This design comes from an exercise in tuning for small area and a short achievable clock period on the open sky130 flow, not from production work. The RTL was checked by simulation tests, not by an equivalence proof against the original design. Some runs may be left out. An edit can pass the tests and still lose a function that they never use.

### CTS result over the die, run 1

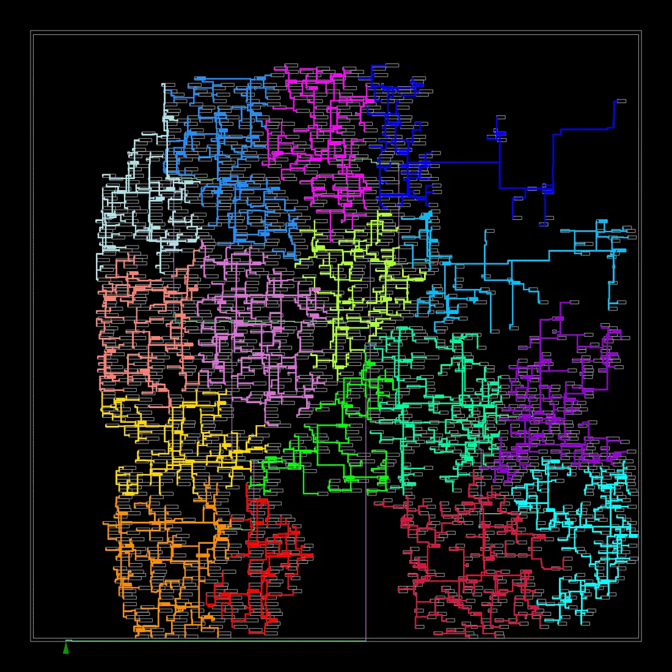
### Where the registers sit, run 1

Bar = 200 um.
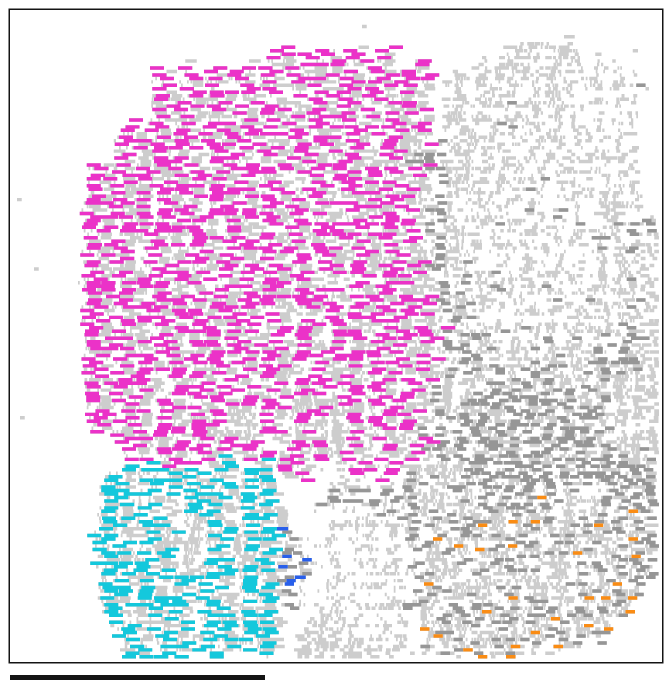
### Sequential cells coloured by instance or generate block, run 1

Bar = 200 um.
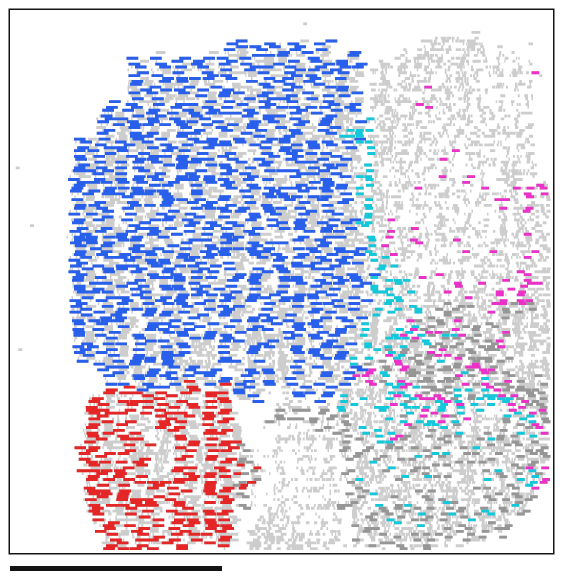
### Signal wires on met2, run 1

Bar = 200 um.
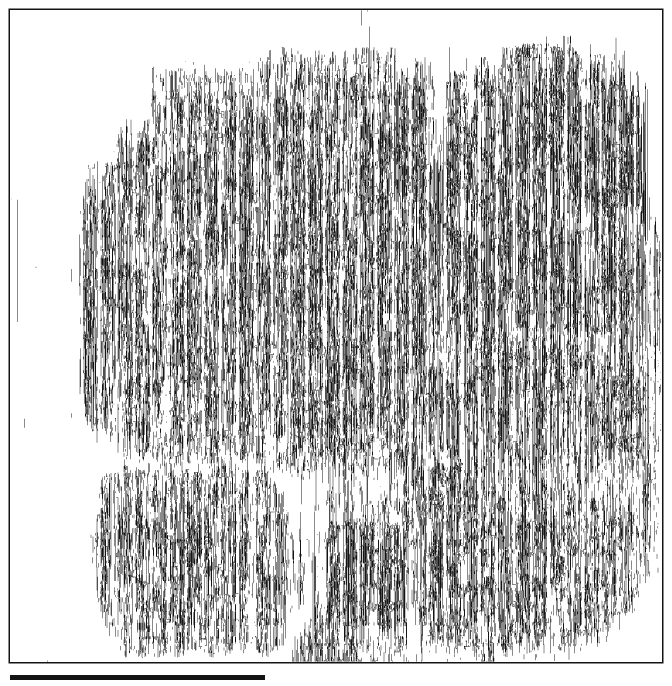
==> flow/design.v <==
`timescale 1ns / 1ps
module instruction_memory(
    input [31:0] pc,
    input clk,
    input [31:0] imem_rdata0,
    input [31:0] imem_rdata1,
    output reg [31:0] instr,
    output reg compressed_or_not,
    input reset
    );
    always @(*) begin
        if (reset == 1) begin
            instr = 0;
            compressed_or_not = 0;
        end
        else begin
            if (pc[1] == 0) begin
                if (imem_rdata0[1:0] == 3) begin  
                    instr = imem_rdata0;
                    compressed_or_not = 0;
                end
                else begin  
                    instr = {{16{1'b0}}, imem_rdata0[15:0]};
                    compressed_or_not = 1;
                end
            end
            else begin
                if (imem_rdata0[17:16] == 3) begin  
                    instr = {imem_rdata1[15:0], imem_rdata0[31:16]};
                    compressed_or_not = 0;
                end
                else begin  
                    instr = {{16{1'b0}}, imem_rdata0[31:16]};
                    compressed_or_not = 1;
                end
            end
        end
    end
endmodule
`timescale 1ns / 1ps
module instruction_decoder(
    input [31:0] instr,
    input compressed_or_not,
    output reg [31:0] instr_o
    );
    parameter reg00 = 5'b00000; parameter reg01 = 5'b00001; parameter reg02 = 5'b00010; parameter reg03 = 5'b00011;
    parameter reg04 = 5'b00100; parameter reg05 = 5'b00101; parameter reg06 = 5'b00110; parameter reg07 = 5'b00111;
    parameter reg08 = 5'b01000; parameter reg09 = 5'b01001; parameter reg10 = 5'b01010; parameter reg11 = 5'b01011;
    parameter reg12 = 5'b01100; parameter reg13 = 5'b01101; parameter reg14 = 5'b01110; parameter reg15 = 5'b01111;
    parameter reg16 = 5'b10000; parameter reg17 = 5'b10001; parameter reg18 = 5'b10010; parameter reg19 = 5'b10011;
    parameter reg20 = 5'b10100; parameter reg21 = 5'b10101; parameter reg22 = 5'b10110; parameter reg23 = 5'b10111;
    parameter reg24 = 5'b11000; parameter reg25 = 5'b11001; parameter reg26 = 5'b11010; parameter reg27 = 5'b11011;
    parameter reg28 = 5'b11100; parameter reg29 = 5'b11101; parameter reg30 = 5'b11110; parameter reg31 = 5'b11111;
    parameter opb = 7'b1100011;  
    parameter ops = 7'b0100011;  
    parameter opl = 7'b0000011;  
    parameter opz = 7'b0110011;  
    parameter opi = 7'b0010011;  
    parameter jlr = 7'b1100111;  
    parameter jal = 7'b1101111;  
    parameter lui = 7'b0110111;  
    parameter aui = 7'b0010111;  
    always@(*)begin
        if (compressed_or_not == 0) begin  
            instr_o = instr;
        end
        else begin  
            instr_o = 1;
            case(instr[1:0])
                2'b00:begin  
                    case(instr[15:13])
                        3'b000: begin  
                            instr_o = {{{2'b00},{instr[12:5]},{2'b00}},{reg02},{3'b000},{{2'b01},{instr[4:2]}},{opi}};
                        end
                        3'b001: begin  
                        end
                        3'b010: begin  
                            instr_o = {{{5'b00000},{instr[12:10],instr[6:5]},{2'b00}},{{2'b01},{instr[9:7]}},{3'b010},{{2'b01},{instr[4:2]}},{opl}};
                        end
                        3'b011: begin  
                        end
                        3'b101: begin  
                        end
                        3'b110: begin  
                            instr_o = {{{instr[12:10],instr[6:5]},{2'b00}},{{2'b01},{instr[4:2]}},{{2'b01},{instr[9:7]}},{3'b010},{5'b00000},{ops}};
                        end
                        3'b111: begin  
                        end
                    endcase
                end
                2'b01: begin  
                    case(instr[15:13])
                        3'b000:begin
                            case(instr[12:10])
                                3'b000: begin  
                                    instr_o = {{12'b000000000000},{reg00},{3'b000},{reg00},{7'b0000000}};
                                end
                                default: begin  
                                    instr_o = {{{6{instr[12]}},{instr[12]},{instr[6:2]}},{instr[11:7]},{3'b000},{instr[11:7]},{opi}};
                                end    
                            endcase 
                        end
                        3'b001:begin  
                            instr_o = {{{instr[12]},{instr[12:2]}},{8{instr[12]}},{reg01},{jal}};
                        end
                        3'b010:begin  
                            instr_o = {{{7{instr[12]}},{instr[6:2]}},{reg00},{3'b000},{instr[11:7]},{opi}};  
                        end
                        3'b011:begin  
                                    instr_o = {{{2'b00},{instr[12]},{instr[6:2]},{4'b0000}},{reg02},{3'b000},{reg02},{opi}};
                        end
                        3'b100:begin  
                            case(instr[11:10])
                                2'b00: begin  
                                    instr_o = {{6'b000000},{{instr[12]},{instr[6:2]}},{{2'b01},{instr[9:7]}},{3'b101},{{2'b01},{instr[9:7]}},{opi}};
                                end
                                2'b01: begin  
                                    instr_o = {{6'b010000},{{instr[12]},{instr[6:2]}},{{2'b01},{instr[9:7]}},{3'b101},{{2'b01},{instr[9:7]}},{opi}};
                                end
                                2'b01: begin  
                                    instr_o = {{6'b000000},{{instr[12]},{instr[6:2]}},{{2'b01},{instr[9:7]}},{3'b111},{{2'b01},{instr[9:7]}},{opi}};
                                end
                                2'b11: begin  
                                    case(instr[6:5])
                                        2'b00: begin  
                                            instr_o = {{7'b0100000},{{2'b01},{instr[4:2]}},{{2'b01},{instr[9:7]}},{3'b000},{{2'b01},{instr[9:7]}},{opz}};
                                        end                                         
                                        2'b01: begin  
                                            instr_o = {{7'b0000000},{{2'b01},{instr[4:2]}},{{2'b01},{instr[9:7]}},{3'b100},{{2'b01},{instr[9:7]}},{opz}};
                                        end                                         
                                        2'b10: begin  
                                            instr_o = {{7'b0000000},{{2'b01},{instr[4:2]}},{{2'b01},{instr[9:7]}},{3'b110},{{2'b01},{instr[9:7]}},{opz}};
                                        end                                         
                                        2'b11: begin  
                                            instr_o = {{7'b0000000},{{2'b01},{instr[4:2]}},{{2'b01},{instr[9:7]}},{3'b111},{{2'b01},{instr[9:7]}},{opz}}; 
                                        end
                                    endcase 
                                end
                           endcase
                        end
                        3'b101:begin  
                            instr_o = {{{instr[12]},{instr[12:2]}},{8{instr[12]}},{reg00},{jal}};
                        end
                        3'b110:begin  
                            instr_o = {{1'b0},{instr[6:2],{1'b0}},{{2'b01},{instr[9:7]}},{reg00},{3'b000},{{2'b01},{instr[12:10]}},{opb}};
                        end
                        3'b111:begin  
                            instr_o = {{1'b0},{instr[6:2],{1'b0}},{{2'b01},{instr[9:7]}},{reg00},{3'b001},{{2'b01},{instr[12:10]}},{opb}};
                        end
                    endcase
                end
                2'b10: begin
                    case(instr[15:13])
                        3'b000: begin  
                            instr_o = {{6'b000000},{{instr[12]},{instr[6:2]}},{instr[11:7]},{3'b001},{instr[11:7]},{opi}};
                        end
                        3'b001: begin  
                        end
                        3'b010: begin  
                            instr_o = {{4'b0000},{{instr[12]},{instr[6:2],{2'b00}}},{reg02},{3'b010},{instr[11:7]},{7'b0000011}};
                        end
                        3'b011: begin  
                        end
                        3'b100: begin  
                            case(instr[12])
                                0: begin
                                    if (instr[11:7] != 0 & instr[6:2] == 0) begin  
                                        instr_o = {{12'b000000000000},{instr[11:7]},{3'b000},{reg00},{jlr}};
                                    end
                                    else if(instr[11:7] != 0 & instr[6:2] != 0)begin  
                                        instr_o = {{7'b0000000},{instr[6:2]},{reg00},{3'b000},{{2'b01},{instr[9:7]}},{opz}};
                                    end
                                end
                                1: begin
                                    if (instr[11:7] == 0 & instr[6:2] == 0) begin  
                                    end
                                    else if(instr[11:7] != 0 & instr[6:2] == 0)begin  
                                        instr_o = {{12'b000000000000},{instr[11:7]},{3'b000},{reg01},{jlr}};
                                    end
                                    else if(instr[11:7] != 0 & instr[6:2] != 0)begin  
                                        instr_o = {{7'b0000000},{instr[6:2]},{instr[11:7]},{3'b000},{{instr[11:7]}},{opz}};
                                    end
                                end
                            endcase
                        end
                        3'b101: begin  
                        end
                        3'b110: begin  
                            instr_o = {{{4'b0000},{instr[12:7]},{2'b00}},{reg02},{3'b010},{instr[6:2]},{ops}};
                        end
                        3'b111: begin  
                        end
                    endcase
                end
            endcase
        end
    end
endmodule
`timescale 1ns / 1ps
module pc_adder(
    input [31:0] in_up,
    input [31:0] in_down,
    output reg [31:0] out,
    input reset,
    input compressed_or_not,
    input instruction_pointer
    );
    parameter [31:0] start_point = 32'h8000006c;
    always @ (*) begin  
        if (reset == 1) begin
            out = start_point;
        end
        else begin
            if (compressed_or_not == 0) begin
                out = in_up + in_down;
            end
            else begin
                out = in_up + 2;
            end
        end
    end
endmodule
`timescale 1ns / 1ps
module pc_adder_2(
    input [31:0] in_up,
    input [31:0] in_down,
    output reg [31:0] out,
    input reset
    );
    reg signed [31:0] srcA;
    reg signed [31:0] srcB;
    always @ (*) begin
        srcA = in_up;
        srcB = in_down;
        if (reset == 1) begin
            out = 0;
        end
        else begin
            out = srcA + srcB;
        end
    end
endmodule
`timescale 1ns / 1ps
module clk_pc_src_merge(
input clk,
input reset,
input [31:0] pc_1,
input [31:0] pc_2,
input [31:0] pc_3,
input [31:0] pc_4,
input [31:0] pc_5,
input StallF,
input jump,
input branch_o,branch_o_delay,
input zero,zero_delay,
input target_choose,
input branch_load_back,
output reg [31:0] pc_out
    );
    parameter [31:0] start_point = 32'h8000006c;
    always@(posedge clk) begin
        if (reset == 1) begin
            pc_out <= start_point;
        end
        else begin
            if (StallF == 1) begin
            end
            else begin
                if ((jump == 1 | (branch_o_delay == 1 & branch_load_back == 0)) & target_choose == 0)begin  
                    pc_out <= pc_2;  
                end
                else if (target_choose == 1 & jump ==1) begin
                    pc_out <= pc_2;
                end
                else if(target_choose == 1) begin
                    pc_out <= pc_3;
                end    
                else if(branch_load_back == 1 & zero == 0) begin
                    pc_out <= pc_4;
                end
                else if(branch_load_back == 1 & zero == 1) begin
                    pc_out <= pc_5;
                end
                else begin
                    pc_out <= pc_1;  
                end
            end
        end
    end
endmodule
`timescale 1ns / 1ps
module jump_branch(
    input zero,
    input branch,
    input jump,
    input branch_o_delayed,
    output pc_src,
    output pc_src_branch
    );
    assign pc_src = ((zero&branch_o_delayed)|jump);
    assign pc_src_branch = (branch | jump);
endmodule
`timescale 1ns / 1ps
module fetch_to_decode(
    input clk,
    input reset,
    input StallD,
    input FlushD,
    input [31:0] instr,
    input [31:0] pc_plus,
    input [31:0] pcf,
    output reg [31:0]instr_o,
    output reg [31:0]pc_plus_o,
    output reg [31:0]pcf_o
    );
    always@(posedge clk) begin
        if (reset == 1 | FlushD == 1) begin
            instr_o <= 0;
            pc_plus_o <= 0;
            pcf_o <= 0;
        end
        else begin
            if (StallD == 0) begin
                instr_o <= instr;
                pc_plus_o <= pc_plus;
                pcf_o <= pcf;
            end
            else begin
            end
        end
    end
endmodule
`timescale 1ns / 1ps
module register_file(
    input [4:0] a1,
    input [4:0] a2,
    input [4:0] a3,
    input [31:0] wd3,
    input reg_write,
    output reg [31:0] rd1,
    output reg [31:0] rd2,
    input reset,
    input clk
    );
    reg [31:0] mem [31:0];
    integer i;
    always @(*) begin
        if (reg_write == 1 && a3 != 0 && a3 == a1) rd1 = wd3;
        else rd1 = mem[a1];
        if (reg_write == 1 && a3 != 0 && a3 == a2) rd2 = wd3;
        else rd2 = mem[a2];
    end
    always @(posedge clk) begin
        if (reset == 1) begin
            for (i = 0; i < 32; i = i + 1) mem[i] <= 0;
        end
        else if (reg_write == 1 && a3 != 0) begin
            mem[a3] <= wd3;
        end
    end
endmodule
`timescale 1ns / 1ps
module extend(
    input [31:0] ex_in,
    input [2:0] imm_src,
    output reg [31:0] imm_ext
    );
    reg [31:0] holder0, holder1, holder2, holder3, holder4, holder5;
    always@(*) begin
        holder0 =  {{20{ex_in[31]}},ex_in[31:20]};
        holder1 =  {{18{ex_in[31]}},ex_in[31:25],ex_in[11:7],2'b00};
        holder2 =  {{20{ex_in[31]}},ex_in[7],ex_in[30:25],ex_in[11:8],1'b0}; 
        holder3 =  {{12{ex_in[31]}},ex_in[19:12],ex_in[20],ex_in[30:21],1'b0};; 
        holder4 =  {ex_in[31:12],{12{1'b0}}}; 
        holder5 =  {ex_in[20],ex_in[19:12],ex_in[11],ex_in[19:12],{11{1'b0}}}; 
        imm_ext = 0;
        case(imm_src)
            0: begin
                imm_ext = {{20{ex_in[31]}},ex_in[31:20]};  
            end
            1: begin
                imm_ext = {{18{ex_in[31]}},ex_in[31:25],ex_in[11:7],2'b00};
            end
            2: begin
                imm_ext = {{20{ex_in[31]}},ex_in[7],ex_in[30:25],ex_in[11:8],1'b0};  
            end
            3: begin
                imm_ext = {{12{ex_in[31]}},ex_in[19:12],ex_in[20],ex_in[30:21],1'b0};  
            end
            4: begin
                imm_ext = {ex_in[31:12],{12{1'b0}}};  
            end
            5: begin
                imm_ext = {ex_in[20],ex_in[19:12],ex_in[11],ex_in[19:12],{11{1'b0}}};  
            end
            6: begin
                imm_ext = {{12{ex_in[31]}},{ex_in[31:20]},{ex_in[11:7]},{ex_in[14:12]}};  
            end
        endcase
    end
endmodule
`timescale 1ns / 1ps
module control_unit(
    input [6:0] op,
    input [2:0] funct3,
    input funct7,
    input zero,
    output reg pc_src,  
    output reg [1:0] result_src,
    output reg [3:0] mem_write,
    output reg [6:0] alu_control,
    output reg alu_src,
    output reg [2:0] imm_src,
    output reg reg_write,
    output reg jump,
    output reg branch,
    output reg call_from_memory,
    input reset
    );
    always@(*)begin
        if (reset == 1) begin
            pc_src = 0;          
            result_src = 0; 
            mem_write = 0;  
            alu_control = 0;
            alu_src = 0;          
            imm_src = 0;    
            reg_write = 0;       
            jump = 0;             
            branch = 0;
            call_from_memory = 0;
        end
        else begin
        pc_src = 0;
        result_src = 0;
        mem_write = 0;
        alu_control = 0;
        alu_src = 0;
        imm_src = 0;
        reg_write = 0;
        jump = 0;
        branch = 0;
        call_from_memory = 0;
        case(op)
            7'b0000000: begin
                result_src = 0;
                alu_src = 0;
                alu_control = 0;
                reg_write = 0;
                imm_src = 0;
                pc_src = 0;
                mem_write = 0;
                jump = 0;
                branch = 0;
                call_from_memory = 0;
            end
            7'b0110111: begin  
                result_src = 0;
                alu_src = 1;
                alu_control = 16;
                reg_write = 1;
                imm_src = 4;
                pc_src = 0;
                mem_write = 0;
                jump = 0;
                branch = 0;
                call_from_memory = 0;
            end
            7'b0010111: begin  
                imm_src = 4;
                pc_src = 0;
                reg_write = 1;
                mem_write = 0;
                result_src = 3;
                alu_control = 0;  
                alu_src = 0;  
                jump = 0;
                branch = 0;
                call_from_memory = 0;
            end
            7'b1101111: begin  
                result_src = 2;
                imm_src = 3;
                pc_src = 1;  
                reg_write = 1;
                mem_write = 0;
                alu_control = 0;  
                alu_src = 0;  
                jump = 1;
                branch = 0;
                call_from_memory = 0;
            end
            7'b1100111: begin  
                case(funct3)
                    3'b000: begin
                        imm_src = 0; 
                        alu_src = 1;
                        alu_control = 0; 
                        result_src = 2;
                        pc_src = 1;
                        reg_write = 1;
                        jump = 1;
                        branch = 0;
                        call_from_memory = 0;
                    end
                endcase     
            end
            7'b1100011: begin  
                imm_src = 2;  
                reg_write = 1;
                alu_src = 0;
                mem_write = 0;
                result_src = 0;  
                jump = 0;
                branch = 1;
                call_from_memory = 0;
                case(funct3)
                    3'b000: begin  
                        alu_control = 10;
                    end
                    3'b001: begin  
                        alu_control = 11; 
                    end
                    3'b100: begin  
                        alu_control = 12;
                    end
                    3'b101: begin  
                        alu_control = 13; 
                    end
                    3'b110: begin  
                        alu_control = 14;
                    end
                    3'b111: begin  
                        alu_control = 15;
                    end
                endcase 
            end
            7'b0000011: begin  
                imm_src = 0;  
                reg_write = 1;
                alu_src = 1;
                result_src = 1;
                pc_src = 0;
                jump = 0;
                branch = 0;
                call_from_memory = 1;
                case(funct3)
                    3'b000: begin  
                        alu_control = 0;
                        mem_write = 6;
                    end
                    3'b001: begin  
                        alu_control = 0;
                        mem_write = 5;
                    end
                    3'b010: begin  
                        alu_control = 0;
                        mem_write = 4;
                    end
                    3'b100: begin  
                        alu_control = 0;
                        mem_write = 7;
                    end
                    3'b101: begin  
                        alu_control = 0;
                        mem_write = 8;
                    end
                endcase 
            end
            7'b0100011: begin  
                imm_src = 1;  
                reg_write = 0;
                alu_src = 1;
                result_src = 1;  
                pc_src = 0;
                alu_control = 0;
                jump = 0;
                branch = 0;
                call_from_memory = 0;
                case(funct3)
                    3'b000: begin  
                        mem_write = 3; 
                    end
                    3'b001: begin  
                        mem_write = 2;
                    end
                    3'b010: begin  
                        mem_write = 1;
                    end
                endcase 
            end
            7'b0010011: begin  
                reg_write = 1;
                imm_src = 0; 
                alu_src = 1;
                mem_write = 0;
                result_src = 0;
                pc_src = 0;
                jump = 0;
                branch = 0;
                call_from_memory = 0;
                case(funct3)
                    3'b000: begin  
                        alu_control = 0;
                    end
                    3'b010: begin  
                        alu_control = 5;
                    end
                    3'b011: begin  
                        alu_control = 7;
                    end
                    3'b100: begin  
                        alu_control = 4;
                    end
                    3'b110: begin  
                        alu_control = 3;
                    end
                    3'b111: begin  
                        alu_control = 2;
                    end
                    3'b001: begin  
                        alu_control = 6;
                    end
                    3'b101: begin  
                        case(funct7)
                        0: begin  
                            alu_control = 8;
                        end
                        1: begin  
                            alu_control = 9;
                        end
                        endcase
                    end
                endcase 
            end
            7'b0110011: begin   
                reg_write = 1;
                imm_src = 0;  
                alu_src = 0;
                mem_write = 0; 
                result_src = 0;
                pc_src = 0;
                jump = 0;
                branch = 0;
                call_from_memory = 0;
                case(funct3)
                    3'b000: begin  
                        case({op[5],funct7})
                            2'b00,2'b01,2'b10: begin  
                                alu_control = 0;
                            end
                            2'b11: begin  
                                alu_control = 1;
                            end
                        endcase
                    end
                    3'b001: begin  
                        alu_control = 6;
                    end
                    3'b010: begin  
                        alu_control = 5;
                    end
                    3'b011: begin  
                        alu_control = 7;
                    end
                    3'b100: begin  
                        alu_control = 4;
                    end
                    3'b101: begin  
                        case (funct7)
                        0: begin  
                            alu_control = 8;
                        end
                        1: begin  
                            alu_control = 9;    
                        end
                        endcase
                    end
                    3'b110: begin  
                        alu_control = 3;
                    end
                    3'b111: begin  
                        alu_control = 2;
                    end
                endcase 
            end
            7'b0000000: begin
                pc_src = 0;          
                result_src = 0; 
                mem_write = 0;  
                alu_control = 0;
                alu_src = 0;          
                imm_src = 0;    
                reg_write = 0;       
                jump = 0;             
                branch = 0;
                call_from_memory = 0;
            end
        endcase
    end  
    end
endmodule
`timescale 1ns / 1ps
module decode_to_execute(
    input clk,
    input reset,
    input FlushE,
    input reg_write,
    input [1:0] result_src,
    input [3:0] mem_write,
    input jump,
    input branch,
    input [6:0] alu_control,
    input alu_src,
    input [31:0] rd1,
    input [31:0] rd2,
    input [31:0] pc,
    input [4:0] rs1,
    input [4:0] rs2,
    input [4:0] rdD,
    input [31:0] imm_ext,
    input [31:0] pc_plus,
    input [31:0] pc_target_wire_pre,
    input target_choose,
    input call_from_memory,
    input StallE,
    output reg reg_write_o,
    output reg [1:0] result_src_o,
    output reg [3:0] mem_write_o,
    output reg jump_o,
    output reg branch_o,
    output reg [6:0] alu_control_o,
    output reg alu_src_o,
    output reg [31:0] rd1_o,
    output reg [31:0] rd2_o,
    output reg [31:0] pc_o,
    output reg [4:0] rs1_o,
    output reg [4:0] rs2_o,
    output reg [4:0] rdD_o,
    output reg [31:0] imm_ext_o,
    output reg [31:0] pc_plus_o,
    output reg [31:0] pc_target_wire,
    output reg target_choose_o,
    output reg call_from_memory_o
    );
    always@(posedge clk) begin
        if (reset == 1 | FlushE == 1) begin
            reg_write_o <= 0;
            result_src_o <= 0;
            mem_write_o <= 0;
            jump_o <= 0;
            branch_o <= 0;
            alu_control_o <= 0;
            alu_src_o <= 0;
            rd1_o <= 0;
            rd2_o <= 0;
            pc_o <= 0;
            rs1_o <= 0;
            rs2_o <= 0;
            rdD_o <= 0;
            imm_ext_o <= 0;
            pc_plus_o <= 0;
            pc_target_wire <= 0;
            target_choose_o <= 0;
            call_from_memory_o <= 0;
        end
        else begin
            if (StallE == 0) begin
                reg_write_o <= reg_write;
                result_src_o <= result_src;
                mem_write_o <= mem_write;
                jump_o <= jump;
                branch_o <= branch;
                alu_control_o <= alu_control;
                alu_src_o <= alu_src;
                rd1_o <= rd1;
                rd2_o <= rd2;
                pc_o <= pc;
                rs1_o <= rs1;
                rs2_o <= rs2;
                rdD_o <= rdD;
                imm_ext_o <= imm_ext;
                pc_plus_o <= pc_plus;
                pc_target_wire <= pc_target_wire_pre;
                target_choose_o <= target_choose;
                call_from_memory_o <= call_from_memory;
            end
        end
    end
endmodule
`timescale 1ns / 1ps
module two_bit_multiplexer(
    input [31:0]in_1,
    input [31:0]in_2,
    input [31:0]in_3,
    input [31:0]in_4,
    input [1:0] control,
    output reg [31:0]out,
    input reset
    );
    always@(*) begin
        if (reset == 1) begin
            out = 0;
        end
        else begin
            case(control)
                0: begin
                    out = in_1;
                end
                1: begin
                    out = in_2;
                end
                2: begin
                    out = in_3;
                end
                3: begin
                    out = in_4;
                end
            endcase
        end
    end
endmodule
`timescale 1ns / 1ps
module one_bit_multiplexer(
    input [31:0]in_up,
    input [31:0]in_down,
    input control,
    output reg [31:0]out
    );
    always@(*)begin
        case (control)
            0: begin
                out = in_up;
            end
            1: begin
                out = in_down;
            end
        endcase
    end
endmodule
`timescale 1ns / 1ps
module alu#(parameter N=32)(
    input [31:0] srcA_us,  
    input [31:0] srcB_us,  
    input [6:0] alu_control,
    input [6:0] alu_control_1,
    output reg [31:0] alu_result,
    output reg zero,
    input clk,
    input reset
    );
    wire [31:0] sum, sub;
    reg signed [31:0] srcA;
    reg signed [31:0] srcB;
    reg signed [31:0] takip;
    always@(*) begin
    srcA = srcA_us;
    srcB = srcB_us;
    zero = 0;
    alu_result = 0;
    if (reset == 1) begin
        zero = 0;
        alu_result = 0;
    end
    else begin
        srcA = srcA_us;
        srcB = srcB_us;
        case(alu_control)
            0:begin  
                alu_result = (srcA+srcB);
                zero = 0;
            end
            1:begin  
                    alu_result = (srcA-srcB);
                zero = 0;
            end
            2:begin  
                alu_result = srcA & srcB;
                zero = 0;
            end
            3:begin  
                alu_result = srcA | srcB;
                zero = 0;
            end
            4:begin  
                alu_result = srcA ^ srcB;
                zero = 0;
            end
            5:begin  
                zero = 0;
                if (srcA < srcB)begin
                    alu_result = 1;
                end
                else begin
                    alu_result = 0;
                end
            end
            6:begin  
                zero = 0;
                alu_result = srcA << srcB[4:0];
            end
            7:begin  
                zero = 0;
                if (srcA_us < srcB_us)begin
                    alu_result = 1;
                end
                else begin
                    alu_result = 0;
                end
            end
            8:begin  
                zero = 0;
                alu_result = srcA >> srcB[4:0];
            end
            9:begin  
                zero = 0;
                alu_result = srcA >>> srcB[4:0];
            end
            10:begin  
                if (srcA == srcB) begin
                    zero = 1;
                    alu_result = 1; 
                end
                else begin
                    zero = 0;
                    alu_result = 0;
                end
            end
            11:begin  
                if (srcA != srcB) begin
                    zero = 1;
                    alu_result = 1; 
                end
                else begin
                    zero = 0;
                    alu_result = 0;
                end
            end
            12:begin  
                if (srcA < srcB) begin
                    zero = 1; 
                    alu_result = 1;
                end
                else begin
                    zero = 0;
                    alu_result = 0;
                end
            end
            13:begin  
                if (srcA >= srcB) begin
                    zero = 1; 
                    alu_result = 1;
                end
                else begin
                    zero = 0;
                    alu_result = 0;
                end
            end
            14:begin  
                if (srcA_us < srcB_us) begin
                    zero = 1; 
                    alu_result = 1;
                end
                else begin
                    zero = 0;
                    alu_result = 0;
                end
            end
            15:begin  
                if (srcA_us >= srcB_us) begin
                    zero = 1; 
                    alu_result = 1;
                end
                else begin
                    zero = 0;
                    alu_result = 0;
                end
            end
            16:begin
                zero = 0;
                alu_result = srcB;
            end
            17:begin
            end
        endcase
    end  
    end
endmodule
`timescale 1ns / 1ps
module execute_to_memory(
    input clk,
    input reset,
    input reg_write,
    input [1:0] result_src,
    input [3:0] mem_write,
    input [31:0] alu_result,
    input [31:0] write_data,
    input [4:0] rdE,
    input [31:0] pc_plus,
    input [31:0] pc_target_wire,
    input target_choose,
    input StallM,
    input call_from_memory,
    output reg reg_write_o,
    output reg [1:0]  result_src_o,
    output reg [3:0]  mem_write_o,
    output reg [31:0] alu_result_o,
    output reg [31:0] write_data_o,
    output reg [4:0] rdE_o,
    output reg [31:0] pc_plus_o,
    output reg [31:0] pc_target_wire_o,
    output reg target_choose_o,
    output call_from_memory_o
    );
    always@(posedge clk) begin
        if (reset == 1) begin
            reg_write_o <= 0;
            result_src_o <= 0;
            mem_write_o <= 0;
            alu_result_o <= 0;
            write_data_o <= 0;
            rdE_o <= 0;
            pc_plus_o <= 0;
            pc_target_wire_o <= 0;
            target_choose_o <= 0;        
        end
        else begin
            if(StallM == 0)begin
                reg_write_o <= reg_write;
                result_src_o <= result_src;
                mem_write_o <= mem_write;
                alu_result_o <= alu_result;
                write_data_o <= write_data;
                rdE_o <= rdE;
                pc_plus_o <= pc_plus;
                pc_target_wire_o <= pc_target_wire;
                target_choose_o <= target_choose;
            end
        end
    end
endmodule
`timescale 1ns / 1ps
module load_unit(
    input [3:0] mem_write,
    input [31:0] addr,
    input [31:0] dmem_rdata,
    output reg [31:0] read_data
    );
    wire [15:0] half = addr[1] ? dmem_rdata[31:16] : dmem_rdata[15:0];
    reg [7:0] byte_sel;
    always @(*) begin
        case (addr[1:0])
            2'b00: byte_sel = dmem_rdata[7:0];
            2'b01: byte_sel = dmem_rdata[15:8];
            2'b10: byte_sel = dmem_rdata[23:16];
            default: byte_sel = dmem_rdata[31:24];
        endcase
        case (mem_write)
            4: read_data = dmem_rdata;
            5: read_data = {{16{half[15]}}, half};
            6: read_data = {{24{byte_sel[7]}}, byte_sel};
            7: read_data = {24'b0, byte_sel};
            8: read_data = {16'b0, half};
            default: read_data = addr;
        endcase
    end
endmodule
`timescale 1ns / 1ps
module memory_to_writeback(
    input clk,
    input reset,
    input reg_write,
    input [1:0] result_src,
    input [31:0] alu_result,
    input [31:0] read_data,
    input [4:0] rdM,
    input [31:0] pc_plus,
    input [31:0] pc_target_wire,
    output reg reg_write_o,
    output reg [1:0] result_src_o,
    output reg [31:0] alu_result_o,
    output reg [31:0] read_data_o,
    output reg [4:0] rdM_o,
    output reg [31:0] pc_plus_o,
    output reg [31:0] pc_target_wire_o
    );
    always@(posedge clk) begin
        if (reset == 1) begin
            reg_write_o <= 0;
            result_src_o <= 0;
            alu_result_o <= 0;
            read_data_o <= 0;
            rdM_o <= 0;
            pc_plus_o <= 0;
            pc_target_wire_o <= 0; 
        end
        else begin
            reg_write_o <= reg_write;
            result_src_o <= result_src;
            alu_result_o <= alu_result;
            read_data_o <= read_data;
            rdM_o <= rdM;
            pc_plus_o <=  pc_plus;
            pc_target_wire_o <= pc_target_wire;
        end
    end
endmodule
`timescale 1ns / 1ps
module hazard_unit(
    input clk,
    input reset,
    input [4:0] Rs1D,
    input [4:0] Rs2D,
    input [4:0] Rs2E,
    input [4:0] Rs1E,
    input PCSrcE,
    input [1:0] Result_SrcE,
    input [4:0] RdE,
    input [4:0] RdM,
    input [4:0] RdW,
    input RegWriteM,
    input RegWriteW,
    input [6:0] op,
    input branch_load_back,
    input branch_o,
    input miss,
    input call_from_memory,
    input call_from_memoryE,
    input call_from_memoryM,
    output reg [1:0] ForwardAE,
    output reg [1:0] ForwardBE,
    output reg StallF,
    output reg StallD,
    output reg StallE,
    output reg StallM,
    output reg FlushD,
    output reg FlushE
    );
    reg lwStall;
    reg [6:0] opD,opE,opM,opW;
    always@(posedge clk) begin
        opD <= op;
        opE <= op;
        opM <= opE;
        opW <= opM;
    end
    always@(*) begin
        if (reset == 1) begin
            ForwardAE   = 0;
            ForwardBE   = 0;
            lwStall     = 0;
            StallF      = 0;
            StallD      = 0;
            StallE      = 0;
            StallM      = 0;
            FlushD      = 0;
            FlushE      = 0;
        end
        else begin
            if (((Rs1E==RdM)&RegWriteM)&(Rs1E != 0)) begin
                ForwardAE = 2;
            end
            else if (((Rs1E==RdW)&RegWriteW)&(Rs1E != 0)) begin
                ForwardAE = 1;
            end
            else begin
                ForwardAE = 0;
            end
            if (((Rs2E==RdM)&RegWriteM)&(Rs2E != 0)) begin
                ForwardBE = 2;
            end
            else if (((Rs2E==RdW)&RegWriteW)&(Rs2E != 0)) begin
                ForwardBE = 1;
            end
            else begin
                ForwardBE <= 0;
            end
            lwStall = Result_SrcE&((Rs1D == RdE)|(Rs2D == RdE));
            StallF = lwStall | miss;
            StallD = lwStall | miss;
            StallE = miss ; 
            StallM = miss ; 
            FlushD = PCSrcE | branch_load_back ; 
            FlushE = lwStall | PCSrcE | branch_load_back;  
        end
    end
endmodule
`timescale 1ns / 1ps
module registerr(
    input reset,
    input clk,
    input in_1,
    input in_2,
    input in_3,
    input in_4,
    output reg out1,
    output reg out2,
    output reg out3,
    output reg out4
    );
    always @(posedge clk) begin
        if (reset == 1)begin
            out1 <= 0;
            out2 <= 0;
            out3 <= 0;
            out4 <= 0;
        end
        else begin
            out1 <= in_1;
            out2 <= in_2;
            out3 <= in_3;
            out4 <= in_4;
        end
    end
endmodule
`timescale 1ns / 1ps
module pc_register(
    input clk,
    input reset,
    input [31:0] PCPlus4,
    input [31:0] PCTarget,
    input branch_load_back,
    input compressed_or_not,
    output reg [31:0] PCE,
    output reg [31:0] PCTarE
    );
    reg [31:0] PCD,PCD1,PCD2,PCD3,PCTar,PCTar1,PCTar2,PCTar3;
    reg branch_holder;
    always @(posedge clk) begin
    if (reset) begin
        branch_holder <= 0;
        PCD <= 0;
        PCE <= 0;
        PCTar <= 0;
        PCTarE <= 0;
        end
    else begin
        branch_holder <= branch_load_back;
        if (branch_load_back == 0) begin
            if (branch_holder == 0) begin
               PCD <= PCPlus4;
               PCD1 <= PCD;
               PCD2 <= PCD1;
               PCD3 <= PCD2;
               PCE <= PCPlus4; 
               PCTar <= PCTarget;
               PCTar1 <= PCTar;
               PCTar2 <= PCTar1;
               PCTar3 <= PCTar2;
               PCTarE <= PCTarget;
            end
        end
    end
    end
endmodule
`timescale 1ns / 1ps
module branch_predictor_pc_based(
    input clk,
    input reset,
    input branch,
    input branch_delayed,
    input alu_branch,
    input [31:0] pc,
    input [31:0] pc_2,
    input branch_o_delayed,
    output reg branch_predict,
    output branch_load_back
    );
    parameter N = 256;
    reg [1:0] branch_mem [N:0];
    reg [1:0] branch_mem_2 [N:0];
    integer i;
    reg [7:0] global_history;
    reg [6:0]predict;
    reg bpredict;
    reg [6:0] any_holder;
    reg [6:0] any_holder2;
    reg [6:0] any_holder3;
    reg [6:0] any_holder4;
    reg predict_holder_gshare, predict_holder_bimodal;
    assign branch_load_back = (branch_o_delayed != alu_branch);
     always@(*) begin
        predict = 0;
        any_holder = pc[6:0];
        any_holder3 = pc[6:0] ^ global_history;
        if (reset == 1) begin
            branch_predict = 0;
            bpredict = 0;
        end
        else if (branch == 0)begin
            branch_predict = 0;
            bpredict = 0;
        end
        else begin
            predict = branch_mem_2[ pc[6:0] | global_history[6:0] ];
            any_holder = pc[6:0];
            any_holder3 = pc[6:0] ^ global_history;
            if (predict == 0 | predict == 1) begin
                bpredict = 0;
            end    
            else begin
                bpredict = 1;
            end
            if (branch_mem[pc[6:0]] == 0 | branch_mem[pc[6:0]] == 1) begin
                branch_predict = 0;
            end    
            else begin
                branch_predict = 1;
            end
        end
    end  
    reg [6:0] branch_holder;
    integer gshare=0,bimodal=0,m=0;
    always@(posedge clk) begin
        any_holder2 <= any_holder3;
        branch_holder <= pc[6:0];
        predict_holder_gshare <= bpredict;
        predict_holder_bimodal <= branch_predict;
        if (branch_delayed == 1)begin
            if (alu_branch == predict_holder_gshare)begin
                gshare = gshare +1;
            end
            if (alu_branch == predict_holder_bimodal) begin
                bimodal = bimodal + 1;
            end
            m = m + 1;
        end
        if (reset == 1) begin
            global_history <= 0;
            for (i=0;i<N+1;i=i+1) begin
                branch_mem[i] <= 1;
                branch_mem_2[i] <= 1;
            end
        end
        else begin
            if (branch_delayed == 1) begin
                global_history <= {global_history[6:0],predict_holder_gshare};
                if (alu_branch == 1) begin
                    case(branch_mem[branch_holder])
                        2'b00: begin
                             branch_mem[branch_holder] <= 2'b01;
                             end
                        2'b01: begin 
                             branch_mem[branch_holder] <= 2'b10;
                             end
                        2'b10: begin
                             branch_mem[branch_holder] <= 2'b11;
                             end
                        2'b11: begin
                             branch_mem[branch_holder] <= 2'b11;
                             end
                    endcase
                    case(branch_mem_2[any_holder2])
                        2'b00: begin
                             branch_mem_2[any_holder2] <= 2'b01;
                             end
                        2'b01: begin 
                             branch_mem_2[any_holder2] <= 2'b10;
                             end
                        2'b10: begin
                             branch_mem_2[any_holder2] <= 2'b11;
                             end
                        2'b11: begin
                             branch_mem_2[any_holder2] <= 2'b11;
                             end
                    endcase
                end
                else begin
                      case(branch_mem[branch_holder])
                        2'b00: begin 
                            branch_mem[branch_holder] <= 2'b00;
                            end
                        2'b01: begin 
                            branch_mem[branch_holder] <= 2'b00;
                            end
                        2'b10: begin 
                            branch_mem[branch_holder] <= 2'b01;
                            end
                        2'b11: begin 
                            branch_mem[branch_holder] <= 2'b10; 
                            end
                    endcase
                    case(branch_mem_2[any_holder2])
                        2'b00: begin 
                            branch_mem_2[any_holder2] <= 2'b00;
                            end
                        2'b01: begin 
                            branch_mem_2[any_holder2] <= 2'b00;
                            end
                        2'b10: begin 
                            branch_mem_2[any_holder2] <= 2'b01;
                            end
                        2'b11: begin 
                            branch_mem_2[any_holder2] <= 2'b10; 
                            end
                    endcase
                end  
            end
            else begin
            end
        end
    end
endmodule
`timescale 1ns / 1ps
module riscv_core(
    input clk,
    input reset,
    output [31:0] imem_addr,
    input [31:0] imem_rdata0,
    input [31:0] imem_rdata1,
    output [31:0] dmem_addr,
    output [31:0] dmem_wdata,
    output [3:0] dmem_op,
    input [31:0] dmem_rdata,
    output wb_en,
    output [4:0] wb_rd,
    output [31:0] wb_data
    );
    wire [31:0] SrcA,SrcB;
    wire [31:0] pc_wire;
    wire [31:0] pc_next_wire,pc_next_wire2;
    wire [31:0] instr_wire;
    wire [31:0] rd1_wire;
    wire [31:0] Alu_Carry;
    wire [31:0] srcb_wire;
    wire [31:0] rd2_wire;
    wire [31:0] imm_ext_wire;
    wire [31:0] alu_result_wire;
    wire [31:0] read_data_wire;
    wire [31:0] result_wire;
    wire [31:0] pc_plus_wire;
    wire [31:0] pc_target_wire, pc_target_wire_pre;
    wire zero;
    wire reg_write_wire;
    wire [2:0] imm_src_wire;
    wire alu_src_wire;
    wire [6:0] alu_control_wire;
    wire [3:0] mem_write_wire;
    wire [1:0] result_src_wire;
    wire  pc_src_wire;
    wire [31:0] pc_plus_adder = 4;
    wire [31:0] PCF, PCD, PCE;
    wire [31:0] InstrF;  
    wire [4:0] Rs1E,Rs2E;  
    wire [4:0] RdE,RdM,RdW;  
    wire [31:0] ImmExtE;  
    wire [31:0] PcPlus4F, PcPlus4D, PcPlusE, PcPlusM, PcPlusW;  
    wire [31:0] RD1E,RD2E;  
    wire [31:0] WriteDataE,WriteDataM;
    wire [31:0] AluResultM, AluResultW;  
    wire [31:0] ReadDataW;  
    wire RegWriteE, RegWriteM, RegWriteW;  
    wire JumpD, JumpE, BranchD, BranchE;
    wire [3:0] MemWriteE, MemWriteM;  
    wire [1:0] Result_SrcE, Result_SrcM, Result_SrcW;  
    wire Alu_SrcE;
    wire [31:0] pc_targetM, pc_targetW;
    wire [1:0] ForwardBE, ForwardAE;
    wire StallF,StallD,StallE,StallM,FlushD,FlushE;
    wire target_choose,target_chooseE,target_chooseM;
    wire branch_o;
    wire [31:0] pc_wire_pre;
    wire branch_o_delay, branch_delayed;
    wire branch_load_back, branch_load_back_delayed;
    wire [31:0] pc_holder_for_branch_load_back, PCTar_reg_delay, PCPlus_reg_delay;
    wire pc_src_branch, zero_delay;
    wire compressed_or_not;
    wire [31:0] instruction_carry,instruction_carry_2;
    wire call_from_memory_wire, call_from_memory_wireE, call_from_memory_wireM;
    wire miss_wire;
    wire [31:0] cache_data_wire;
    wire [31:0] mainmem_result_wire;
    wire save_to_cache_wire;
    jump_branch jbra (.jump(JumpE),.branch(branch_o),.zero(zero),.pc_src(pc_src_wire),.branch_o_delayed(branch_o_delay),.pc_src_branch(pc_src_branch));
    clk_pc_src_merge pc_src_all (.reset(reset),.clk(clk),.StallF(StallF),.pc_1(PcPlus4F),.pc_2(pc_target_wire),.pc_3(alu_result_wire),.pc_4(PCPlus_reg_delay),
                                 .pc_5(PCTar_reg_delay),.jump(JumpE),.branch_o(branch_o),.branch_o_delay(branch_o_delay),.target_choose(target_chooseE),.zero(zero),
                                 .zero_delay(zero_delay),.branch_load_back(branch_load_back),.pc_out(pc_wire));
    instruction_memory in_mem (.clk(clk),.reset(reset),.pc(pc_wire),.imem_rdata0(imem_rdata0),.imem_rdata1(imem_rdata1),.instr(instruction_carry),.compressed_or_not(compressed_or_not));
    instruction_decoder in_dec (.instr(instruction_carry),.compressed_or_not(compressed_or_not),.instr_o(InstrF));
    pc_adder pc_add_1 (.reset(reset),.in_up(pc_wire),.in_down(pc_plus_adder),.out(PcPlus4F),.compressed_or_not(compressed_or_not));
    fetch_to_decode f2d (.StallD(StallD),.FlushD(FlushD),.clk(clk),.reset(reset),.instr(InstrF),.instr_o(instr_wire),
                         .pc_plus(PcPlus4F),.pc_plus_o(PcPlus4D),.pcf(pc_wire),.pcf_o(PCD));
    register_file reg_file (.clk(clk),.reset(reset),.a1(instr_wire[19:15]),.a2(instr_wire[24:20]),.a3(RdW),
                            .wd3(result_wire),.reg_write(RegWriteW),.rd1(rd1_wire),.rd2(rd2_wire));
    extend ext (.ex_in(instr_wire),.imm_src(imm_src_wire),.imm_ext(imm_ext_wire));
    control_unit c_unit (.reset(reset),.jump(JumpD),.branch(BranchD),.op(instr_wire[6:0]),.funct3(instr_wire[14:12]),.funct7(instr_wire[30]),
                        .zero(zero),.pc_src(target_choose),.result_src(result_src_wire),
                        .mem_write(mem_write_wire),.alu_control(alu_control_wire),.alu_src(alu_src_wire),
                        .imm_src(imm_src_wire),.reg_write(reg_write_wire),.call_from_memory(call_from_memory_wire));
    pc_adder_2 pc_add_2 (.reset(reset),.in_up(PCD),.in_down(imm_ext_wire),.out(pc_target_wire_pre));
    decode_to_execute d2e (.StallE(StallE),.FlushE(FlushE),.clk(clk),.reset(reset),.reg_write(reg_write_wire),.result_src(result_src_wire),.mem_write(mem_write_wire),.jump(JumpD),.branch(BranchD),
                            .alu_control(alu_control_wire),.alu_src(alu_src_wire),.rd1(rd1_wire),.rd2(rd2_wire),.pc(PCD),.rs1(instr_wire[19:15]),
                            .rs2(instr_wire[24:20]),.rdD(instr_wire[11:7]),.imm_ext(imm_ext_wire),.pc_plus(PcPlus4D),.pc_target_wire_pre(pc_target_wire_pre),.target_choose(target_choose),
                            .call_from_memory(call_from_memory_wire),
                            .reg_write_o(RegWriteE),.result_src_o(Result_SrcE),.mem_write_o(MemWriteE),.jump_o(JumpE),.branch_o(BranchE),
                            .alu_control_o(Alu_Carry[6:0]),.alu_src_o(Alu_SrcE),.rd1_o(RD1E),.rd2_o(RD2E),.pc_o(PCE),.rs1_o(Rs1E),
                            .rs2_o(Rs2E),.rdD_o(RdE),.imm_ext_o(ImmExtE),.pc_plus_o(PcPlusE),.pc_target_wire(pc_target_wire),.target_choose_o(target_chooseE),
                            .call_from_memory_o(call_from_memory_wireE));
    two_bit_multiplexer srca (.reset(reset),.in_1(RD1E),.in_2(result_wire),.in_3(AluResultM),.in_4(32'd0),.control(ForwardAE),.out(SrcA));
    two_bit_multiplexer w_data_e (.reset(reset),.in_1(RD2E),.in_2(result_wire),.in_3(AluResultM),.in_4(32'd0),.control(ForwardBE),.out(WriteDataE));
    one_bit_multiplexer alu_src_mult (.in_up(WriteDataE),.in_down(ImmExtE),.control(Alu_SrcE),.out(srcb_wire));
    alu alu1 (.reset(reset),.clk(clk),.srcA_us(SrcA),.srcB_us(srcb_wire),.alu_control(Alu_Carry[6:0]),
              .alu_control_1(alu_control_wire),.zero(zero),.alu_result(alu_result_wire));
    execute_to_memory e2m (.StallM(StallM),.clk(clk),.reset(reset),.reg_write(RegWriteE),.result_src(Result_SrcE),.mem_write(MemWriteE),.call_from_memory(call_from_memory_wireE),
                            .alu_result(alu_result_wire),.write_data(WriteDataE),.rdE(RdE),.pc_plus(PcPlusE),.pc_target_wire(pc_target_wire),.target_choose(target_chooseE),
                            .reg_write_o(RegWriteM),.result_src_o(Result_SrcM),.mem_write_o(MemWriteM),.call_from_memory_o(call_from_memory_wireM),
                            .alu_result_o(AluResultM),.write_data_o(WriteDataM),.rdE_o(RdM),.pc_plus_o(PcPlusM),.pc_target_wire_o(pc_targetM),.target_choose_o(target_chooseM));
    assign miss_wire = 1'b0;
    load_unit ld_unit (.mem_write(MemWriteM),.addr(AluResultM),.dmem_rdata(dmem_rdata),.read_data(read_data_wire));
    memory_to_writeback m2w (.clk(clk),.reset(reset),.reg_write(RegWriteM),.result_src(Result_SrcM),.alu_result(AluResultM),
                             .read_data(read_data_wire),.rdM(RdM),.pc_plus(PcPlusM),.pc_target_wire(pc_targetM),
                             .reg_write_o(RegWriteW),.result_src_o(Result_SrcW),.alu_result_o(AluResultW),
                             .read_data_o(ReadDataW),.rdM_o(RdW),.pc_plus_o(PcPlusW),.pc_target_wire_o(pc_targetW));
    two_bit_multiplexer result_src_mult (.reset(reset),.in_1(AluResultW),.in_2(ReadDataW),.in_3(PcPlusW),.in_4(pc_targetW),.control(Result_SrcW),.out(result_wire));
    hazard_unit hunit (.clk(clk),.reset(reset),.op(instr_wire[6:0]),.branch_load_back(branch_load_back),.miss(miss_wire),
                       .StallF(StallF),.StallD(StallD),.StallE(StallE),.StallM(StallM),.FlushD(FlushD),.Rs1D(instr_wire[19:15]),.Rs2D(instr_wire[24:20]),.FlushE(FlushE),.RdE(RdE),.Rs2E(Rs2E),
                       .Rs1E(Rs1E),.PCSrcE(pc_src_wire),.ForwardAE(ForwardAE),.ForwardBE(ForwardBE),.call_from_memory(call_from_memory_wire),.call_from_memoryE(call_from_memory_wireE),.call_from_memoryM(call_from_memory_wireM),
                       .Result_SrcE(Result_SrcE),.RdM(RdM),.RegWriteM(RegWriteM),.RdW(RdW),.RegWriteW(RegWriteW),.branch_o(branch_o));
    registerr regreg (.reset(reset),.clk(clk),.in_1(branch_o),.in_2(BranchD),.in_3(branch_load_back),.in_4(zero),.out1(branch_o_delay),.out2(branch_delayed),.out3(branch_load_back_delayed),.out4(zero_delay));
    pc_register pc_reg (.clk(clk),.reset(reset),.PCPlus4(PcPlus4D),.PCTarget(pc_target_wire_pre),.PCE(PCPlus_reg_delay),.PCTarE(PCTar_reg_delay),.branch_load_back(branch_load_back),.compressed_or_not(compressed_or_not));
    branch_predictor_pc_based bra_pre_pc_base (.clk(clk),.reset(reset),.branch(BranchD),.alu_branch(zero),.pc(PCD),.pc_2(pc_wire)
                                              ,.branch_delayed(branch_delayed),.branch_o_delayed(branch_o_delay),.branch_load_back(branch_load_back),.branch_predict(branch_o));
    assign imem_addr = pc_wire;
    assign dmem_addr = AluResultM;
    assign dmem_wdata = WriteDataM;
    assign dmem_op = MemWriteM;
    assign wb_en = RegWriteW;
    assign wb_rd = RdW;
    assign wb_data = result_wire;
endmodule
==> flow/run.sh <==
#!/bin/bash
# synth_recipe.tcl (not shown) runs the flow's synth.tcl, then flattens the netlist and writes it again
# the make line also repeats each setting of config.mk as NAME=value (left out here)
make -C /OpenROAD-flow-scripts/flow DESIGN_CONFIG=/design/flow/config.mk WORK_HOME=/design/flow/orfs CLKGATE_MAP_FILE= SYNTH_SCRIPT=/design/flow/synth_recipe.tcl finish
==> flow/config.mk <==
export PLATFORM = sky130hd
export DESIGN_NAME = riscv_core
export DESIGN_NICKNAME = riscv_core
export VERILOG_FILES = /design/flow/design.v
export SDC_FILE = /design/flow/constraint.sdc
export NUM_CORES = 4
export LEC_CHECK = 0
export CAP_MARGIN = 20
export CORE_MARGIN = 2
export CORE_UTILIZATION = 40
export PLACE_DENSITY = 0.6
export SLEW_MARGIN = 20
==> flow/constraint.sdc <==
create_clock -name core_clock -period 15.0 [get_ports {clk}]
set_input_delay 3.0000 -clock core_clock [delete_from_list [all_inputs] [get_ports {clk}]]
set_output_delay 3.0000 -clock core_clock [all_outputs]
set_load 0.01 [all_outputs]
==> reports/results.ini, run 1 <==
[synthesis]
synth_top_family_by_area = multiplexers
yosys.area_share.simple = 0.139
synth.top_cell.area_share = 0.372
synth_edf_count = 1280
synth-xor-area-share = 0.0100
ys.flop_type = edfxtp_1
yosys_warnings = 20

[finish]
buffers = 499
layout_common_cells = 1603 x nor2_1, 1280 x edfxtp_1, 810 x mux4_2
final_nets = 9183
buf_share = 0.0377
finalInstanceArea_mm2 = 0.116
drive_gt1_frac = 0.177
n_antenna_cell = 9
final_common_cell = nor2_1
clockBufferCount = 283

[flow_run]
drv_cap = 0

[setup_path]
slowest_delay_ns = 0.84
crit_path_start = reset
r2r_start = m2w.result_src_o[0]
path_delay_family = simple AND/OR/NAND/NOR gates
worstPathArrival_ns = 11.52
slowest_stage = nor4_1

[outcome]
status = no timing/DRC/antenna violations

[placed_design]
post-dp-hpwl_um = 269000
pre_cts_ws_ns = 3.30

[clock_network]
cts_resized = 0
cts.hold.buffers_added = 0
clkSlewWorstSetupHoldPaths_ns = 0.07

[drt]
wl_per_cell_um = 32.7
drc = 0

[sta]
min_period_ns = 10.73
hold_slack_ns = 0.431
slew_headroom = 0.189
max_freq_mhz = 93.2

-- 'CTS result over the die' (at the start) --
CTS root buf: clkbuf_16
CTS Buf Count: 206
H-tree levels: 4
Num Clock Sinks: 1954

-- 'Where the registers sit' (at the start) --
colour	signal	sequential cells
cyan	bra_pre_pc_base.branch_mem	256
magenta	reg_file.mem	1024
orange	pc_reg.PCE	32
blue	bra_pre_pc_base.branch_holder	7
not coloured	635
Finished Core Util: 0.450
FF/Latch Area: 0.0520 mm^2
Seq area share: 0.449

-- 'Sequential cells coloured by instance or generate block' (at the start) --
colour	scope	sequential cells
blue	reg_file	1024
cyan	d2e	189
magenta	e2m	140
red	bra_pre_pc_base	263
fin cells: 12500
die area: 0.262 mm^2

-- 'Signal wires on met2' (at the start) --
wire length on this layer	189 mm
nets with wire on the layer	7828
longest straight run	159 um
met2 Usage GRT: 0.485
final wirelength: 409000 um
DR vias: 79900

## run 1: cell usage after synthesis, drive strengths merged, types with 45 or more instances
| master | count |
|---|---|
| edfxtp | 1280 |
| nor3 | 148 |
| and3 | 89 |
| nor2b | 279 |
| o221ai | 45 |
| inv | 170 |
| mux4 | 810 |
| nand2 | 865 |
| a21oi | 406 |
| nand3 | 142 |
| a31oi | 59 |
| dfxtp | 674 |
| xnor2 | 83 |
| nor2 | 1609 |
| o21ai | 323 |
| a22oi | 52 |
| a211oi | 212 |
| mux2i | 132 |
| buf | 216 |
| ha | 137 |
| clkbuf | 634 |
## run 1: how the worst min path moves through the flow
stage | end | slack [ns] | start | depth (start not counted)
6_report | m2w.pc_target_wire_o[23] | 0.43 | e2m.pc_target_wire_o[23] | 1
4_1_cts | e2m.pc_plus_o[29] | 0.43 | d2e.pc_plus_o[29] | 1
2_1_floorplan | bra_pre_pc_base.branch_holder[0] | 0.36 | f2d.pcf_o[0] | 0
5_1_grt | e2m.pc_plus_o[11] | 0.45 | d2e.pc_plus_o[11] | 1
3_3_place_gp | e2m.pc_plus_o[7] | 0.42 | d2e.pc_plus_o[7] | 1
3_5_place_dp | m2w.pc_plus_o[6] | 0.42 | e2m.pc_plus_o[6] | 1
## run 1: flip-flops by register name, summed over array words and instances (netlist names), 7 cells and up, named ones only
signal                         cells
reg_file.mem                    1024
bra_pre_pc_base.branch_mem       256
d2e.imm_ext_o                     32
d2e.pc_plus_o                     32
d2e.pc_target_wire                32
d2e.rd1_o                         32
d2e.rd2_o                         32
e2m.alu_result_o                  32
e2m.pc_plus_o                     32
e2m.pc_target_wire_o              32
e2m.write_data_o                  32
f2d.instr_o                       32
f2d.pc_plus_o                     32
f2d.pcf_o                         32
m2w.alu_result_o                  32
m2w.pc_plus_o                     32
m2w.pc_target_wire_o              32
m2w.read_data_o                   32
pc_reg.PCE                        32
pc_reg.PCTarE                     32
pc_src_all.pc_out                 32
bra_pre_pc_base.branch_holder      7
## run 1: metal layers
metal	track usage	share of wire	up-vias
li1	-	-	33300
met1	0.390	0.37	40300
met2	0.485	0.46	5214
met3	0.0709	0.11	1011
met4	0.149	0.056	10
met5	0	0.00018	-
### Pin map, run 1

Pins as bars across the die edge, other pins in grey.
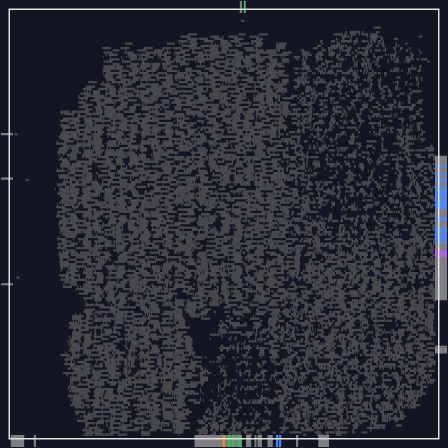

==> run 2: a larger rewrite; changed files in full <==
==> flow/design.v <==
`timescale 1ns / 1ps
module rvc_expand(
    input  [15:0] h,
    output reg [31:0] o
    );
    localparam [6:0] opb = 7'b1100011, ops = 7'b0100011, opl = 7'b0000011,
                     opz = 7'b0110011, opi = 7'b0010011, jlr = 7'b1100111,
                     jal = 7'b1101111;
    always @(*) begin
        o = 32'd1;
        case (h[1:0])
            2'b00: case (h[15:13])
                3'b000: o = {2'b00, h[12:5], 2'b00, 5'd2, 3'b000, 2'b01, h[4:2], opi};
                3'b010: o = {5'b00000, h[12:10], h[6:5], 2'b00, 2'b01, h[9:7], 3'b010, 2'b01, h[4:2], opl};
                3'b110: o = {h[12:10], h[6:5], 2'b00, 2'b01, h[4:2], 2'b01, h[9:7], 3'b010, 5'b00000, ops};
                default: ;
            endcase
            2'b01: case (h[15:13])
                3'b000: if (h[12:10] == 3'b000) o = 32'd0;
                        else o = {{7{h[12]}}, h[6:2], h[11:7], 3'b000, h[11:7], opi};
                3'b001: o = {h[12], h[12:2], {8{h[12]}}, 5'd1, jal};
                3'b010: o = {{7{h[12]}}, h[6:2], 5'd0, 3'b000, h[11:7], opi};
                3'b011: o = {2'b00, h[12], h[6:2], 4'b0000, 5'd2, 3'b000, 5'd2, opi};
                3'b100: case (h[11:10])
                    2'b00: o = {6'b000000, h[12], h[6:2], 2'b01, h[9:7], 3'b101, 2'b01, h[9:7], opi};
                    2'b01: o = {6'b010000, h[12], h[6:2], 2'b01, h[9:7], 3'b101, 2'b01, h[9:7], opi};
                    2'b11: case (h[6:5])
                        2'b00: o = {7'b0100000, 2'b01, h[4:2], 2'b01, h[9:7], 3'b000, 2'b01, h[9:7], opz};
                        2'b01: o = {7'b0000000, 2'b01, h[4:2], 2'b01, h[9:7], 3'b100, 2'b01, h[9:7], opz};
                        2'b10: o = {7'b0000000, 2'b01, h[4:2], 2'b01, h[9:7], 3'b110, 2'b01, h[9:7], opz};
                        default: o = {7'b0000000, 2'b01, h[4:2], 2'b01, h[9:7], 3'b111, 2'b01, h[9:7], opz};
                    endcase
                    default: ;
                endcase
                3'b101: o = {h[12], h[12:2], {8{h[12]}}, 5'd0, jal};
                3'b110: o = {1'b0, h[6:2], 1'b0, 2'b01, h[9:7], 5'd0, 3'b000, 2'b01, h[12:10], opb};
                default: o = {1'b0, h[6:2], 1'b0, 2'b01, h[9:7], 5'd0, 3'b001, 2'b01, h[12:10], opb};
            endcase
            2'b10: case (h[15:13])
                3'b000: o = {6'b000000, h[12], h[6:2], h[11:7], 3'b001, h[11:7], opi};
                3'b010: o = {4'b0000, h[12], h[6:2], 2'b00, 5'd2, 3'b010, h[11:7], opl};
                3'b100: begin
                    if (h[11:7] != 5'd0) begin
                        if (h[6:2] == 5'd0) o = {12'd0, h[11:7], 3'b000, 4'd0, h[12], jlr};
                        else if (h[12]) o = {7'b0000000, h[6:2], h[11:7], 3'b000, h[11:7], opz};
                        else o = {7'b0000000, h[6:2], 5'd0, 3'b000, 2'b01, h[9:7], opz};
                    end
                end
                3'b110: o = {4'b0000, h[12:7], 2'b00, 5'd2, 3'b010, h[6:2], ops};
                default: ;
            endcase
            default: ;
        endcase
    end
endmodule
`timescale 1ns / 1ps
module riscv_core(
    input clk,
    input reset,
    output [31:0] imem_addr,
    input [31:0] imem_rdata0,
    input [31:0] imem_rdata1,
    output [31:0] dmem_addr,
    output [31:0] dmem_wdata,
    output [3:0] dmem_op,
    input [31:0] dmem_rdata,
    output wb_en,
    output [4:0] wb_rd,
    output [31:0] wb_data
    );
    localparam [31:0] START = 32'h8000006c;
    reg  [31:0] pc;
    reg  [31:0] rawD;
    reg  [31:0] pcD;
    reg  [1:0]  incD;           
    reg         regwE, jumpE, brE, ldsE;
    reg  [1:0]  rsrcE;
    reg  [3:0]  memopE;
    reg  [2:0]  f3E;
    reg         altE, passbE, alusrcE;
    reg  [4:0]  rs1E, rs2E, rdE;
    reg  [31:0] rd1E, rd2E, immE;
    reg         holdR;
    reg  [31:0] pcPlusR, pcTarR;
    reg         regwM;
    reg  [1:0]  rsrcM;
    reg  [3:0]  memopM;
    reg  [4:0]  rdM;
    reg  [31:0] aluM, dataM;
    reg         regwW;
    reg  [4:0]  rdW;
    reg  [31:0] resW;
    reg         bod, bdel;
    reg  [6:0]  bpIdx;
    reg  [1:0]  bpVal;
    reg  [1:0]  bpt [0:127];
    wire [15:0] lo16 = pc[1] ? imem_rdata0[31:16] : imem_rdata0[15:0];
    wire [15:0] hi16 = pc[1] ? imem_rdata1[15:0]  : imem_rdata0[31:16];
    wire        cF   = (lo16[1:0] != 2'b11);
    wire [31:0] pcPlus2F = pc + 32'd2;
    wire [31:0] pcPlus4F = pc + 32'd4;
    wire [31:0] pcPlusF  = cF ? pcPlus2F : pcPlus4F;
    wire        cD = incD[0];
    wire [31:0] expD;
    rvc_expand u_exp (.h(rawD[15:0]), .o(expD));
    wire [31:0] iD = cD ? expD : rawD;
    wire [6:0]  op  = iD[6:0];
    wire [2:0]  f3  = iD[14:12];
    wire        f7  = iD[30];
    wire [4:0]  rs1D = iD[19:15];
    wire [4:0]  rs2D = iD[24:20];
    wire [4:0]  rdD  = iD[11:7];
    wire isLUI  = (op == 7'b0110111);
    wire isAUI  = (op == 7'b0010111);
    wire isJAL  = (op == 7'b1101111);
    wire isJALR = (op == 7'b1100111) && (f3 == 3'b000);
    wire isBR   = (op == 7'b1100011);
    wire isLD   = (op == 7'b0000011);
    wire isST   = (op == 7'b0100011);
    wire isOPI  = (op == 7'b0010011);
    wire isOP   = (op == 7'b0110011);
    wire brValid = isBR && (f3[2] || !f3[1]);
    wire regwD  = isLUI | isAUI | isJAL | isJALR | isBR | isLD | isOPI | isOP;
    wire jumpD  = isJAL | isJALR;
    wire [1:0] rsrcD = isAUI ? 2'd3 : jumpD ? 2'd2 : (isLD | isST) ? 2'd1 : 2'd0;
    reg  [3:0] memopD;
    always @(*) begin
        memopD = 4'd0;
        if (isLD) case (f3)
            3'b000: memopD = 4'd6;
            3'b001: memopD = 4'd5;
            3'b010: memopD = 4'd4;
            3'b100: memopD = 4'd7;
            3'b101: memopD = 4'd8;
            default: ;
        endcase
        if (isST) case (f3)
            3'b000: memopD = 4'd3;
            3'b001: memopD = 4'd2;
            3'b010: memopD = 4'd1;
            default: ;
        endcase
    end
    wire alusrcD = isLUI | isJALR | isLD | isST | isOPI;
    wire [2:0] f3aD  = (isOP | isOPI | brValid) ? f3 : 3'b000;
    wire       altD  = (isOP & f7 & (f3 == 3'b000)) | ((isOP | isOPI) & f7 & (f3 == 3'b101));
    wire       passbD = isLUI;
    reg [31:0] immD;
    always @(*) begin
        if (isLUI | isAUI)      immD = {iD[31:12], 12'd0};
        else if (isJAL)         immD = {{12{iD[31]}}, iD[19:12], iD[20], iD[30:21], 1'b0};
        else if (isBR)          immD = {{20{iD[31]}}, iD[7], iD[30:25], iD[11:8], 1'b0};
        else if (isST)          immD = {{18{iD[31]}}, iD[31:25], iD[11:7], 2'b00};
        else                    immD = {{20{iD[31]}}, iD[31:20]};
    end
    wire [31:0] pcTarD  = pcD + immD;
    wire [31:0] pcPlusD = pcD + {29'd0, incD, 1'b0};
    reg  [31:0] rf [1:31];
    wire        wrW = regwW && (rdW != 5'd0);
    reg  [31:0] rf1, rf2;
    integer k;
    always @(*) begin
        rf1 = 32'd0;
        rf2 = 32'd0;
        for (k = 1; k < 32; k = k + 1) begin
            if (rs1D == k) rf1 = rf1 | rf[k];
            if (rs2D == k) rf2 = rf2 | rf[k];
        end
    end
    wire [31:0] rd1D = (wrW && rdW == rs1D) ? resW : rf1;
    wire [31:0] rd2D = (wrW && rdW == rs2D) ? resW : rf2;
    wire [31:0] rfWd = reset ? 32'd0 : resW;
    genvar g;
    generate
        for (g = 1; g < 32; g = g + 1) begin : g_rf
            always @(posedge clk)
                if (reset || (wrW && rdW == g)) rf[g] <= rfWd;
        end
    endgenerate
    wire fa2 = regwM && (rdM == rs1E) && (rs1E != 5'd0);
    wire fa1 = regwW && (rdW == rs1E) && (rs1E != 5'd0);
    wire fb2 = regwM && (rdM == rs2E) && (rs2E != 5'd0);
    wire fb1 = regwW && (rdW == rs2E) && (rs2E != 5'd0);
    wire [31:0] srcA = fa2 ? aluM : fa1 ? resW : rd1E;
    wire [31:0] wdE  = fb2 ? aluM : fb1 ? resW : rd2E;
    wire [31:0] srcB = alusrcE ? immE : wdE;
    wire eqAB  = (srcA == wdE);
    wire ltAB  = ({~srcA[31], srcA[30:0]} < {~wdE[31], wdE[30:0]});
    wire ltuAB = (srcA < wdE);
    wire brCond = f3E[2] ? ((f3E[1] ? ltuAB : ltAB) ^ f3E[0]) : (eqAB ^ f3E[0]);
    wire zero = brE & brCond;
    wire [31:0] sum = altE ? (srcA - srcB) : (srcA + srcB);
    wire sltr  = ({~srcA[31], srcA[30:0]} < {~srcB[31], srcB[30:0]});
    wire sltur = (srcA < srcB);
    wire signed [31:0] srcAs = srcA;
    wire [31:0] sraR = srcAs >>> srcB[4:0];
    wire [31:0] srlR = srcA >> srcB[4:0];
    wire [31:0] shr = altE ? sraR : srlR;
    reg  [31:0] aluE;
    always @(*) begin
        if (passbE)   aluE = srcB;
        else if (brE) aluE = {31'd0, brCond};
        else case (f3E)
            3'b000: aluE = sum;
            3'b001: aluE = srcA << srcB[4:0];
            3'b010: aluE = {31'd0, sltr};
            3'b011: aluE = {31'd0, sltur};
            3'b100: aluE = srcA ^ srcB;
            3'b101: aluE = shr;
            3'b110: aluE = srcA | srcB;
            default: aluE = srcA & srcB;
        endcase
    end
    wire lwStall = ldsE && ((rs1D == rdE) || (rs2D == rdE));
    wire blb     = bod ^ zero;
    wire flushD  = jumpE | bod | zero;
    wire flushE  = lwStall | flushD;
    always @(posedge clk) begin
        if (reset)
            pc <= START;
        else if (!lwStall)
            pc <= (jumpE | zero) ? pcTarR : bod ? pcPlusR : pcPlusF;
    end
    always @(posedge clk) begin
        if (reset || flushD) begin
            rawD <= 32'd0;
            pcD  <= 32'd0;
            incD <= 2'b00;
        end else if (!lwStall) begin
            rawD <= {hi16, lo16};
            pcD  <= pc;
            incD <= cF ? 2'b01 : 2'b10;
        end
    end
    always @(posedge clk) begin
        if (reset || flushE) begin
            regwE  <= 1'b0;
            jumpE  <= 1'b0;
            brE    <= 1'b0;
            ldsE   <= 1'b0;
            memopE <= 4'd0;
        end else begin
            regwE  <= regwD;
            jumpE  <= jumpD;
            brE    <= brValid;
            ldsE   <= rsrcD[0];
            memopE <= memopD;
        end
        rsrcE   <= rsrcD;
        f3E     <= f3aD;
        altE    <= altD;
        passbE  <= passbD;
        alusrcE <= alusrcD;
        rs1E    <= rs1D;
        rs2E    <= rs2D;
        rdE     <= rdD;
        rd1E    <= rd1D;
        rd2E    <= rd2D;
        immE    <= immD;
    end
    always @(posedge clk) begin
        holdR <= !reset && blb;
        if (!blb && !holdR) begin
            pcPlusR <= pcPlusD;
            pcTarR  <= pcTarD;
        end
    end
    always @(posedge clk) begin
        if (reset) begin
            regwM  <= 1'b0;
            memopM <= 4'd0;
        end else begin
            regwM  <= regwE;
            memopM <= memopE;
        end
        rsrcM <= rsrcE;
        rdM   <= rdE;
        aluM  <= aluE;
        dataM <= rsrcE[1] ? (rsrcE[0] ? pcTarR : pcPlusR) : wdE;
    end
    wire [15:0] half = aluM[1] ? dmem_rdata[31:16] : dmem_rdata[15:0];
    wire [7:0]  byt  = aluM[0] ? half[15:8] : half[7:0];
    reg  [31:0] ldM;
    always @(*) begin
        case (memopM)
            4'd4: ldM = dmem_rdata;
            4'd5: ldM = {{16{half[15]}}, half};
            4'd6: ldM = {{24{byt[7]}}, byt};
            4'd7: ldM = {24'd0, byt};
            4'd8: ldM = {16'd0, half};
            default: ldM = aluM;
        endcase
    end
    wire [31:0] resM = rsrcM[1] ? dataM : rsrcM[0] ? ldM : aluM;
    always @(posedge clk) begin
        regwW <= !reset && regwM;
        rdW   <= rdM;
        resW  <= resM;
    end
    wire [1:0] bpRd = bpt[pcD[6:0]];
    wire [1:0] bpNew = zero ? ((bpVal == 2'b11) ? 2'b11 : bpVal + 2'd1)
                            : ((bpVal == 2'b00) ? 2'b00 : bpVal - 2'd1);
    wire bpUpd = bdel;
    always @(posedge clk) begin
        bod   <= !reset && isBR && bpRd[1];
        bdel  <= !reset && isBR;
        bpIdx <= pcD[6:0];
        bpVal <= (bpUpd && bpIdx == pcD[6:0]) ? bpNew : bpRd;
    end
    wire [1:0] bpWd = reset ? 2'b01 : bpNew;
    generate
        for (g = 0; g < 128; g = g + 1) begin : g_bp
            always @(posedge clk)
                if (reset || (bpUpd && bpIdx == g)) bpt[g] <= bpWd;
        end
    endgenerate
    assign imem_addr  = pc;
    assign dmem_addr  = aluM;
    assign dmem_wdata = dataM;
    assign dmem_op    = memopM;
    assign wb_en      = regwW;
    assign wb_rd      = rdW;
    assign wb_data    = resW;
endmodule
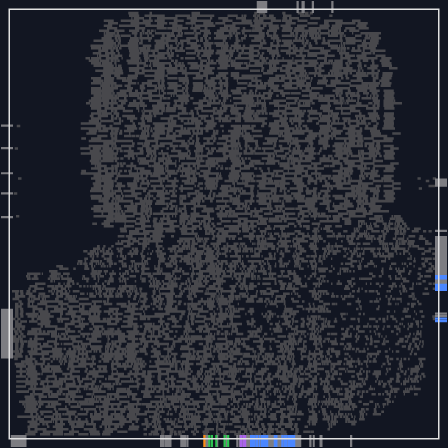
*Pin map, run 2*
Pins as bars across the die edge, other pins in grey.
colour	port	pins	direction	edge
orange	reset	1	input	bottom
blue	dmem_wdata	32	output	22 bottom, 10 right
purple	dmem_op	4	output	bottom
green	wb_rd	5	output	bottom
all pins by edge	122 bottom, 54 right, 44 left, 16 top
die width: 464 um
die span in y: 464 um
port buffer count: 219

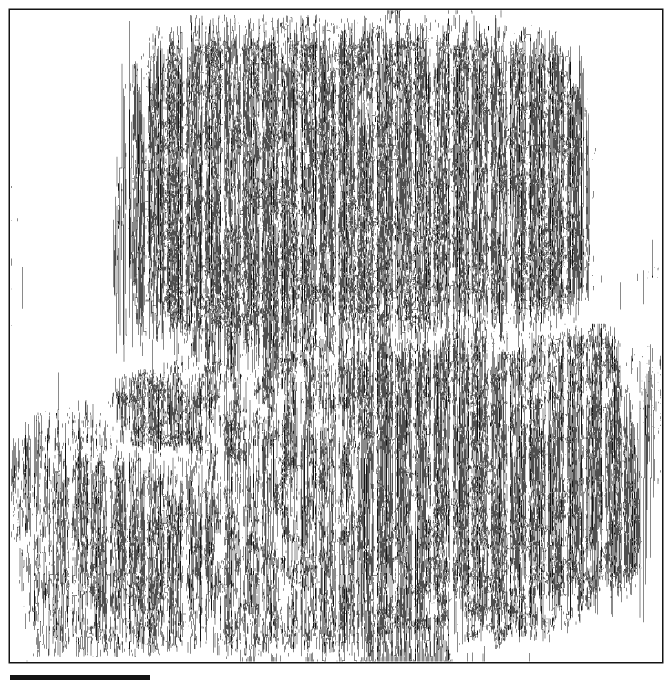
*Signal wires on met2, run 2*
Bar = 100 um.
wire length on this layer	179 mm
nets with wire on the layer	6866
share of all routed wire	40%
main direction	vertical
longest straight run	139 um
DR vias: 79800
met2 Usage GRT: 0.553
final wirelength: 448000 um

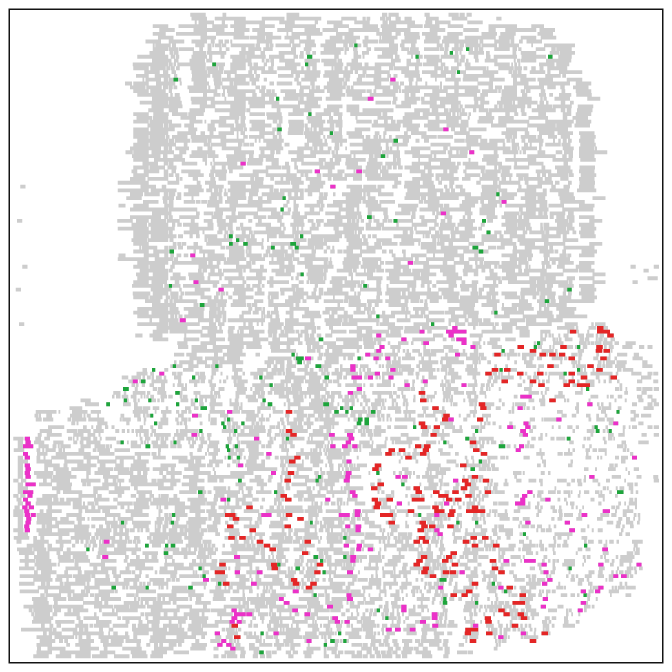
*Gate families picked out, run 2*
colour	family	cells	most used
green	and/or cells	171	and3_1
magenta	mux cells	214	mux2i_1
red	fa/ha/maj cells	183	ha_1
commonest non-fill, non-tap cell in the layout: edfxtp_1
fin cells: 10900
multi-input gate share of total cell area: 0.370

==> run 2 against run 1 <==
Against the previous run: clock-buffer cell count shrank 52; synthesized cell count shrank 15%; die area shrank 18%; critical path depth shrank 5; critical endpoint is now pcTarR[29]; still clean; routed wire length grew 9.7%; first-iteration DRC count grew 57%; core utilization grew 1.2 points; clock skew grew 0.041 ns.
==> reports/results.ini, run 2 <==
[placed_design]
pre_cts_ws_ns = 7.18
post-dp-hpwl_um = 281000

[setup_path]
crit_path_start = rawD[11]
worstPathArrival_ns = 8.66
path_delay_family = compound AO/OA/AOI/OAI gates
r2r_start = rawD[11]
slowest_stage = dfxtp_1

[clock_network]
root_buffer = clkbuf_16
cts.sinks = 1663
htree_levels = 4
cts_resized = 0
cts-buffers-inserted = 177
cts.hold.buffers_added = 0

[synthesis]
synth-xor-area-share = 0.0150
synth_edf_count = 1312
synth_common_cells = 1312 x edfxtp_1, 559 x a22oi_1, 530 x nand2_1, 495 x nor2_1, 437 x a21oi_1
synth_top_family_by_area = compound AO/OA/AOI/OAI gates
yosysMostFrequentCell = edfxtp_1
synth.top_cell.area_share = 0.465
yosys_warnings = 4
yosys.area_share.simple = 0.115
ys.flop_type = edfxtp_1

[floorplanning]
dieArea_mm2 = 0.216

[sta]
slew_headroom = 0.154

[drt]
wl_per_cell_um = 41.3

[outcome]
status = no timing/DRC/antenna violations

[finish]
largestRegisters = rf x992, bpt x256
final_nets = 8140
drive_gt1_frac = 0.112
layout_common_cells = 1312 x edfxtp_1, 559 x a22oi_1, 529 x nand2_1
largest_reg_flops = 992

[flow_run]
drv_cap = 0

[min_path]
worstHoldStart = rdE[3]

-- run 2: cell types whose count changed in the layout (fill, tap and decap cells not counted), moves of 98 or more --
cell / change
nor2b_1: -202
nand4_1: +138
a22o_1: +206
a21o_1: +119
nor2_1: -1127
nand2_1: -263
dfxtp_1: -314
a211oi_1: -98
a221oi_1: +188
a22oi_1: +507
nand3_1: +111
mux4_2: -808
-- run 2: how the worst min path moves through the flow --
stage / slack, ns / endpoint / cells after the start
CTS: 0.40 / rdM[3] / 0
detailed placement: 0.39 / rdM[3] / 0
global placement: 0.39 / rdM[3] / 0
finish: 0.40 / rdM[3] / 0
global route: 0.40 / rdM[3] / 0
floorplan: 0.33 / rsrcM[0] / 0
-- run 2: routing by layer --
| layer | wire length, um | up-vias | GRT usage |
|---|---|---|---|
| met5 | 485 | - | 0.00824 |
| met4 | 42400 | 30 | 0.289 |
| met3 | 71300 | 2201 | 0.164 |
| met2 | 179000 | 8172 | 0.553 |
| met1 | 156000 | 38600 | 0.497 |
| li1 | - | 30800 | - |
-- run 2: area by class of cell --
class,instances,area (um^2),share of cell area
sequential,1663,46400,0.475
multi-input combinational,5297,36200,0.370
clock buffer,231,4960,0.0507
timing repair buffer,555,4740,0.0485
tap,2821,3530,0.0361
clock inverter,100,1240,0.0127
inverter,165,619,0.00634
antenna,24,60.1,0.000615
-- run 2: logic make-up after synthesis --
logic type	count (synthesis)
AOI/OAI and AO/OA	2741
and+or+nand+nor	2014
DFF	1663
buffers and inverters	746
muxes	214
adders and majority gates	183
xor gates and xnor gates	145
-- run 2: through the flow --
stage	std cells	utilization	instance area [um^2]
3_3_place_gp	10500	0.432	91400
2_1_floorplan	7706	-	84800
5_1_grt	10800	0.462	97700
6_report	10900	0.462	97700
4_1_cts	10800	0.462	97600
3_5_place_dp	10500	0.432	91400
## Run 3: files that changed since run 2, shown whole
removed: flow/run.sh
==> flow/design.v <==
`timescale 1ns / 1ps
module rvc_expand(
    input  [15:0] h,
    output reg [31:0] o
    );
    localparam [6:0] opb = 7'b1100011, ops = 7'b0100011, opl = 7'b0000011,
                     opz = 7'b0110011, opi = 7'b0010011, jlr = 7'b1100111,
                     jal = 7'b1101111;
    always @(*) begin
        o = 32'd1;
        case (h[1:0])
            2'b00: case (h[15:13])
                3'b000: o = {2'b00, h[12:5], 2'b00, 5'd2, 3'b000, 2'b01, h[4:2], opi};
                3'b010: o = {5'b00000, h[12:10], h[6:5], 2'b00, 2'b01, h[9:7], 3'b010, 2'b01, h[4:2], opl};
                3'b110: o = {h[12:10], h[6:5], 2'b00, 2'b01, h[4:2], 2'b01, h[9:7], 3'b010, 5'b00000, ops};
                default: ;
            endcase
            2'b01: case (h[15:13])
                3'b000: if (h[12:10] == 3'b000) o = 32'd0;
                        else o = {{7{h[12]}}, h[6:2], h[11:7], 3'b000, h[11:7], opi};
                3'b001: o = {h[12], h[12:2], {8{h[12]}}, 5'd1, jal};
                3'b010: o = {{7{h[12]}}, h[6:2], 5'd0, 3'b000, h[11:7], opi};
                3'b011: o = {2'b00, h[12], h[6:2], 4'b0000, 5'd2, 3'b000, 5'd2, opi};
                3'b100: case (h[11:10])
                    2'b00: o = {6'b000000, h[12], h[6:2], 2'b01, h[9:7], 3'b101, 2'b01, h[9:7], opi};
                    2'b01: o = {6'b010000, h[12], h[6:2], 2'b01, h[9:7], 3'b101, 2'b01, h[9:7], opi};
                    2'b11: case (h[6:5])
                        2'b00: o = {7'b0100000, 2'b01, h[4:2], 2'b01, h[9:7], 3'b000, 2'b01, h[9:7], opz};
                        2'b01: o = {7'b0000000, 2'b01, h[4:2], 2'b01, h[9:7], 3'b100, 2'b01, h[9:7], opz};
                        2'b10: o = {7'b0000000, 2'b01, h[4:2], 2'b01, h[9:7], 3'b110, 2'b01, h[9:7], opz};
                        default: o = {7'b0000000, 2'b01, h[4:2], 2'b01, h[9:7], 3'b111, 2'b01, h[9:7], opz};
                    endcase
                    default: ;
                endcase
                3'b101: o = {h[12], h[12:2], {8{h[12]}}, 5'd0, jal};
                3'b110: o = {1'b0, h[6:2], 1'b0, 2'b01, h[9:7], 5'd0, 3'b000, 2'b01, h[12:10], opb};
                default: o = {1'b0, h[6:2], 1'b0, 2'b01, h[9:7], 5'd0, 3'b001, 2'b01, h[12:10], opb};
            endcase
            2'b10: case (h[15:13])
                3'b000: o = {6'b000000, h[12], h[6:2], h[11:7], 3'b001, h[11:7], opi};
                3'b010: o = {4'b0000, h[12], h[6:2], 2'b00, 5'd2, 3'b010, h[11:7], opl};
                3'b100: begin
                    if (h[11:7] != 5'd0) begin
                        if (h[6:2] == 5'd0) o = {12'd0, h[11:7], 3'b000, 4'd0, h[12], jlr};
                        else if (h[12]) o = {7'b0000000, h[6:2], h[11:7], 3'b000, h[11:7], opz};
                        else o = {7'b0000000, h[6:2], 5'd0, 3'b000, 2'b01, h[9:7], opz};
                    end
                end
                3'b110: o = {4'b0000, h[12:7], 2'b00, 5'd2, 3'b010, h[6:2], ops};
                default: ;
            endcase
            default: ;
        endcase
    end
endmodule
`timescale 1ns / 1ps
module riscv_core(
    input clk,
    input reset,
    output [31:0] imem_addr,
    input [31:0] imem_rdata0,
    input [31:0] imem_rdata1,
    output [31:0] dmem_addr,
    output [31:0] dmem_wdata,
    output [3:0] dmem_op,
    input [31:0] dmem_rdata,
    output wb_en,
    output [4:0] wb_rd,
    output [31:0] wb_data
    );
    localparam [31:0] START = 32'h8000006c;
    reg  [31:0] pc;
    reg         resetR;         
    always @(posedge clk) resetR <= reset;
    reg  [31:0] rawD;
    reg  [31:0] pcD;
    reg  [1:0]  incD;           
    reg         regwE, jumpE, brE, ldsE;
    reg  [1:0]  rsrcE;
    reg  [3:0]  memopE;
    reg  [2:0]  f3E;
    reg         altE, passbE, alusrcE;
    reg         fa2E, fa1E, fb2E, fb1E;
    reg  [5:0]  brSelE;
    reg  [4:0]  rs1E, rs2E, rdE;
    reg  [31:0] rd1E, rd2E, immE;
    reg         holdR;
    reg  [31:0] pcPlusR, pcTarR;
    reg         regwM;
    reg  [1:0]  rsrcM;
    reg  [3:0]  memopM;
    reg  [4:0]  rdM;
    reg  [31:0] aluM, dataM;
    reg         regwW;
    reg  [4:0]  rdW;
    reg  [31:0] resW;
    reg         bod, bdel;
    reg  [6:0]  bpIdx;
    reg  [1:0]  bpVal;
    reg  [1:0]  bpt [0:127];
    wire [15:0] lo16 = pc[1] ? imem_rdata0[31:16] : imem_rdata0[15:0];
    wire [15:0] hi16 = pc[1] ? imem_rdata1[15:0]  : imem_rdata0[31:16];
    wire        cF   = (lo16[1:0] != 2'b11);
    wire [29:0] pcIncF   = pc[31:2] + 30'd1;
    wire [31:0] pcPlusF  = {(cF & ~pc[1]) ? pc[31:2] : pcIncF, cF ^ pc[1], pc[0]};
    wire [31:0] expLo, expHi;
    rvc_expand u_expLo (.h(imem_rdata0[15:0]),  .o(expLo));
    rvc_expand u_expHi (.h(imem_rdata0[31:16]), .o(expHi));
    wire        cLo = (imem_rdata0[1:0] != 2'b11);
    wire        cHi = (imem_rdata0[17:16] != 2'b11);
    wire [31:0] instF = pc[1] ? (cHi ? expHi : {imem_rdata1[15:0], imem_rdata0[31:16]})
                              : (cLo ? expLo : imem_rdata0);
    wire [31:0] iD = rawD;
    wire [6:0]  op  = iD[6:0];
    wire [2:0]  f3  = iD[14:12];
    wire        f7  = iD[30];
    wire [4:0]  rs1D = iD[19:15];
    wire [4:0]  rs2D = iD[24:20];
    wire [4:0]  rdD  = iD[11:7];
    wire isLUI  = (op == 7'b0110111);
    wire isAUI  = (op == 7'b0010111);
    wire isJAL  = (op == 7'b1101111);
    wire isJALR = (op == 7'b1100111) && (f3 == 3'b000);
    wire isBR   = (op == 7'b1100011);
    wire isLD   = (op == 7'b0000011);
    wire isST   = (op == 7'b0100011);
    wire isOPI  = (op == 7'b0010011);
    wire isOP   = (op == 7'b0110011);
    wire brValid = isBR && (f3[2] || !f3[1]);
    wire [5:0] brSelD = {6{isBR}} & {f3 == 3'b111, f3 == 3'b110, f3 == 3'b101,
                                     f3 == 3'b100, f3 == 3'b001, f3 == 3'b000};
    wire regwD  = isLUI | isAUI | isJAL | isJALR | isBR | isLD | isOPI | isOP;
    wire jumpD  = isJAL | isJALR;
    wire [1:0] rsrcD = isAUI ? 2'd3 : jumpD ? 2'd2 : (isLD | isST) ? 2'd1 : 2'd0;
    reg  [3:0] memopD;
    always @(*) begin
        memopD = 4'd0;
        if (isLD) case (f3)
            3'b000: memopD = 4'd6;
            3'b001: memopD = 4'd5;
            3'b010: memopD = 4'd4;
            3'b100: memopD = 4'd7;
            3'b101: memopD = 4'd8;
            default: ;
        endcase
        if (isST) case (f3)
            3'b000: memopD = 4'd3;
            3'b001: memopD = 4'd2;
            3'b010: memopD = 4'd1;
            default: ;
        endcase
    end
    wire alusrcD = isLUI | isJALR | isLD | isST | isOPI;
    wire [2:0] f3aD  = (isOP | isOPI | brValid) ? f3 : 3'b000;
    wire       altD  = (isOP & f7 & (f3 == 3'b000)) | ((isOP | isOPI) & f7 & (f3 == 3'b101))
                     | ((isOP | isOPI) & (f3 == 3'b010 || f3 == 3'b011));
    wire       passbD = isLUI;
    reg [31:0] immD;
    always @(*) begin
        if (isLUI | isAUI)      immD = {iD[31:12], 12'd0};
        else if (isJAL)         immD = {{12{iD[31]}}, iD[19:12], iD[20], iD[30:21], 1'b0};
        else if (isBR)          immD = {{20{iD[31]}}, iD[7], iD[30:25], iD[11:8], 1'b0};
        else if (isST)          immD = {{18{iD[31]}}, iD[31:25], iD[11:7], 2'b00};
        else                    immD = {{20{iD[31]}}, iD[31:20]};
    end
    wire [31:0] pcTarD  = pcD + immD;
    wire [29:0] pcIncD  = pcD[31:2] + 30'd1;
    wire [31:0] pcPlusD = {(incD[1] | (incD[0] & pcD[1])) ? pcIncD : pcD[31:2],
                           incD[0] ^ pcD[1], pcD[0]};
    reg  [31:0] rf [1:31];
    wire        wrW = regwW && (rdW != 5'd0);
    reg  [31:0] rf1, rf2;
    integer k;
    always @(*) begin
        rf1 = 32'd0;
        rf2 = 32'd0;
        for (k = 1; k < 32; k = k + 1) begin
            if (rs1D == k) rf1 = rf1 | rf[k];
            if (rs2D == k) rf2 = rf2 | rf[k];
        end
    end
    wire [31:0] rd1D = (wrW && rdW == rs1D) ? resW : rf1;
    wire [31:0] rd2D = (wrW && rdW == rs2D) ? resW : rf2;
    wire [31:0] rfWd = resetR ? 32'd0 : resW;
    genvar g;
    generate
        for (g = 1; g < 32; g = g + 1) begin : g_rf
            always @(posedge clk)
                if (resetR || (wrW && rdW == g)) rf[g] <= rfWd;
        end
    endgenerate
    wire [31:0] srcA = fa2E ? aluM : fa1E ? resW : rd1E;
    wire [31:0] wdE  = fb2E ? aluM : fb1E ? resW : rd2E;
    wire [31:0] srcB = alusrcE ? immE : wdE;
    wire [31:0] cLt0 = {1'b0, ~srcA[30:0] & wdE[30:0]};
    wire [31:0] cEq0 = {1'b1, ~(srcA[30:0] ^ wdE[30:0])};
    wire [15:0] cLt1, cEq1;
    wire [7:0]  cLt2, cEq2;
    wire [3:0]  cLt3, cEq3;
    wire [1:0]  cLt4, cEq4;
    genvar c;
    generate
        for (c = 0; c < 16; c = c + 1) begin : g_c1
            assign cLt1[c] = cLt0[2*c+1] | (cEq0[2*c+1] & cLt0[2*c]);
            assign cEq1[c] = cEq0[2*c+1] & cEq0[2*c];
        end
        for (c = 0; c < 8; c = c + 1) begin : g_c2
            assign cLt2[c] = cLt1[2*c+1] | (cEq1[2*c+1] & cLt1[2*c]);
            assign cEq2[c] = cEq1[2*c+1] & cEq1[2*c];
        end
        for (c = 0; c < 4; c = c + 1) begin : g_c3
            assign cLt3[c] = cLt2[2*c+1] | (cEq2[2*c+1] & cLt2[2*c]);
            assign cEq3[c] = cEq2[2*c+1] & cEq2[2*c];
        end
        for (c = 0; c < 2; c = c + 1) begin : g_c4
            assign cLt4[c] = cLt3[2*c+1] | (cEq3[2*c+1] & cLt3[2*c]);
            assign cEq4[c] = cEq3[2*c+1] & cEq3[2*c];
        end
    endgenerate
    wire lowLt = cLt4[1] | (cEq4[1] & cLt4[0]);
    wire lowEq = cEq4[1] & cEq4[0];
    wire msbEq = ~(srcA[31] ^ wdE[31]);
    wire eqAB  = msbEq & lowEq;
    wire ltAB  = (srcA[31] & ~wdE[31]) | (msbEq & lowLt);
    wire ltuAB = (~srcA[31] & wdE[31]) | (msbEq & lowLt);
    wire zero = (brSelE[0] & eqAB) | (brSelE[1] & ~eqAB) | (brSelE[2] & ltAB)
              | (brSelE[3] & ~ltAB) | (brSelE[4] & ltuAB) | (brSelE[5] & ~ltuAB);
    wire [32:0] sum33 = {1'b0, srcA} + {1'b0, srcB ^ {32{altE}}} + {32'd0, altE};
    wire [31:0] sum   = sum33[31:0];
    wire sltur = ~sum33[32];
    wire sltr  = (srcA[31] ^ srcB[31]) ? srcA[31] : sum33[31];
    wire        isSll = (f3E == 3'b001);
    wire [31:0] srcArev;
    genvar r;
    generate
        for (r = 0; r < 32; r = r + 1) begin : g_rev
            assign srcArev[r] = srcA[31-r];
        end
    endgenerate
    wire [31:0] shX  = isSll ? srcArev : srcA;
    wire        fill = altE & srcA[31];
    wire [31:0] sh0  = srcB[0] ? {fill, shX[31:1]} : shX;
    wire [31:0] sh1  = srcB[1] ? {{2{fill}}, sh0[31:2]} : sh0;
    wire [31:0] sh2  = srcB[2] ? {{4{fill}}, sh1[31:4]} : sh1;
    wire [31:0] sh3  = srcB[3] ? {{8{fill}}, sh2[31:8]} : sh2;
    wire [31:0] shr  = srcB[4] ? {{16{fill}}, sh3[31:16]} : sh3;
    wire [31:0] shl;
    generate
        for (r = 0; r < 32; r = r + 1) begin : g_rev2
            assign shl[r] = shr[31-r];
        end
    endgenerate
    reg  [31:0] aluE;
    always @(*) begin
        if (passbE)   aluE = srcB;
        else if (brE) aluE = {31'd0, zero};
        else case (f3E)
            3'b000: aluE = sum;
            3'b001: aluE = shl;
            3'b010: aluE = {31'd0, sltr};
            3'b011: aluE = {31'd0, sltur};
            3'b100: aluE = srcA ^ srcB;
            3'b101: aluE = shr;
            3'b110: aluE = srcA | srcB;
            default: aluE = srcA & srcB;
        endcase
    end
    wire lwStall = ldsE && ((rs1D == rdE) || (rs2D == rdE));
    wire blb     = bod ^ zero;
    wire flushD  = jumpE | bod | zero;
    wire flushE  = lwStall | flushD;
    always @(posedge clk) begin
        if (reset)
            pc <= START;
        else if (!lwStall)
            pc <= flushD ? ((jumpE | zero) ? pcTarR : pcPlusR) : pcPlusF;
    end
    always @(posedge clk) begin
        if (reset || flushD) begin
            rawD <= 32'd0;
            pcD  <= 32'd0;
            incD <= 2'b00;
        end else if (!lwStall) begin
            rawD <= instF;
            pcD  <= pc;
            incD <= cF ? 2'b01 : 2'b10;
        end
    end
    always @(posedge clk) begin
        if (reset || flushE) begin
            regwE  <= 1'b0;
            jumpE  <= 1'b0;
            brSelE <= 6'd0;
            ldsE   <= 1'b0;
            memopE <= 4'd0;
        end else begin
            regwE  <= regwD;
            jumpE  <= jumpD;
            brSelE <= brSelD;
            ldsE   <= rsrcD[0];
            memopE <= memopD;
        end
        rsrcE   <= rsrcD;
        brE     <= brValid;
        fa2E    <= regwE && (rdE == rs1D) && (rs1D != 5'd0);
        fa1E    <= regwM && (rdM == rs1D) && (rs1D != 5'd0);
        fb2E    <= regwE && (rdE == rs2D) && (rs2D != 5'd0);
        fb1E    <= regwM && (rdM == rs2D) && (rs2D != 5'd0);
        f3E     <= f3aD;
        altE    <= altD;
        passbE  <= passbD;
        alusrcE <= alusrcD;
        rs1E    <= rs1D;
        rs2E    <= rs2D;
        rdE     <= rdD;
        rd1E    <= rd1D;
        rd2E    <= rd2D;
        immE    <= immD;
    end
    always @(posedge clk) begin
        holdR <= !reset && blb;
        if (!blb && !holdR) begin
            pcPlusR <= pcPlusD;
            pcTarR  <= pcTarD;
        end
    end
    always @(posedge clk) begin
        if (reset) begin
            regwM  <= 1'b0;
            memopM <= 4'd0;
        end else begin
            regwM  <= regwE;
            memopM <= memopE;
        end
        rsrcM <= rsrcE;
        rdM   <= rdE;
        aluM  <= aluE;
        dataM <= rsrcE[1] ? (rsrcE[0] ? pcTarR : pcPlusR) : wdE;
    end
    wire        ldSel = (rsrcM == 2'b01);
    wire        selWd = ldSel & (memopM == 4'd4);
    wire        selHf = ldSel & (memopM == 4'd5 || memopM == 4'd8);
    wire        selBy = ldSel & (memopM == 4'd6 || memopM == 4'd7);
    wire        sxHf  = ldSel & (memopM == 4'd5);
    wire        sxBy  = ldSel & (memopM == 4'd6);
    wire        selAl = (rsrcM == 2'b00) | (ldSel & ~(memopM == 4'd4 || memopM == 4'd5 ||
                        memopM == 4'd6 || memopM == 4'd7 || memopM == 4'd8));
    wire        selDt = rsrcM[1];
    wire [15:0] half = aluM[1] ? dmem_rdata[31:16] : dmem_rdata[15:0];
    reg  [7:0]  byt;
    always @(*) begin
        case (aluM[1:0])
            2'd0: byt = dmem_rdata[7:0];
            2'd1: byt = dmem_rdata[15:8];
            2'd2: byt = dmem_rdata[23:16];
            default: byt = dmem_rdata[31:24];
        endcase
    end
    wire        sgn  = (sxHf & half[15]) | (sxBy & byt[7]);
    wire [31:0] early = ({32{selAl}} & aluM) | ({32{selDt}} & dataM);
    wire [31:0] resM;
    assign resM[7:0]   = early[7:0] | ({8{selWd}} & dmem_rdata[7:0]) | ({8{selHf}} & half[7:0])
                       | ({8{selBy}} & byt);
    assign resM[15:8]  = early[15:8] | ({8{selWd}} & dmem_rdata[15:8]) | ({8{selHf}} & half[15:8])
                       | {8{sxBy & byt[7]}};
    assign resM[31:16] = early[31:16] | ({16{selWd}} & dmem_rdata[31:16]) | {16{sgn}};
    always @(posedge clk) begin
        regwW <= !reset && regwM;
        rdW   <= rdM;
        resW  <= resM;
    end
    reg        pend, pZ;
    reg  [6:0] pIdx;
    reg  [1:0] pVal;
    wire [1:0] pNew = pZ ? ((pVal == 2'b11) ? 2'b11 : pVal + 2'd1)
                         : ((pVal == 2'b00) ? 2'b00 : pVal - 2'd1);
    wire [1:0] bpRdT = bpt[pcD[6:0]];
    wire [1:0] bpRd  = (pend && pIdx == pcD[6:0]) ? pNew : bpRdT;
    wire [1:0] bpInc = (bpVal == 2'b11) ? 2'b11 : bpVal + 2'd1;
    wire [1:0] bpDec = (bpVal == 2'b00) ? 2'b00 : bpVal - 2'd1;
    wire [1:0] bpNew = zero ? bpInc : bpDec;
    always @(posedge clk) begin
        bod   <= !reset && isBR && bpRd[1];
        bdel  <= !reset && isBR;
        bpIdx <= pcD[6:0];
        bpVal <= (bdel && bpIdx == pcD[6:0]) ? bpNew : bpRd;
        pend  <= !reset && bdel;
        pIdx  <= bpIdx;
        pVal  <= bpVal;
        pZ    <= zero;
    end
    wire [1:0] bpWd = resetR ? 2'b01 : pNew;
    generate
        for (g = 0; g < 128; g = g + 1) begin : g_bp
            always @(posedge clk)
                if (resetR || (pend && pIdx == g)) bpt[g] <= bpWd;
        end
    endgenerate
    assign imem_addr  = pc;
    assign dmem_addr  = aluM;
    assign dmem_wdata = dataM;
    assign dmem_op    = memopM;
    assign wb_en      = regwW;
    assign wb_rd      = rdW;
    assign wb_data    = resW;
endmodule
==> flow/flow/run.sh <==
#!/bin/bash
set -uo pipefail
bash standard.sh SETUP_SLACK_MARGIN=10.4 "BUFFER_PORTS_ARGS=-buffer_cell sky130_fd_sc_hd__buf_2" finish > standard_flow.log 2>&1
==> flow/standard.sh <==
#!/bin/bash
# synth_recipe.tcl (not shown) runs the flow's synth.tcl, then flattens the netlist and writes it again
# the make line also repeats each setting of config.mk as NAME=value (left out here)
make -C /OpenROAD-flow-scripts/flow DESIGN_CONFIG=/design/flow/config.mk WORK_HOME=/design/flow/orfs CLKGATE_MAP_FILE= SYNTH_SCRIPT=/design/flow/synth_recipe.tcl "${@:-finish}"
==> flow/config.mk <==
export PLATFORM = sky130hd
export DESIGN_NAME = riscv_core
export DESIGN_NICKNAME = riscv_core
export VERILOG_FILES = /design/flow/design.v
export SDC_FILE = /design/flow/constraint.sdc
export NUM_CORES = 4
export LEC_CHECK = 0
export CAP_MARGIN = 20
export CORE_MARGIN = 2
export CORE_UTILIZATION = 40
export CTS_BUF_LIST = sky130_fd_sc_hd__clkbuf_4 sky130_fd_sc_hd__clkbuf_8
export CTS_CLUSTER_DIAMETER = 80
export CTS_CLUSTER_SIZE = 16
export PLACE_DENSITY = 0.6
export SLEW_MARGIN = 20
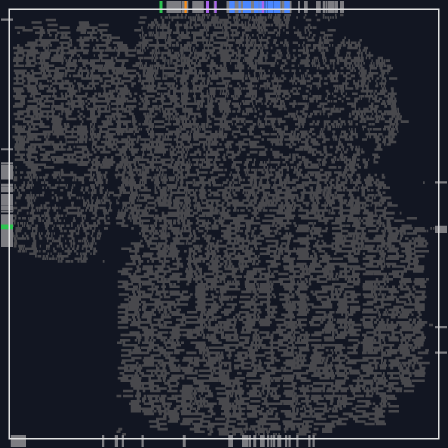
*Pin map, run 3*
Pins as bars across the die edge, other pins in grey.
colour	port	pins	direction	edge
orange	reset	1	input	top
blue	dmem_wdata	32	output	top
green	wb_rd	5	output	3 left, 2 top
purple	dmem_op	4	output	top
all pins by edge	121 top, 56 left, 51 bottom, 8 right
die width: 458 um
die span in y: 458 um

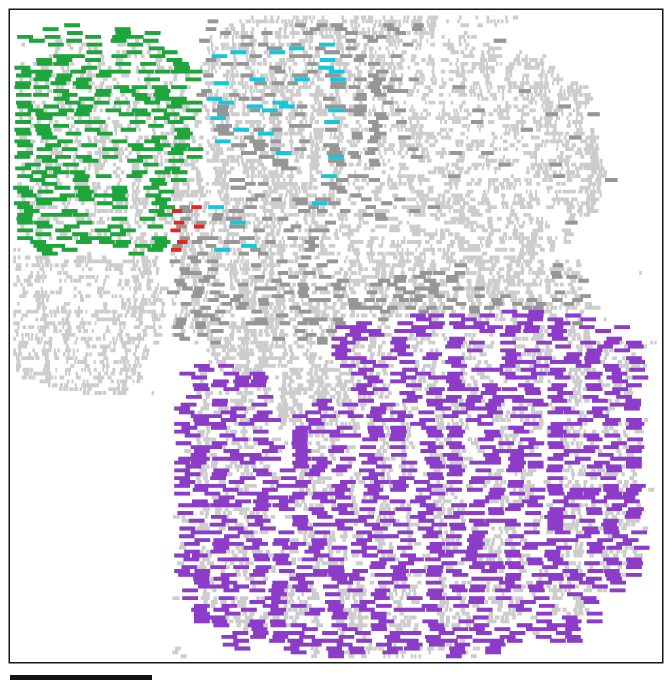
*Where the registers sit, run 3*
Bar = 100 um.
colour	signal	sequential cells
purple	rf	992
red	bpIdx	7
green	bpt	256
cyan	pcPlusR	32
not coloured	388
Finished Core Util: 0.454
FF/Latch Area: 0.0471 mm^2
Seq area share: 0.506

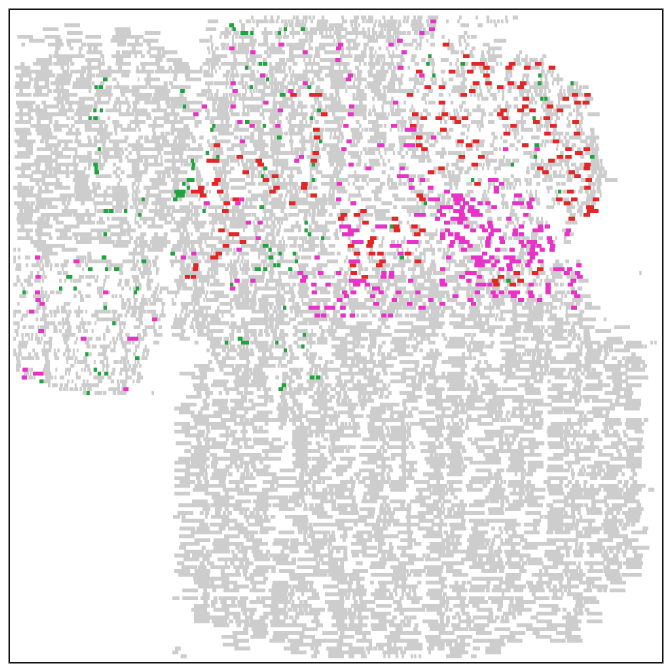
*Gate families picked out, run 3*
colour	family	cells	most used
magenta	mux cells	294	mux2i_1
red	fa/ha/maj cells	172	ha_1
green	and/or cells	133	and3_1
fin cells: 10200
multi-input gate share of total cell area: 0.375

==> run 3 against run 2 <==
Against the previous run: synthesized cell count fell by 6.3%; via count is 9.1% lower; global-route usage fell by 3.0 points; still clean on timing, DRC and antenna; die area fell by 2.7%; setup slack better by 3.4 ns; final cell count fell by 6.1%; critical path type is now register to output pin.
==> reports/results.ini, run 3 <==
[outcome]
status = no timing/DRC/antenna violations

[setup_path]
worstPathArrival_ns = 1.66
path_delay_family = flip-flops
slowest_delay_ns = 0.54

[synthesis]
yosys_warnings = 4
yosysTopAreaCell = edfxtp_1
synth.top_cell.area_share = 0.478
synth_common_cells = 1312 x edfxtp_1, 487 x nand2_1, 484 x clkbuf_1, 484 x nor2_1, 476 x a22oi_1

[drt]
vias = 72500
drc = 0
m1WireLength_um = 140000
routed-wl-met3_um = 54600
top_layer = met5
wl_per_cell_um = 39.5
routed_wl_um = 402000

[clock_network]
root_buffer = clkbuf_8
cts.hold.buffers_added = 0
htree_levels = 4
clkSlewWorstSetupHoldPaths_ns = 0.10
cts.sinks = 1675
cts-buffers-inserted = 131

[placed_design]
place.port_buffers = 219
post-dp-hpwl_um = 240000
pre_cts_ws_ns = 8.87

[floorplanning]
dieArea_mm2 = 0.210

[global_routing]
antenna_found_initial = 28
groute.usage.overall = 0.369

[sta]
max_freq_mhz = 215
slew_headroom = 0.0854

[finish]
largestRegisters = rf x992, bpt x256
drive_gt1_frac = 0.176
final_common_cell = edfxtp_1
final_nets = 7660
largest-register = rf
layout_common_cells = 1312 x edfxtp_1, 481 x nand2_1, 476 x a22oi_1

[flow_run]
drv_cap = 0

run 3: changes by cell type after synthesis, sizes merged, moves of 44 or more:
cell and change:
a211oi -56, mux2i +47, a222oi +48, o21ai -66, a22o +66, nand3 -89, a22oi -83, buf -141
a21oi -63, nand2 -44, a221oi +77, clkbuf +133, nor3 -53
run 3: cell type report:
type / instances / area (um^2)
sequential: 1675 / 47100
fill: 18900 / 112000
tap: 2688 / 3360
antenna: 48 / 120
timing repair buffer: 612 / 4650
multi-input combinational: 4845 / 34800
clock buffer: 166 / 2080
clock inverter: 26 / 312
inverter: 129 / 499
run 3: stage by stage:
stage                     std cells  hold slack, ns  instance area, um^2
after floorplan                7220           0.329                82800
final                         10200           0.368                92900
after detailed placement       9820           0.353                87700
after CTS                     10100           0.365                92000
after global routing          10200           0.377                92900
after global placement         9819           0.353                87700
run 3: worst paths after layout:
kind | slack (ns) | cells after the start | startpoint | to
setup / recovery | 10.34 | 1 | resW[19] | wb_data[19]
hold / removal | 0.37 | 0 | bpIdx[4] | pIdx[4]
setup reg to reg | 10.42 | 8 | rawD[20] | rd2E[1]
hold reg to reg | 0.37 | 0 | bpIdx[4] | pIdx[4]
run 3: routing by layer:
metal / up-vias / GRT usage
met3: 1760 / 0.123
met2: 6555 / 0.532
met5: - / 0.000459
met1: 35300 / 0.451
li1: 28900 / -
met4: 14 / 0.293
run 3: timing repair:
item	4_1_cts	5_1_grt
pin swaps	13	16
gates resized for setup	375	124
gates cloned	7	2
setup buffers	99	18
setup endpoints to repair	329	194
run 3: logic make-up after synthesis:
family                   Yosys count  synth area share
AO/OA/AOI/OAI                   2465             0.219
multiplexers                     294            0.0380
AND/OR/NAND/NOR                 1734            0.0992
XOR/XNOR                         178            0.0190
adder cells (fa/ha/maj)          172            0.0261
flip-flops                      1675             0.566
buffers and inverters            702            0.0331
==> run 4: changes to the inputs <==
--- a/flow/design.v
+++ b/flow/design.v
@@ -104,11 +104,7 @@
     wire [29:0] pcIncF   = pc[31:2] + 30'd1;
     wire [31:0] pcPlusF  = {(cF & ~pc[1]) ? pc[31:2] : pcIncF, cF ^ pc[1], pc[0]};
-    wire [31:0] expLo, expHi;
-    rvc_expand u_expLo (.h(imem_rdata0[15:0]),  .o(expLo));
-    rvc_expand u_expHi (.h(imem_rdata0[31:16]), .o(expHi));
-    wire        cLo = (imem_rdata0[1:0] != 2'b11);
-    wire        cHi = (imem_rdata0[17:16] != 2'b11);
-    wire [31:0] instF = pc[1] ? (cHi ? expHi : {imem_rdata1[15:0], imem_rdata0[31:16]})
-                              : (cLo ? expLo : imem_rdata0);
+    wire [31:0] expF;
+    rvc_expand u_exp (.h(lo16), .o(expF));
+    wire [31:0] instF = cF ? expF : {hi16, lo16};
     wire [31:0] iD = rawD;
     wire [6:0]  op  = iD[6:0];
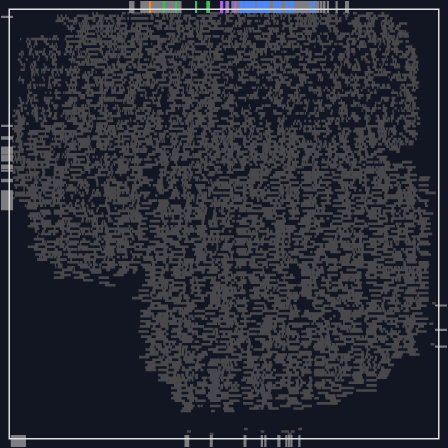
*Pin map, run 4*
Pins as bars across the die edge, other pins in grey.
colour	port	pins	direction	edge
orange	reset	1	input	top
green	wb_rd	5	output	top
blue	dmem_wdata	32	output	top
purple	dmem_op	4	output	top
die span in y: 454 um
die width: 454 um

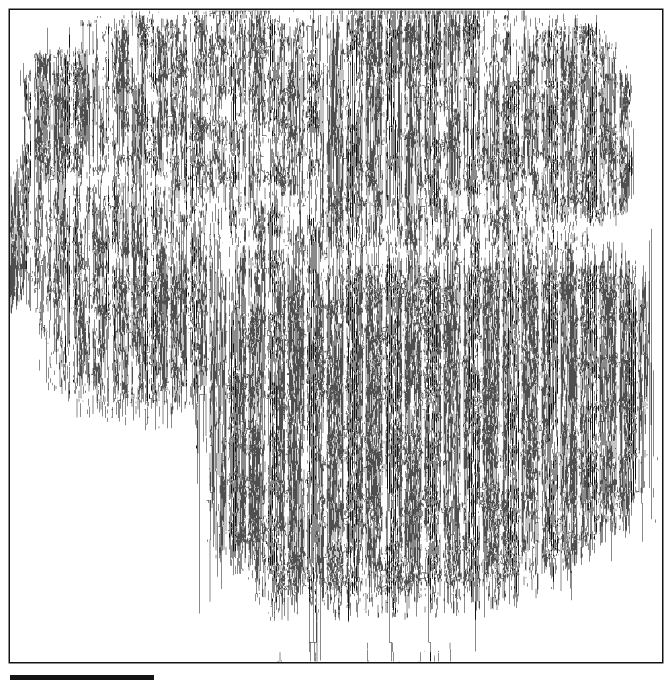
*Signal wires on met2, run 4*
Bar = 100 um.
wire length on this layer	161 mm
longest straight run	202 um
share of all routed wire	41%
nets with wire on the layer	6375
met2 Usage GRT: 0.524
DR vias: 71300
final wirelength: 395000 um

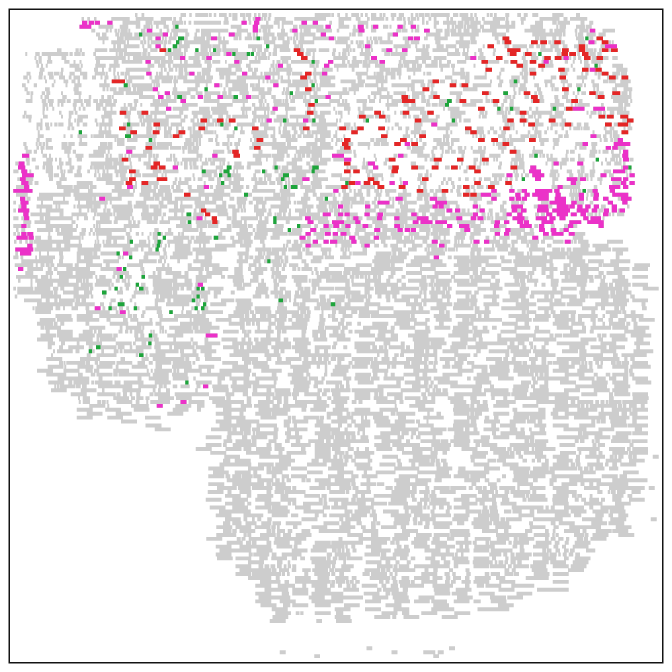
*Gate families picked out, run 4*
colour	family	cells	most used
magenta	mux cells	338	mux2i_1
red	fa/ha/maj cells	172	ha_1
green	and/or cells	109	and3_1
multi-input gate share of total cell area: 0.364
fin cells: 10100

==> run 4 against run 3 <==
Against the previous run: critical path depth increased by 1; still clean on timing, DRC and antenna; routed wire length decreased by 1.8%; largest cell class unchanged; cell area decreased by 1.5%; critical endpoint is now wb_data[18]; global-route usage about the same; hold slack got worse by 0.00082 ns; die area decreased by 2.0%.
==> reports/results.ini, run 4 <==
[outcome]
status = no timing/DRC/antenna violations

[setup_path]
path_delay_family = flip-flops
worstPathArrival_ns = 1.63
slowest_delay_ns = 0.35

[placed_design]
post-dp-hpwl_um = 235000
place.port_buffers = 219
place_area_mm2 = 0.0865
pre_cts_ws_ns = 8.57

[sta]
hold_slack_ns = 0.368
min_period_ns = 4.63
slew_headroom = 0.166

[clock_network]
htree_levels = 3
cts-buffers-inserted = 120
clkSlewWorstSetupHoldPaths_ns = 0.10
cts.sinks = 1675
root_buffer = clkbuf_8

[synthesis]
yosysTopAreaCell = edfxtp_1
ys.flop_type = edfxtp_1
synth_edf_count = 1312
synth.top_cell.area_share = 0.487
yosysMostFrequentCell = edfxtp_1
avgSynthCellArea_um2 = 11.5
yosys_warnings = 4
synth_common_cells = 1312 x edfxtp_1, 623 x nand2_1, 472 x a22oi_1, 457 x nor2_1, 426 x clkbuf_1

[drt]
drc = 0

[finish]
largest-register = rf
finalInstanceArea_mm2 = 0.0915
final_nets = 7551
drive_gt1_frac = 0.177
largestRegisters = rf x992, bpt x256
final_common_cell = edfxtp_1
layout_common_cells = 1312 x edfxtp_1, 609 x nand2_1, 472 x a22oi_1
largest_reg_flops = 992
final_core_utilization = 0.454
fill_cells = 18600

[global_routing]
groute.usage.overall = 0.369
antenna_found_initial = 28
grt_overflow = 0

[flow_run]
drv_cap = 0

[floorplanning]
dieArea_mm2 = 0.206

run 4: layout make-up:
| cell class | count | area [um^2] | area share |
|---|---|---|---|
| sequential | 1675 | 47000 | 0.514 |
| timing repair buffer | 635 | 4930 | 0.0539 |
| clock buffer | 179 | 2120 | 0.0232 |
| tap | 2672 | 3340 | 0.0365 |
| inverter | 143 | 557 | 0.00608 |
| clock inverter | 17 | 240 | 0.00262 |
| multi-input combinational | 4710 | 33300 | 0.364 |
| antenna | 23 | 57.6 | 0.000629 |
run 4: through the flow:
stage	instances
2_1_floorplan	7025
3_3_place_gp	9702
3_5_place_dp	9702
4_1_cts	9993
5_1_grt	10000
6_report	10100
run 4: cells by family (layout without fill, tap and decap cells):
logic type	Yosys count	in the layout	synth area share
DFF	1675	1675	0.577
other	0	23	0
and+or+nand+nor	1807	1809	0.103
muxes	338	338	0.0450
xor gates and xnor gates	175	175	0.0190
buffers and inverters	642	974	0.0308
adders and majority gates	172	172	0.0267
AOI/OAI and AO/OA	2216	2216	0.199
run 4: worst paths after layout:
kind,from,endpoint,slack (ns),cells after the start
max,resW[18],wb_data[18],10.37,2
min,bpIdx[0],pIdx[0],0.37,0
max reg2reg,fa1E,brSelE[4],10.43,17
min reg2reg,bpIdx[0],pIdx[0],0.37,0
run 4: per-layer routing:
metal	vias up	wire length, um	GRT usage
li1	28100	-	-
met1	34500	138000	0.465
met2	6923	161000	0.524
met3	1795	59100	0.126
met4	16	36800	0.267
met5	-	95	0.00280
run 4: timing repair:
item | CTS | global route
buffers inserted | 88 | 29
pin swaps | 13 | 14
resized for setup | 334 | 90
gates cloned | 7 | 6
endpoints found under the setup margin | 321 | 183
run 4: worst register-to-register path: stages, from the launching register on:
cell	delay, ns
dfxtp_4	0.42
buf_12	0.15
buf_4	0.11
mux2i_1	0.20
o21a_2	0.45
clkinvlp_4	0.23
ha_1	0.45
nand4_1	0.14
nor2_1	0.17
nand2_1	0.11
o22ai_2	0.38
a221o_1	0.33
o2111ai_4	0.15
buf_12	0.19
or3_4	0.36
buf_12	0.17
or3_4	0.36
nor3_2	0.12
### CTS result over the die, run 4

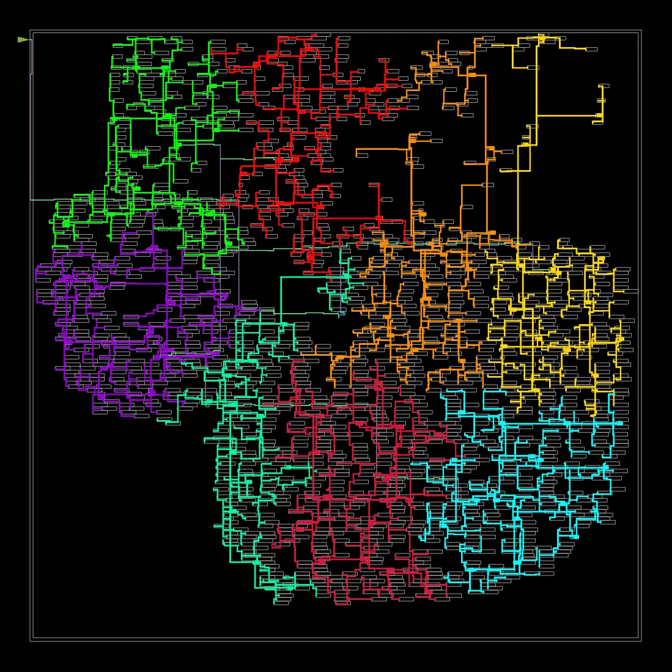

==> run 5: changes to the inputs <==
--- a/flow/config.mk
+++ b/flow/config.mk
@@ -6,10 +6,10 @@
 export NUM_CORES = 4
 export LEC_CHECK = 0
-export CAP_MARGIN = 20
+export CAP_MARGIN = 30
 export CORE_MARGIN = 2
 export CORE_UTILIZATION = 40
 export CTS_BUF_LIST = sky130_fd_sc_hd__clkbuf_4 sky130_fd_sc_hd__clkbuf_8
-export CTS_CLUSTER_DIAMETER = 80
-export CTS_CLUSTER_SIZE = 16
+export CTS_CLUSTER_DIAMETER = 70
+export CTS_CLUSTER_SIZE = 14
 export PLACE_DENSITY = 0.6
 export SLEW_MARGIN = 20
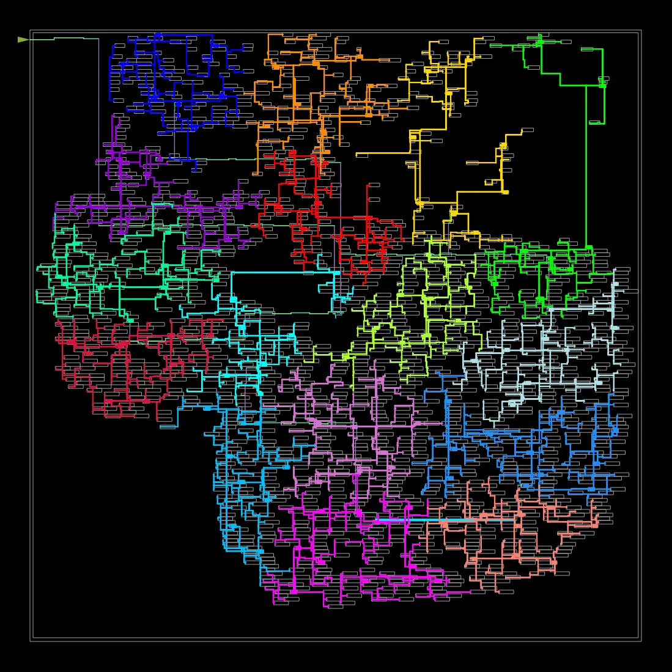
*CTS result over the die, run 5*
sequential cell count: 1675
CTS root buf: clkbuf_8
Num Clock Sinks: 1675
CTS Buf Count: 146

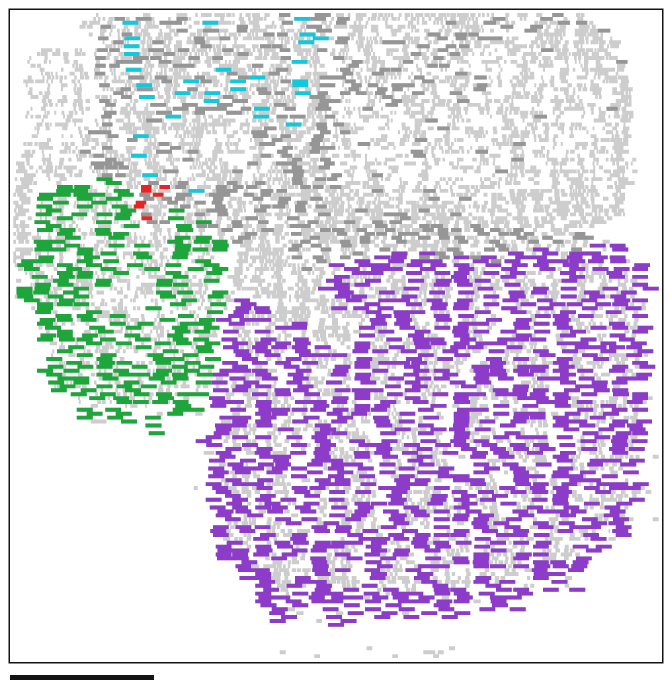
*Where the registers sit, run 5*
Bar = 100 um.
colour	signal	sequential cells
red	bpIdx	7
green	bpt	256
purple	rf	992
cyan	pcPlusR	32
Seq area share: 0.510

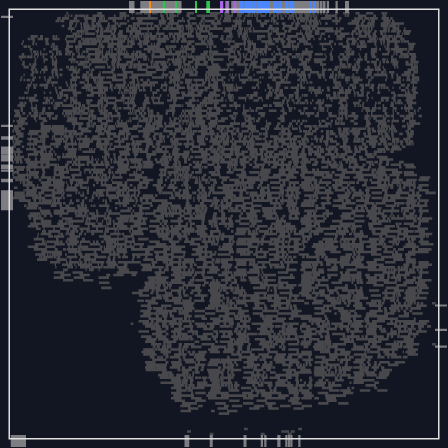
*Pin map, run 5*
Pins as bars across the die edge, other pins in grey.
colour	port	pins	direction	edge
blue	dmem_wdata	32	output	top
green	wb_rd	5	output	top
purple	dmem_op	4	output	top
orange	reset	1	input	top
all pins by edge	166 top, 35 left, 32 bottom, 3 right

==> run 5 against run 4 <==
Against the previous run: still clean on timing, DRC and antenna; sequential share of layout area shrank 0.36 points; non-clock buffer count grew 32; area after synthesis is the same.
==> reports/results.ini, run 5 <==
[outcome]
status = no timing/DRC/antenna violations

[finish]
multi_input_area_mm2 = 0.0333
layout_common_cells = 1312 x edfxtp_1, 608 x nand2_1, 472 x a22oi_1
largest-register = rf
finalInstanceArea_mm2 = 0.0922
fill_cells = 18500
largest_reg_flops = 992
final_nets = 7609
drive_gt1_frac = 0.183

[global_routing]
grt_overflow = 0
antenna_found_initial = 29

[clock_network]
clkSlewWorstSetupHoldPaths_ns = 0.09
htree_levels = 4
cts.hold.buffers_added = 0

[synthesis]
yosysTopAreaCell = edfxtp_1
avgSynthCellArea_um2 = 11.5
synth.top_cell.area_share = 0.487
synth_edf_count = 1312
yosys_warnings = 4

[setup_path]
worst-r2r-cell-count = 16
worstPathArrival_ns = 5.52
r2r_start = fa1E
ff2ff_setup_slack_ns = 10.36

[sta]
slew_headroom = 0.248

[flow_run]
drv_cap = 0

[floorplanning]
die_h_um = 454

[drt]
drc = 0
routed_wl_um = 396000

[placed_design]
post-dp-hpwl_um = 235000

[run 5: cell counts after synthesis]
No cell type changed its count.
[run 5: metrics by stage]
step | utilization | hold WS (ns) | instances | worst slack, ns
2_1_floorplan | - | 0.329 | 7025 | 10.39
3_3_place_gp | 0.429 | 0.352 | 9702 | 8.57
4_1_cts | 0.452 | 0.368 | 10000 | 10.29
5_1_grt | 0.457 | 0.376 | 10100 | 10.30
3_5_place_dp | 0.430 | 0.355 | 9715 | 8.58
6_report | 0.457 | 0.359 | 10100 | 10.36
[run 5: critical path: stages (launching register included)]
cell,delay [ns]
dfxtp_4,0.40
buf_12,0.16
buf_4,0.13
mux2i_1,0.12
o21a_1,0.48
ha_1,0.36
a21oi_1,0.24
o221ai_1,0.20
a221oi_2,0.38
o22ai_2,0.20
a221oi_4,0.39
o2111ai_4,0.19
buf_12,0.19
or3_4,0.38
buf_8,0.19
or3_1,0.39
nor3_2,0.13
[run 5: worst max-delay path by stage]
stage,cells past startpoint,from,endpoint
floorplan,11,imem_rdata0[0],pc[21]
finish,16,fa1E,brSelE[4]
detailed placement,16,fb1E,brSelE[0]
global placement,16,fb1E,brSelE[0]
CTS,15,fa2E,brSelE[4]
global route,16,fa1E,brSelE[4]
[run 5: cell families after synthesis]
group / synth area share
xor+xnor: 0.0190
simple gates: 0.103
buf+inv: 0.0308
fa+ha+maj: 0.0267
mux: 0.0450
compound gates: 0.199
flops: 0.577
[run 5: metal layers]
| metal | track usage | share of wire | vias up |
|---|---|---|---|
| met1 | 0.463 | 0.35 | 34800 |
| met2 | 0.524 | 0.41 | 6918 |
| met4 | 0.271 | 0.091 | 16 |
| met5 | 0 | 0.00052 | - |
| li1 | - | - | 28200 |
| met3 | 0.132 | 0.15 | 1750 |
[run 5: repair_timing]
item,CTS,global route
gates resized for setup,334,101
setup endpoints to repair,322,184
setup buffers,86,43
cloned,6,8
pin swaps,14,18
hold endpoints to repair,0,0
[run 5: final cells by class]
| type | instances | area share |
|---|---|---|
| clock inverter | 28 | 0.00303 |
| antenna | 17 | 0.000462 |
| timing repair buffer | 667 | 0.0571 |
| inverter | 143 | 0.00601 |
| multi-input combinational | 4710 | 0.361 |
| sequential | 1675 | 0.510 |
| tap | 2672 | 0.0363 |
| clock buffer | 192 | 0.0261 |
==> run 6: changes to the inputs <==
==> flow/flow/run.sh (replaced) <==
#!/bin/bash
set -uo pipefail
bash standard.sh SETUP_SLACK_MARGIN=10.3 "BUFFER_PORTS_ARGS=-buffer_cell sky130_fd_sc_hd__buf_2" finish > standard_flow.log 2>&1
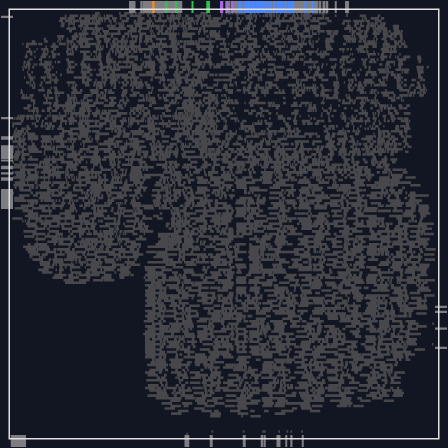
*Pin map, run 6*
Pins as bars across the die edge, other pins in grey.
colour	port	pins	direction	edge
green	wb_rd	5	output	top
blue	dmem_wdata	32	output	top
purple	dmem_op	4	output	top
orange	reset	1	input	top
all pins by edge	166 top, 35 left, 31 bottom, 4 right

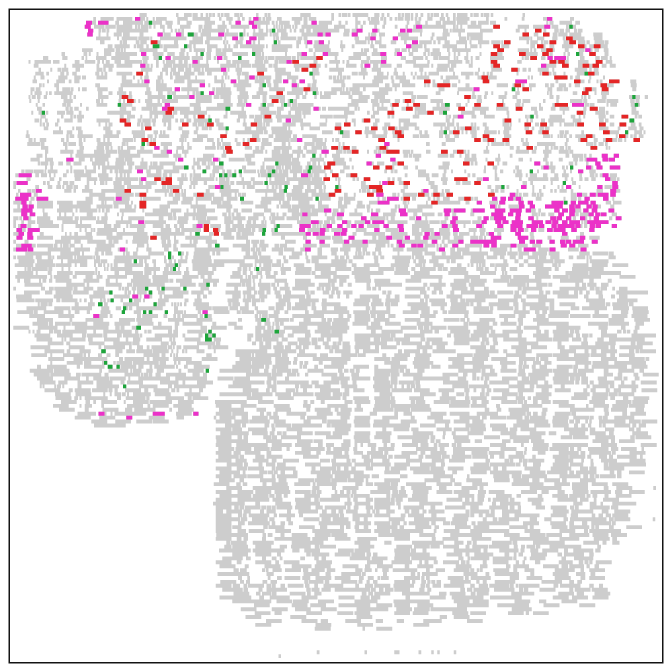
*Gate families picked out, run 6*
colour	family	cells	most used
magenta	mux cells	339	mux2i_1
green	and/or cells	107	and3_1
red	fa/ha/maj cells	172	ha_1
multi-input gate share of total cell area: 0.363
fin cells: 10000

==> run 6 against run 5 <==
Against the previous run: setup slack worse by 0.14 ns; area after synthesis stayed put; clock-buffer cell count grew 1; die area is the same; maximum frequency down 2.9%; critical path type unchanged; highest routed layer unchanged.
==> reports/results.ini, run 6 <==
[clock_network]
cts.sinks = 1675
cts-buffers-inserted = 147
clkSlewWorstSetupHoldPaths_ns = 0.10
root_buffer = clkbuf_8
cts_tree = yes
htree_levels = 4

[finish]
layout_common_cells = 1312 x edfxtp_1, 610 x nand2_1, 472 x a22oi_1
largest-register = rf
largestRegisters = rf x992, bpt x256
drive_gt1_frac = 0.168
final_common_cell = edfxtp_1
largest_reg_flops = 992
finalInstanceArea_mm2 = 0.0912
final_nets = 7531

[synthesis]
yosysMostFrequentCell = edfxtp_1
yosysTopAreaCell = edfxtp_1
synth_common_cells = 1312 x edfxtp_1, 623 x nand2_1, 472 x a22oi_1, 457 x nor2_1, 426 x clkbuf_1
ys.flop_type = edfxtp_1
synth_sequential_area_ratio = 0.577
synth.top_cell.area_share = 0.487
avgSynthCellArea_um2 = 11.5
yosys_warnings = 4
synth_edf_count = 1312
synthCells = 7025

[floorplanning]
die_h_um = 454
dieArea_mm2 = 0.206
die_w_um = 454

[min_path]
min_path_cells = 0

[sta]
final.setup_skew_ns = 0.0892
min_period_ns = 4.78
max_freq_mhz = 209
slew_headroom = 0.217

[global_routing]
grt_pass1_vias = 65500
antenna_found_initial = 27
grt_overflow = 0
groute.usage.overall = 0.367

[flow_run]
drv_cap = 0

[setup_path]
worstPathArrival_ns = 5.61
worst-r2r-cell-count = 15

[drt]
wl_per_cell_um = 39.1
vias = 71000
drc = 0
routed_wl_um = 392000

[placed_design]
place.port_buffers = 219
post-dp-hpwl_um = 236000
place_area_mm2 = 0.0865

[outcome]
status = no timing/DRC/antenna violations

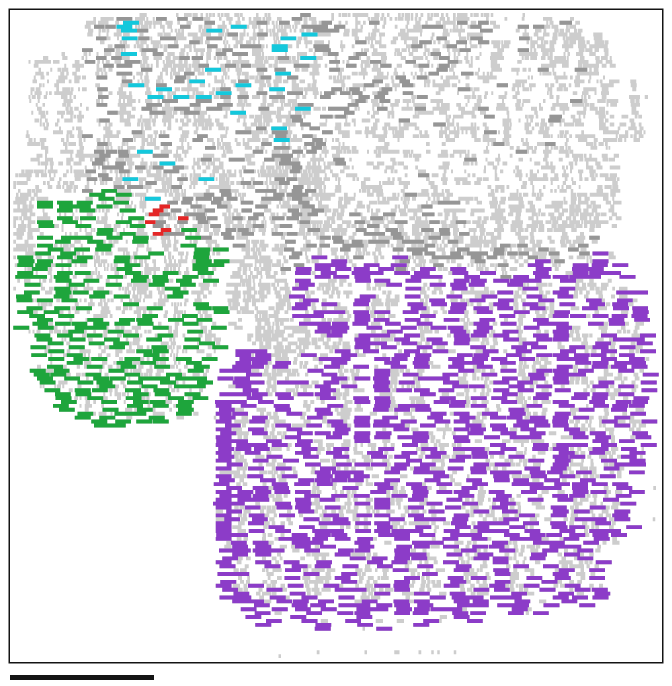
*Where the registers sit, run 6*
Bar = 100 um.
colour	signal	sequential cells
purple	rf	992
red	bpIdx	7
green	bpt	256
cyan	pcPlusR	32
not coloured	388
FF/Latch Area: 0.0469 mm^2
Finished Core Util: 0.453
Seq area share: 0.514

## run 6: layout make-up
type                            instances  area, um^2
Sequential cell                      1675       46900
Inverter                              143         556
Timing Repair Buffer                  588        4470
Clock buffer                          193        2410
Antenna cell                           22        55.1
Fill cell                           18700      110000
Tap cell                             2672        3340
Clock inverter                         32         402
Multi-Input combinational cell       4710       33100
## run 6: per-stage QoR
stage | worst slack, ns | cells | hold WS, ns
floorplan | 10.30 | 7025 | 0.329
global placement | 8.56 | 9690 | 0.352
detailed placement | 8.53 | 9709 | 0.355
CTS | 10.25 | 9966 | 0.367
global route | 10.16 | 10000 | 0.369
finish | 10.22 | 10000 | 0.364
## run 6: layer usage
metal,wire length (um),vias to the layer above,track usage
met1,141000,34500,0.472
met2,159000,6782,0.515
li1,-,28100,-
met5,256,-,0.00490
met3,59500,1604,0.135
met4,32400,18,0.239
## run 6: cells by family (layout without fill, tap and decap cells)
family	Yosys count	after routing	share of synthesized area
AOI/OAI and AO/OA	2216	2216	0.199
and+or+nand+nor	1807	1808	0.103
DFF	1675	1675	0.577
buffers and inverters	642	956	0.0308
muxes	338	339	0.0450
xor gates and xnor gates	175	175	0.0190
adders and majority gates	172	172	0.0267
other	0	22	0
## run 6: path summary, 6_finish.rpt
path | from | endpoint | slack [ns]
setup / recovery | fa1E | aluM[0] | 10.22
hold / removal | bpIdx[6] | pIdx[6] | 0.36
setup reg to reg | fa1E | aluM[0] | 10.22
hold reg to reg | bpIdx[6] | pIdx[6] | 0.36
## run 6: what timing repair did
action | CTS | global route
setup buffers | 24 | 34
gates cloned | 8 | 6
hold endpoints to repair | 0 | 0
resized for setup | 237 | 45
hold buffers | 0 | 0
endpoints found under the setup margin | 294 | 131
pin swaps | 13 | 16
## run 6: critical path: stages (launching register included)
cell and delay (ns):
dfxtp_4 0.42, bufbuf_16 0.33, mux2_2 0.36, mux2i_1 0.57
inv_1 0.22, ha_1 0.38, a21oi_1 0.22, nor4b_1 0.39
a211oi_2 0.13, buf_4 0.20, a21oi_4 0.25, o31a_1 0.24
a21oi_1 0.11, a2111oi_2 0.37, buf_4 0.20, a2bb2oi_2 0.28

==> port drivers added, routing unchanged <==
The flow's constraints put no driver on any port. The routed layouts listed below were extracted and timed again, unchanged, in two steps. Step 1 sets driving cells, clkbuf_16 on the clock port and buf_2 on the other inputs (assumed; they add their load-dependent delay and slew). Step 2 adds t to the input delays and takes it off the output delays; t is the mean of the earliest and latest rising clock arrival at the registers after step 1. Input paths then give back, and output paths get back, about the clock's delay inside the block. a / b / c = ideal ports / drivers / drivers and shift; a / b = the first two.
run	t (ns)	slack for setup (ns)	hold slack, ns
run 1	0.950	4.265 / 4.300 / 3.351	0.431 / 0.431 / 0.431
run 2	0.942	6.934 / 6.934 / 6.934	0.399 / 0.399 / 0.399
run 3	1.028	10.344 / 10.251 / 9.437	0.368 / 0.368 / 0.368
run 4	1.065	10.372 / 10.284 / 9.381	0.368 / 0.368 / 0.368
run 5	1.060	10.356 / 10.273 / 9.407	0.359 / 0.359 / 0.359
run 6	1.042	10.215 / 10.215 / 9.303	0.364 / 0.364 / 0.364
After both steps setup and hold are still met in every run listed. The setup slack of run 4, which loses most, moves by -0.088 ns with the drivers and by -0.991 ns with both steps.
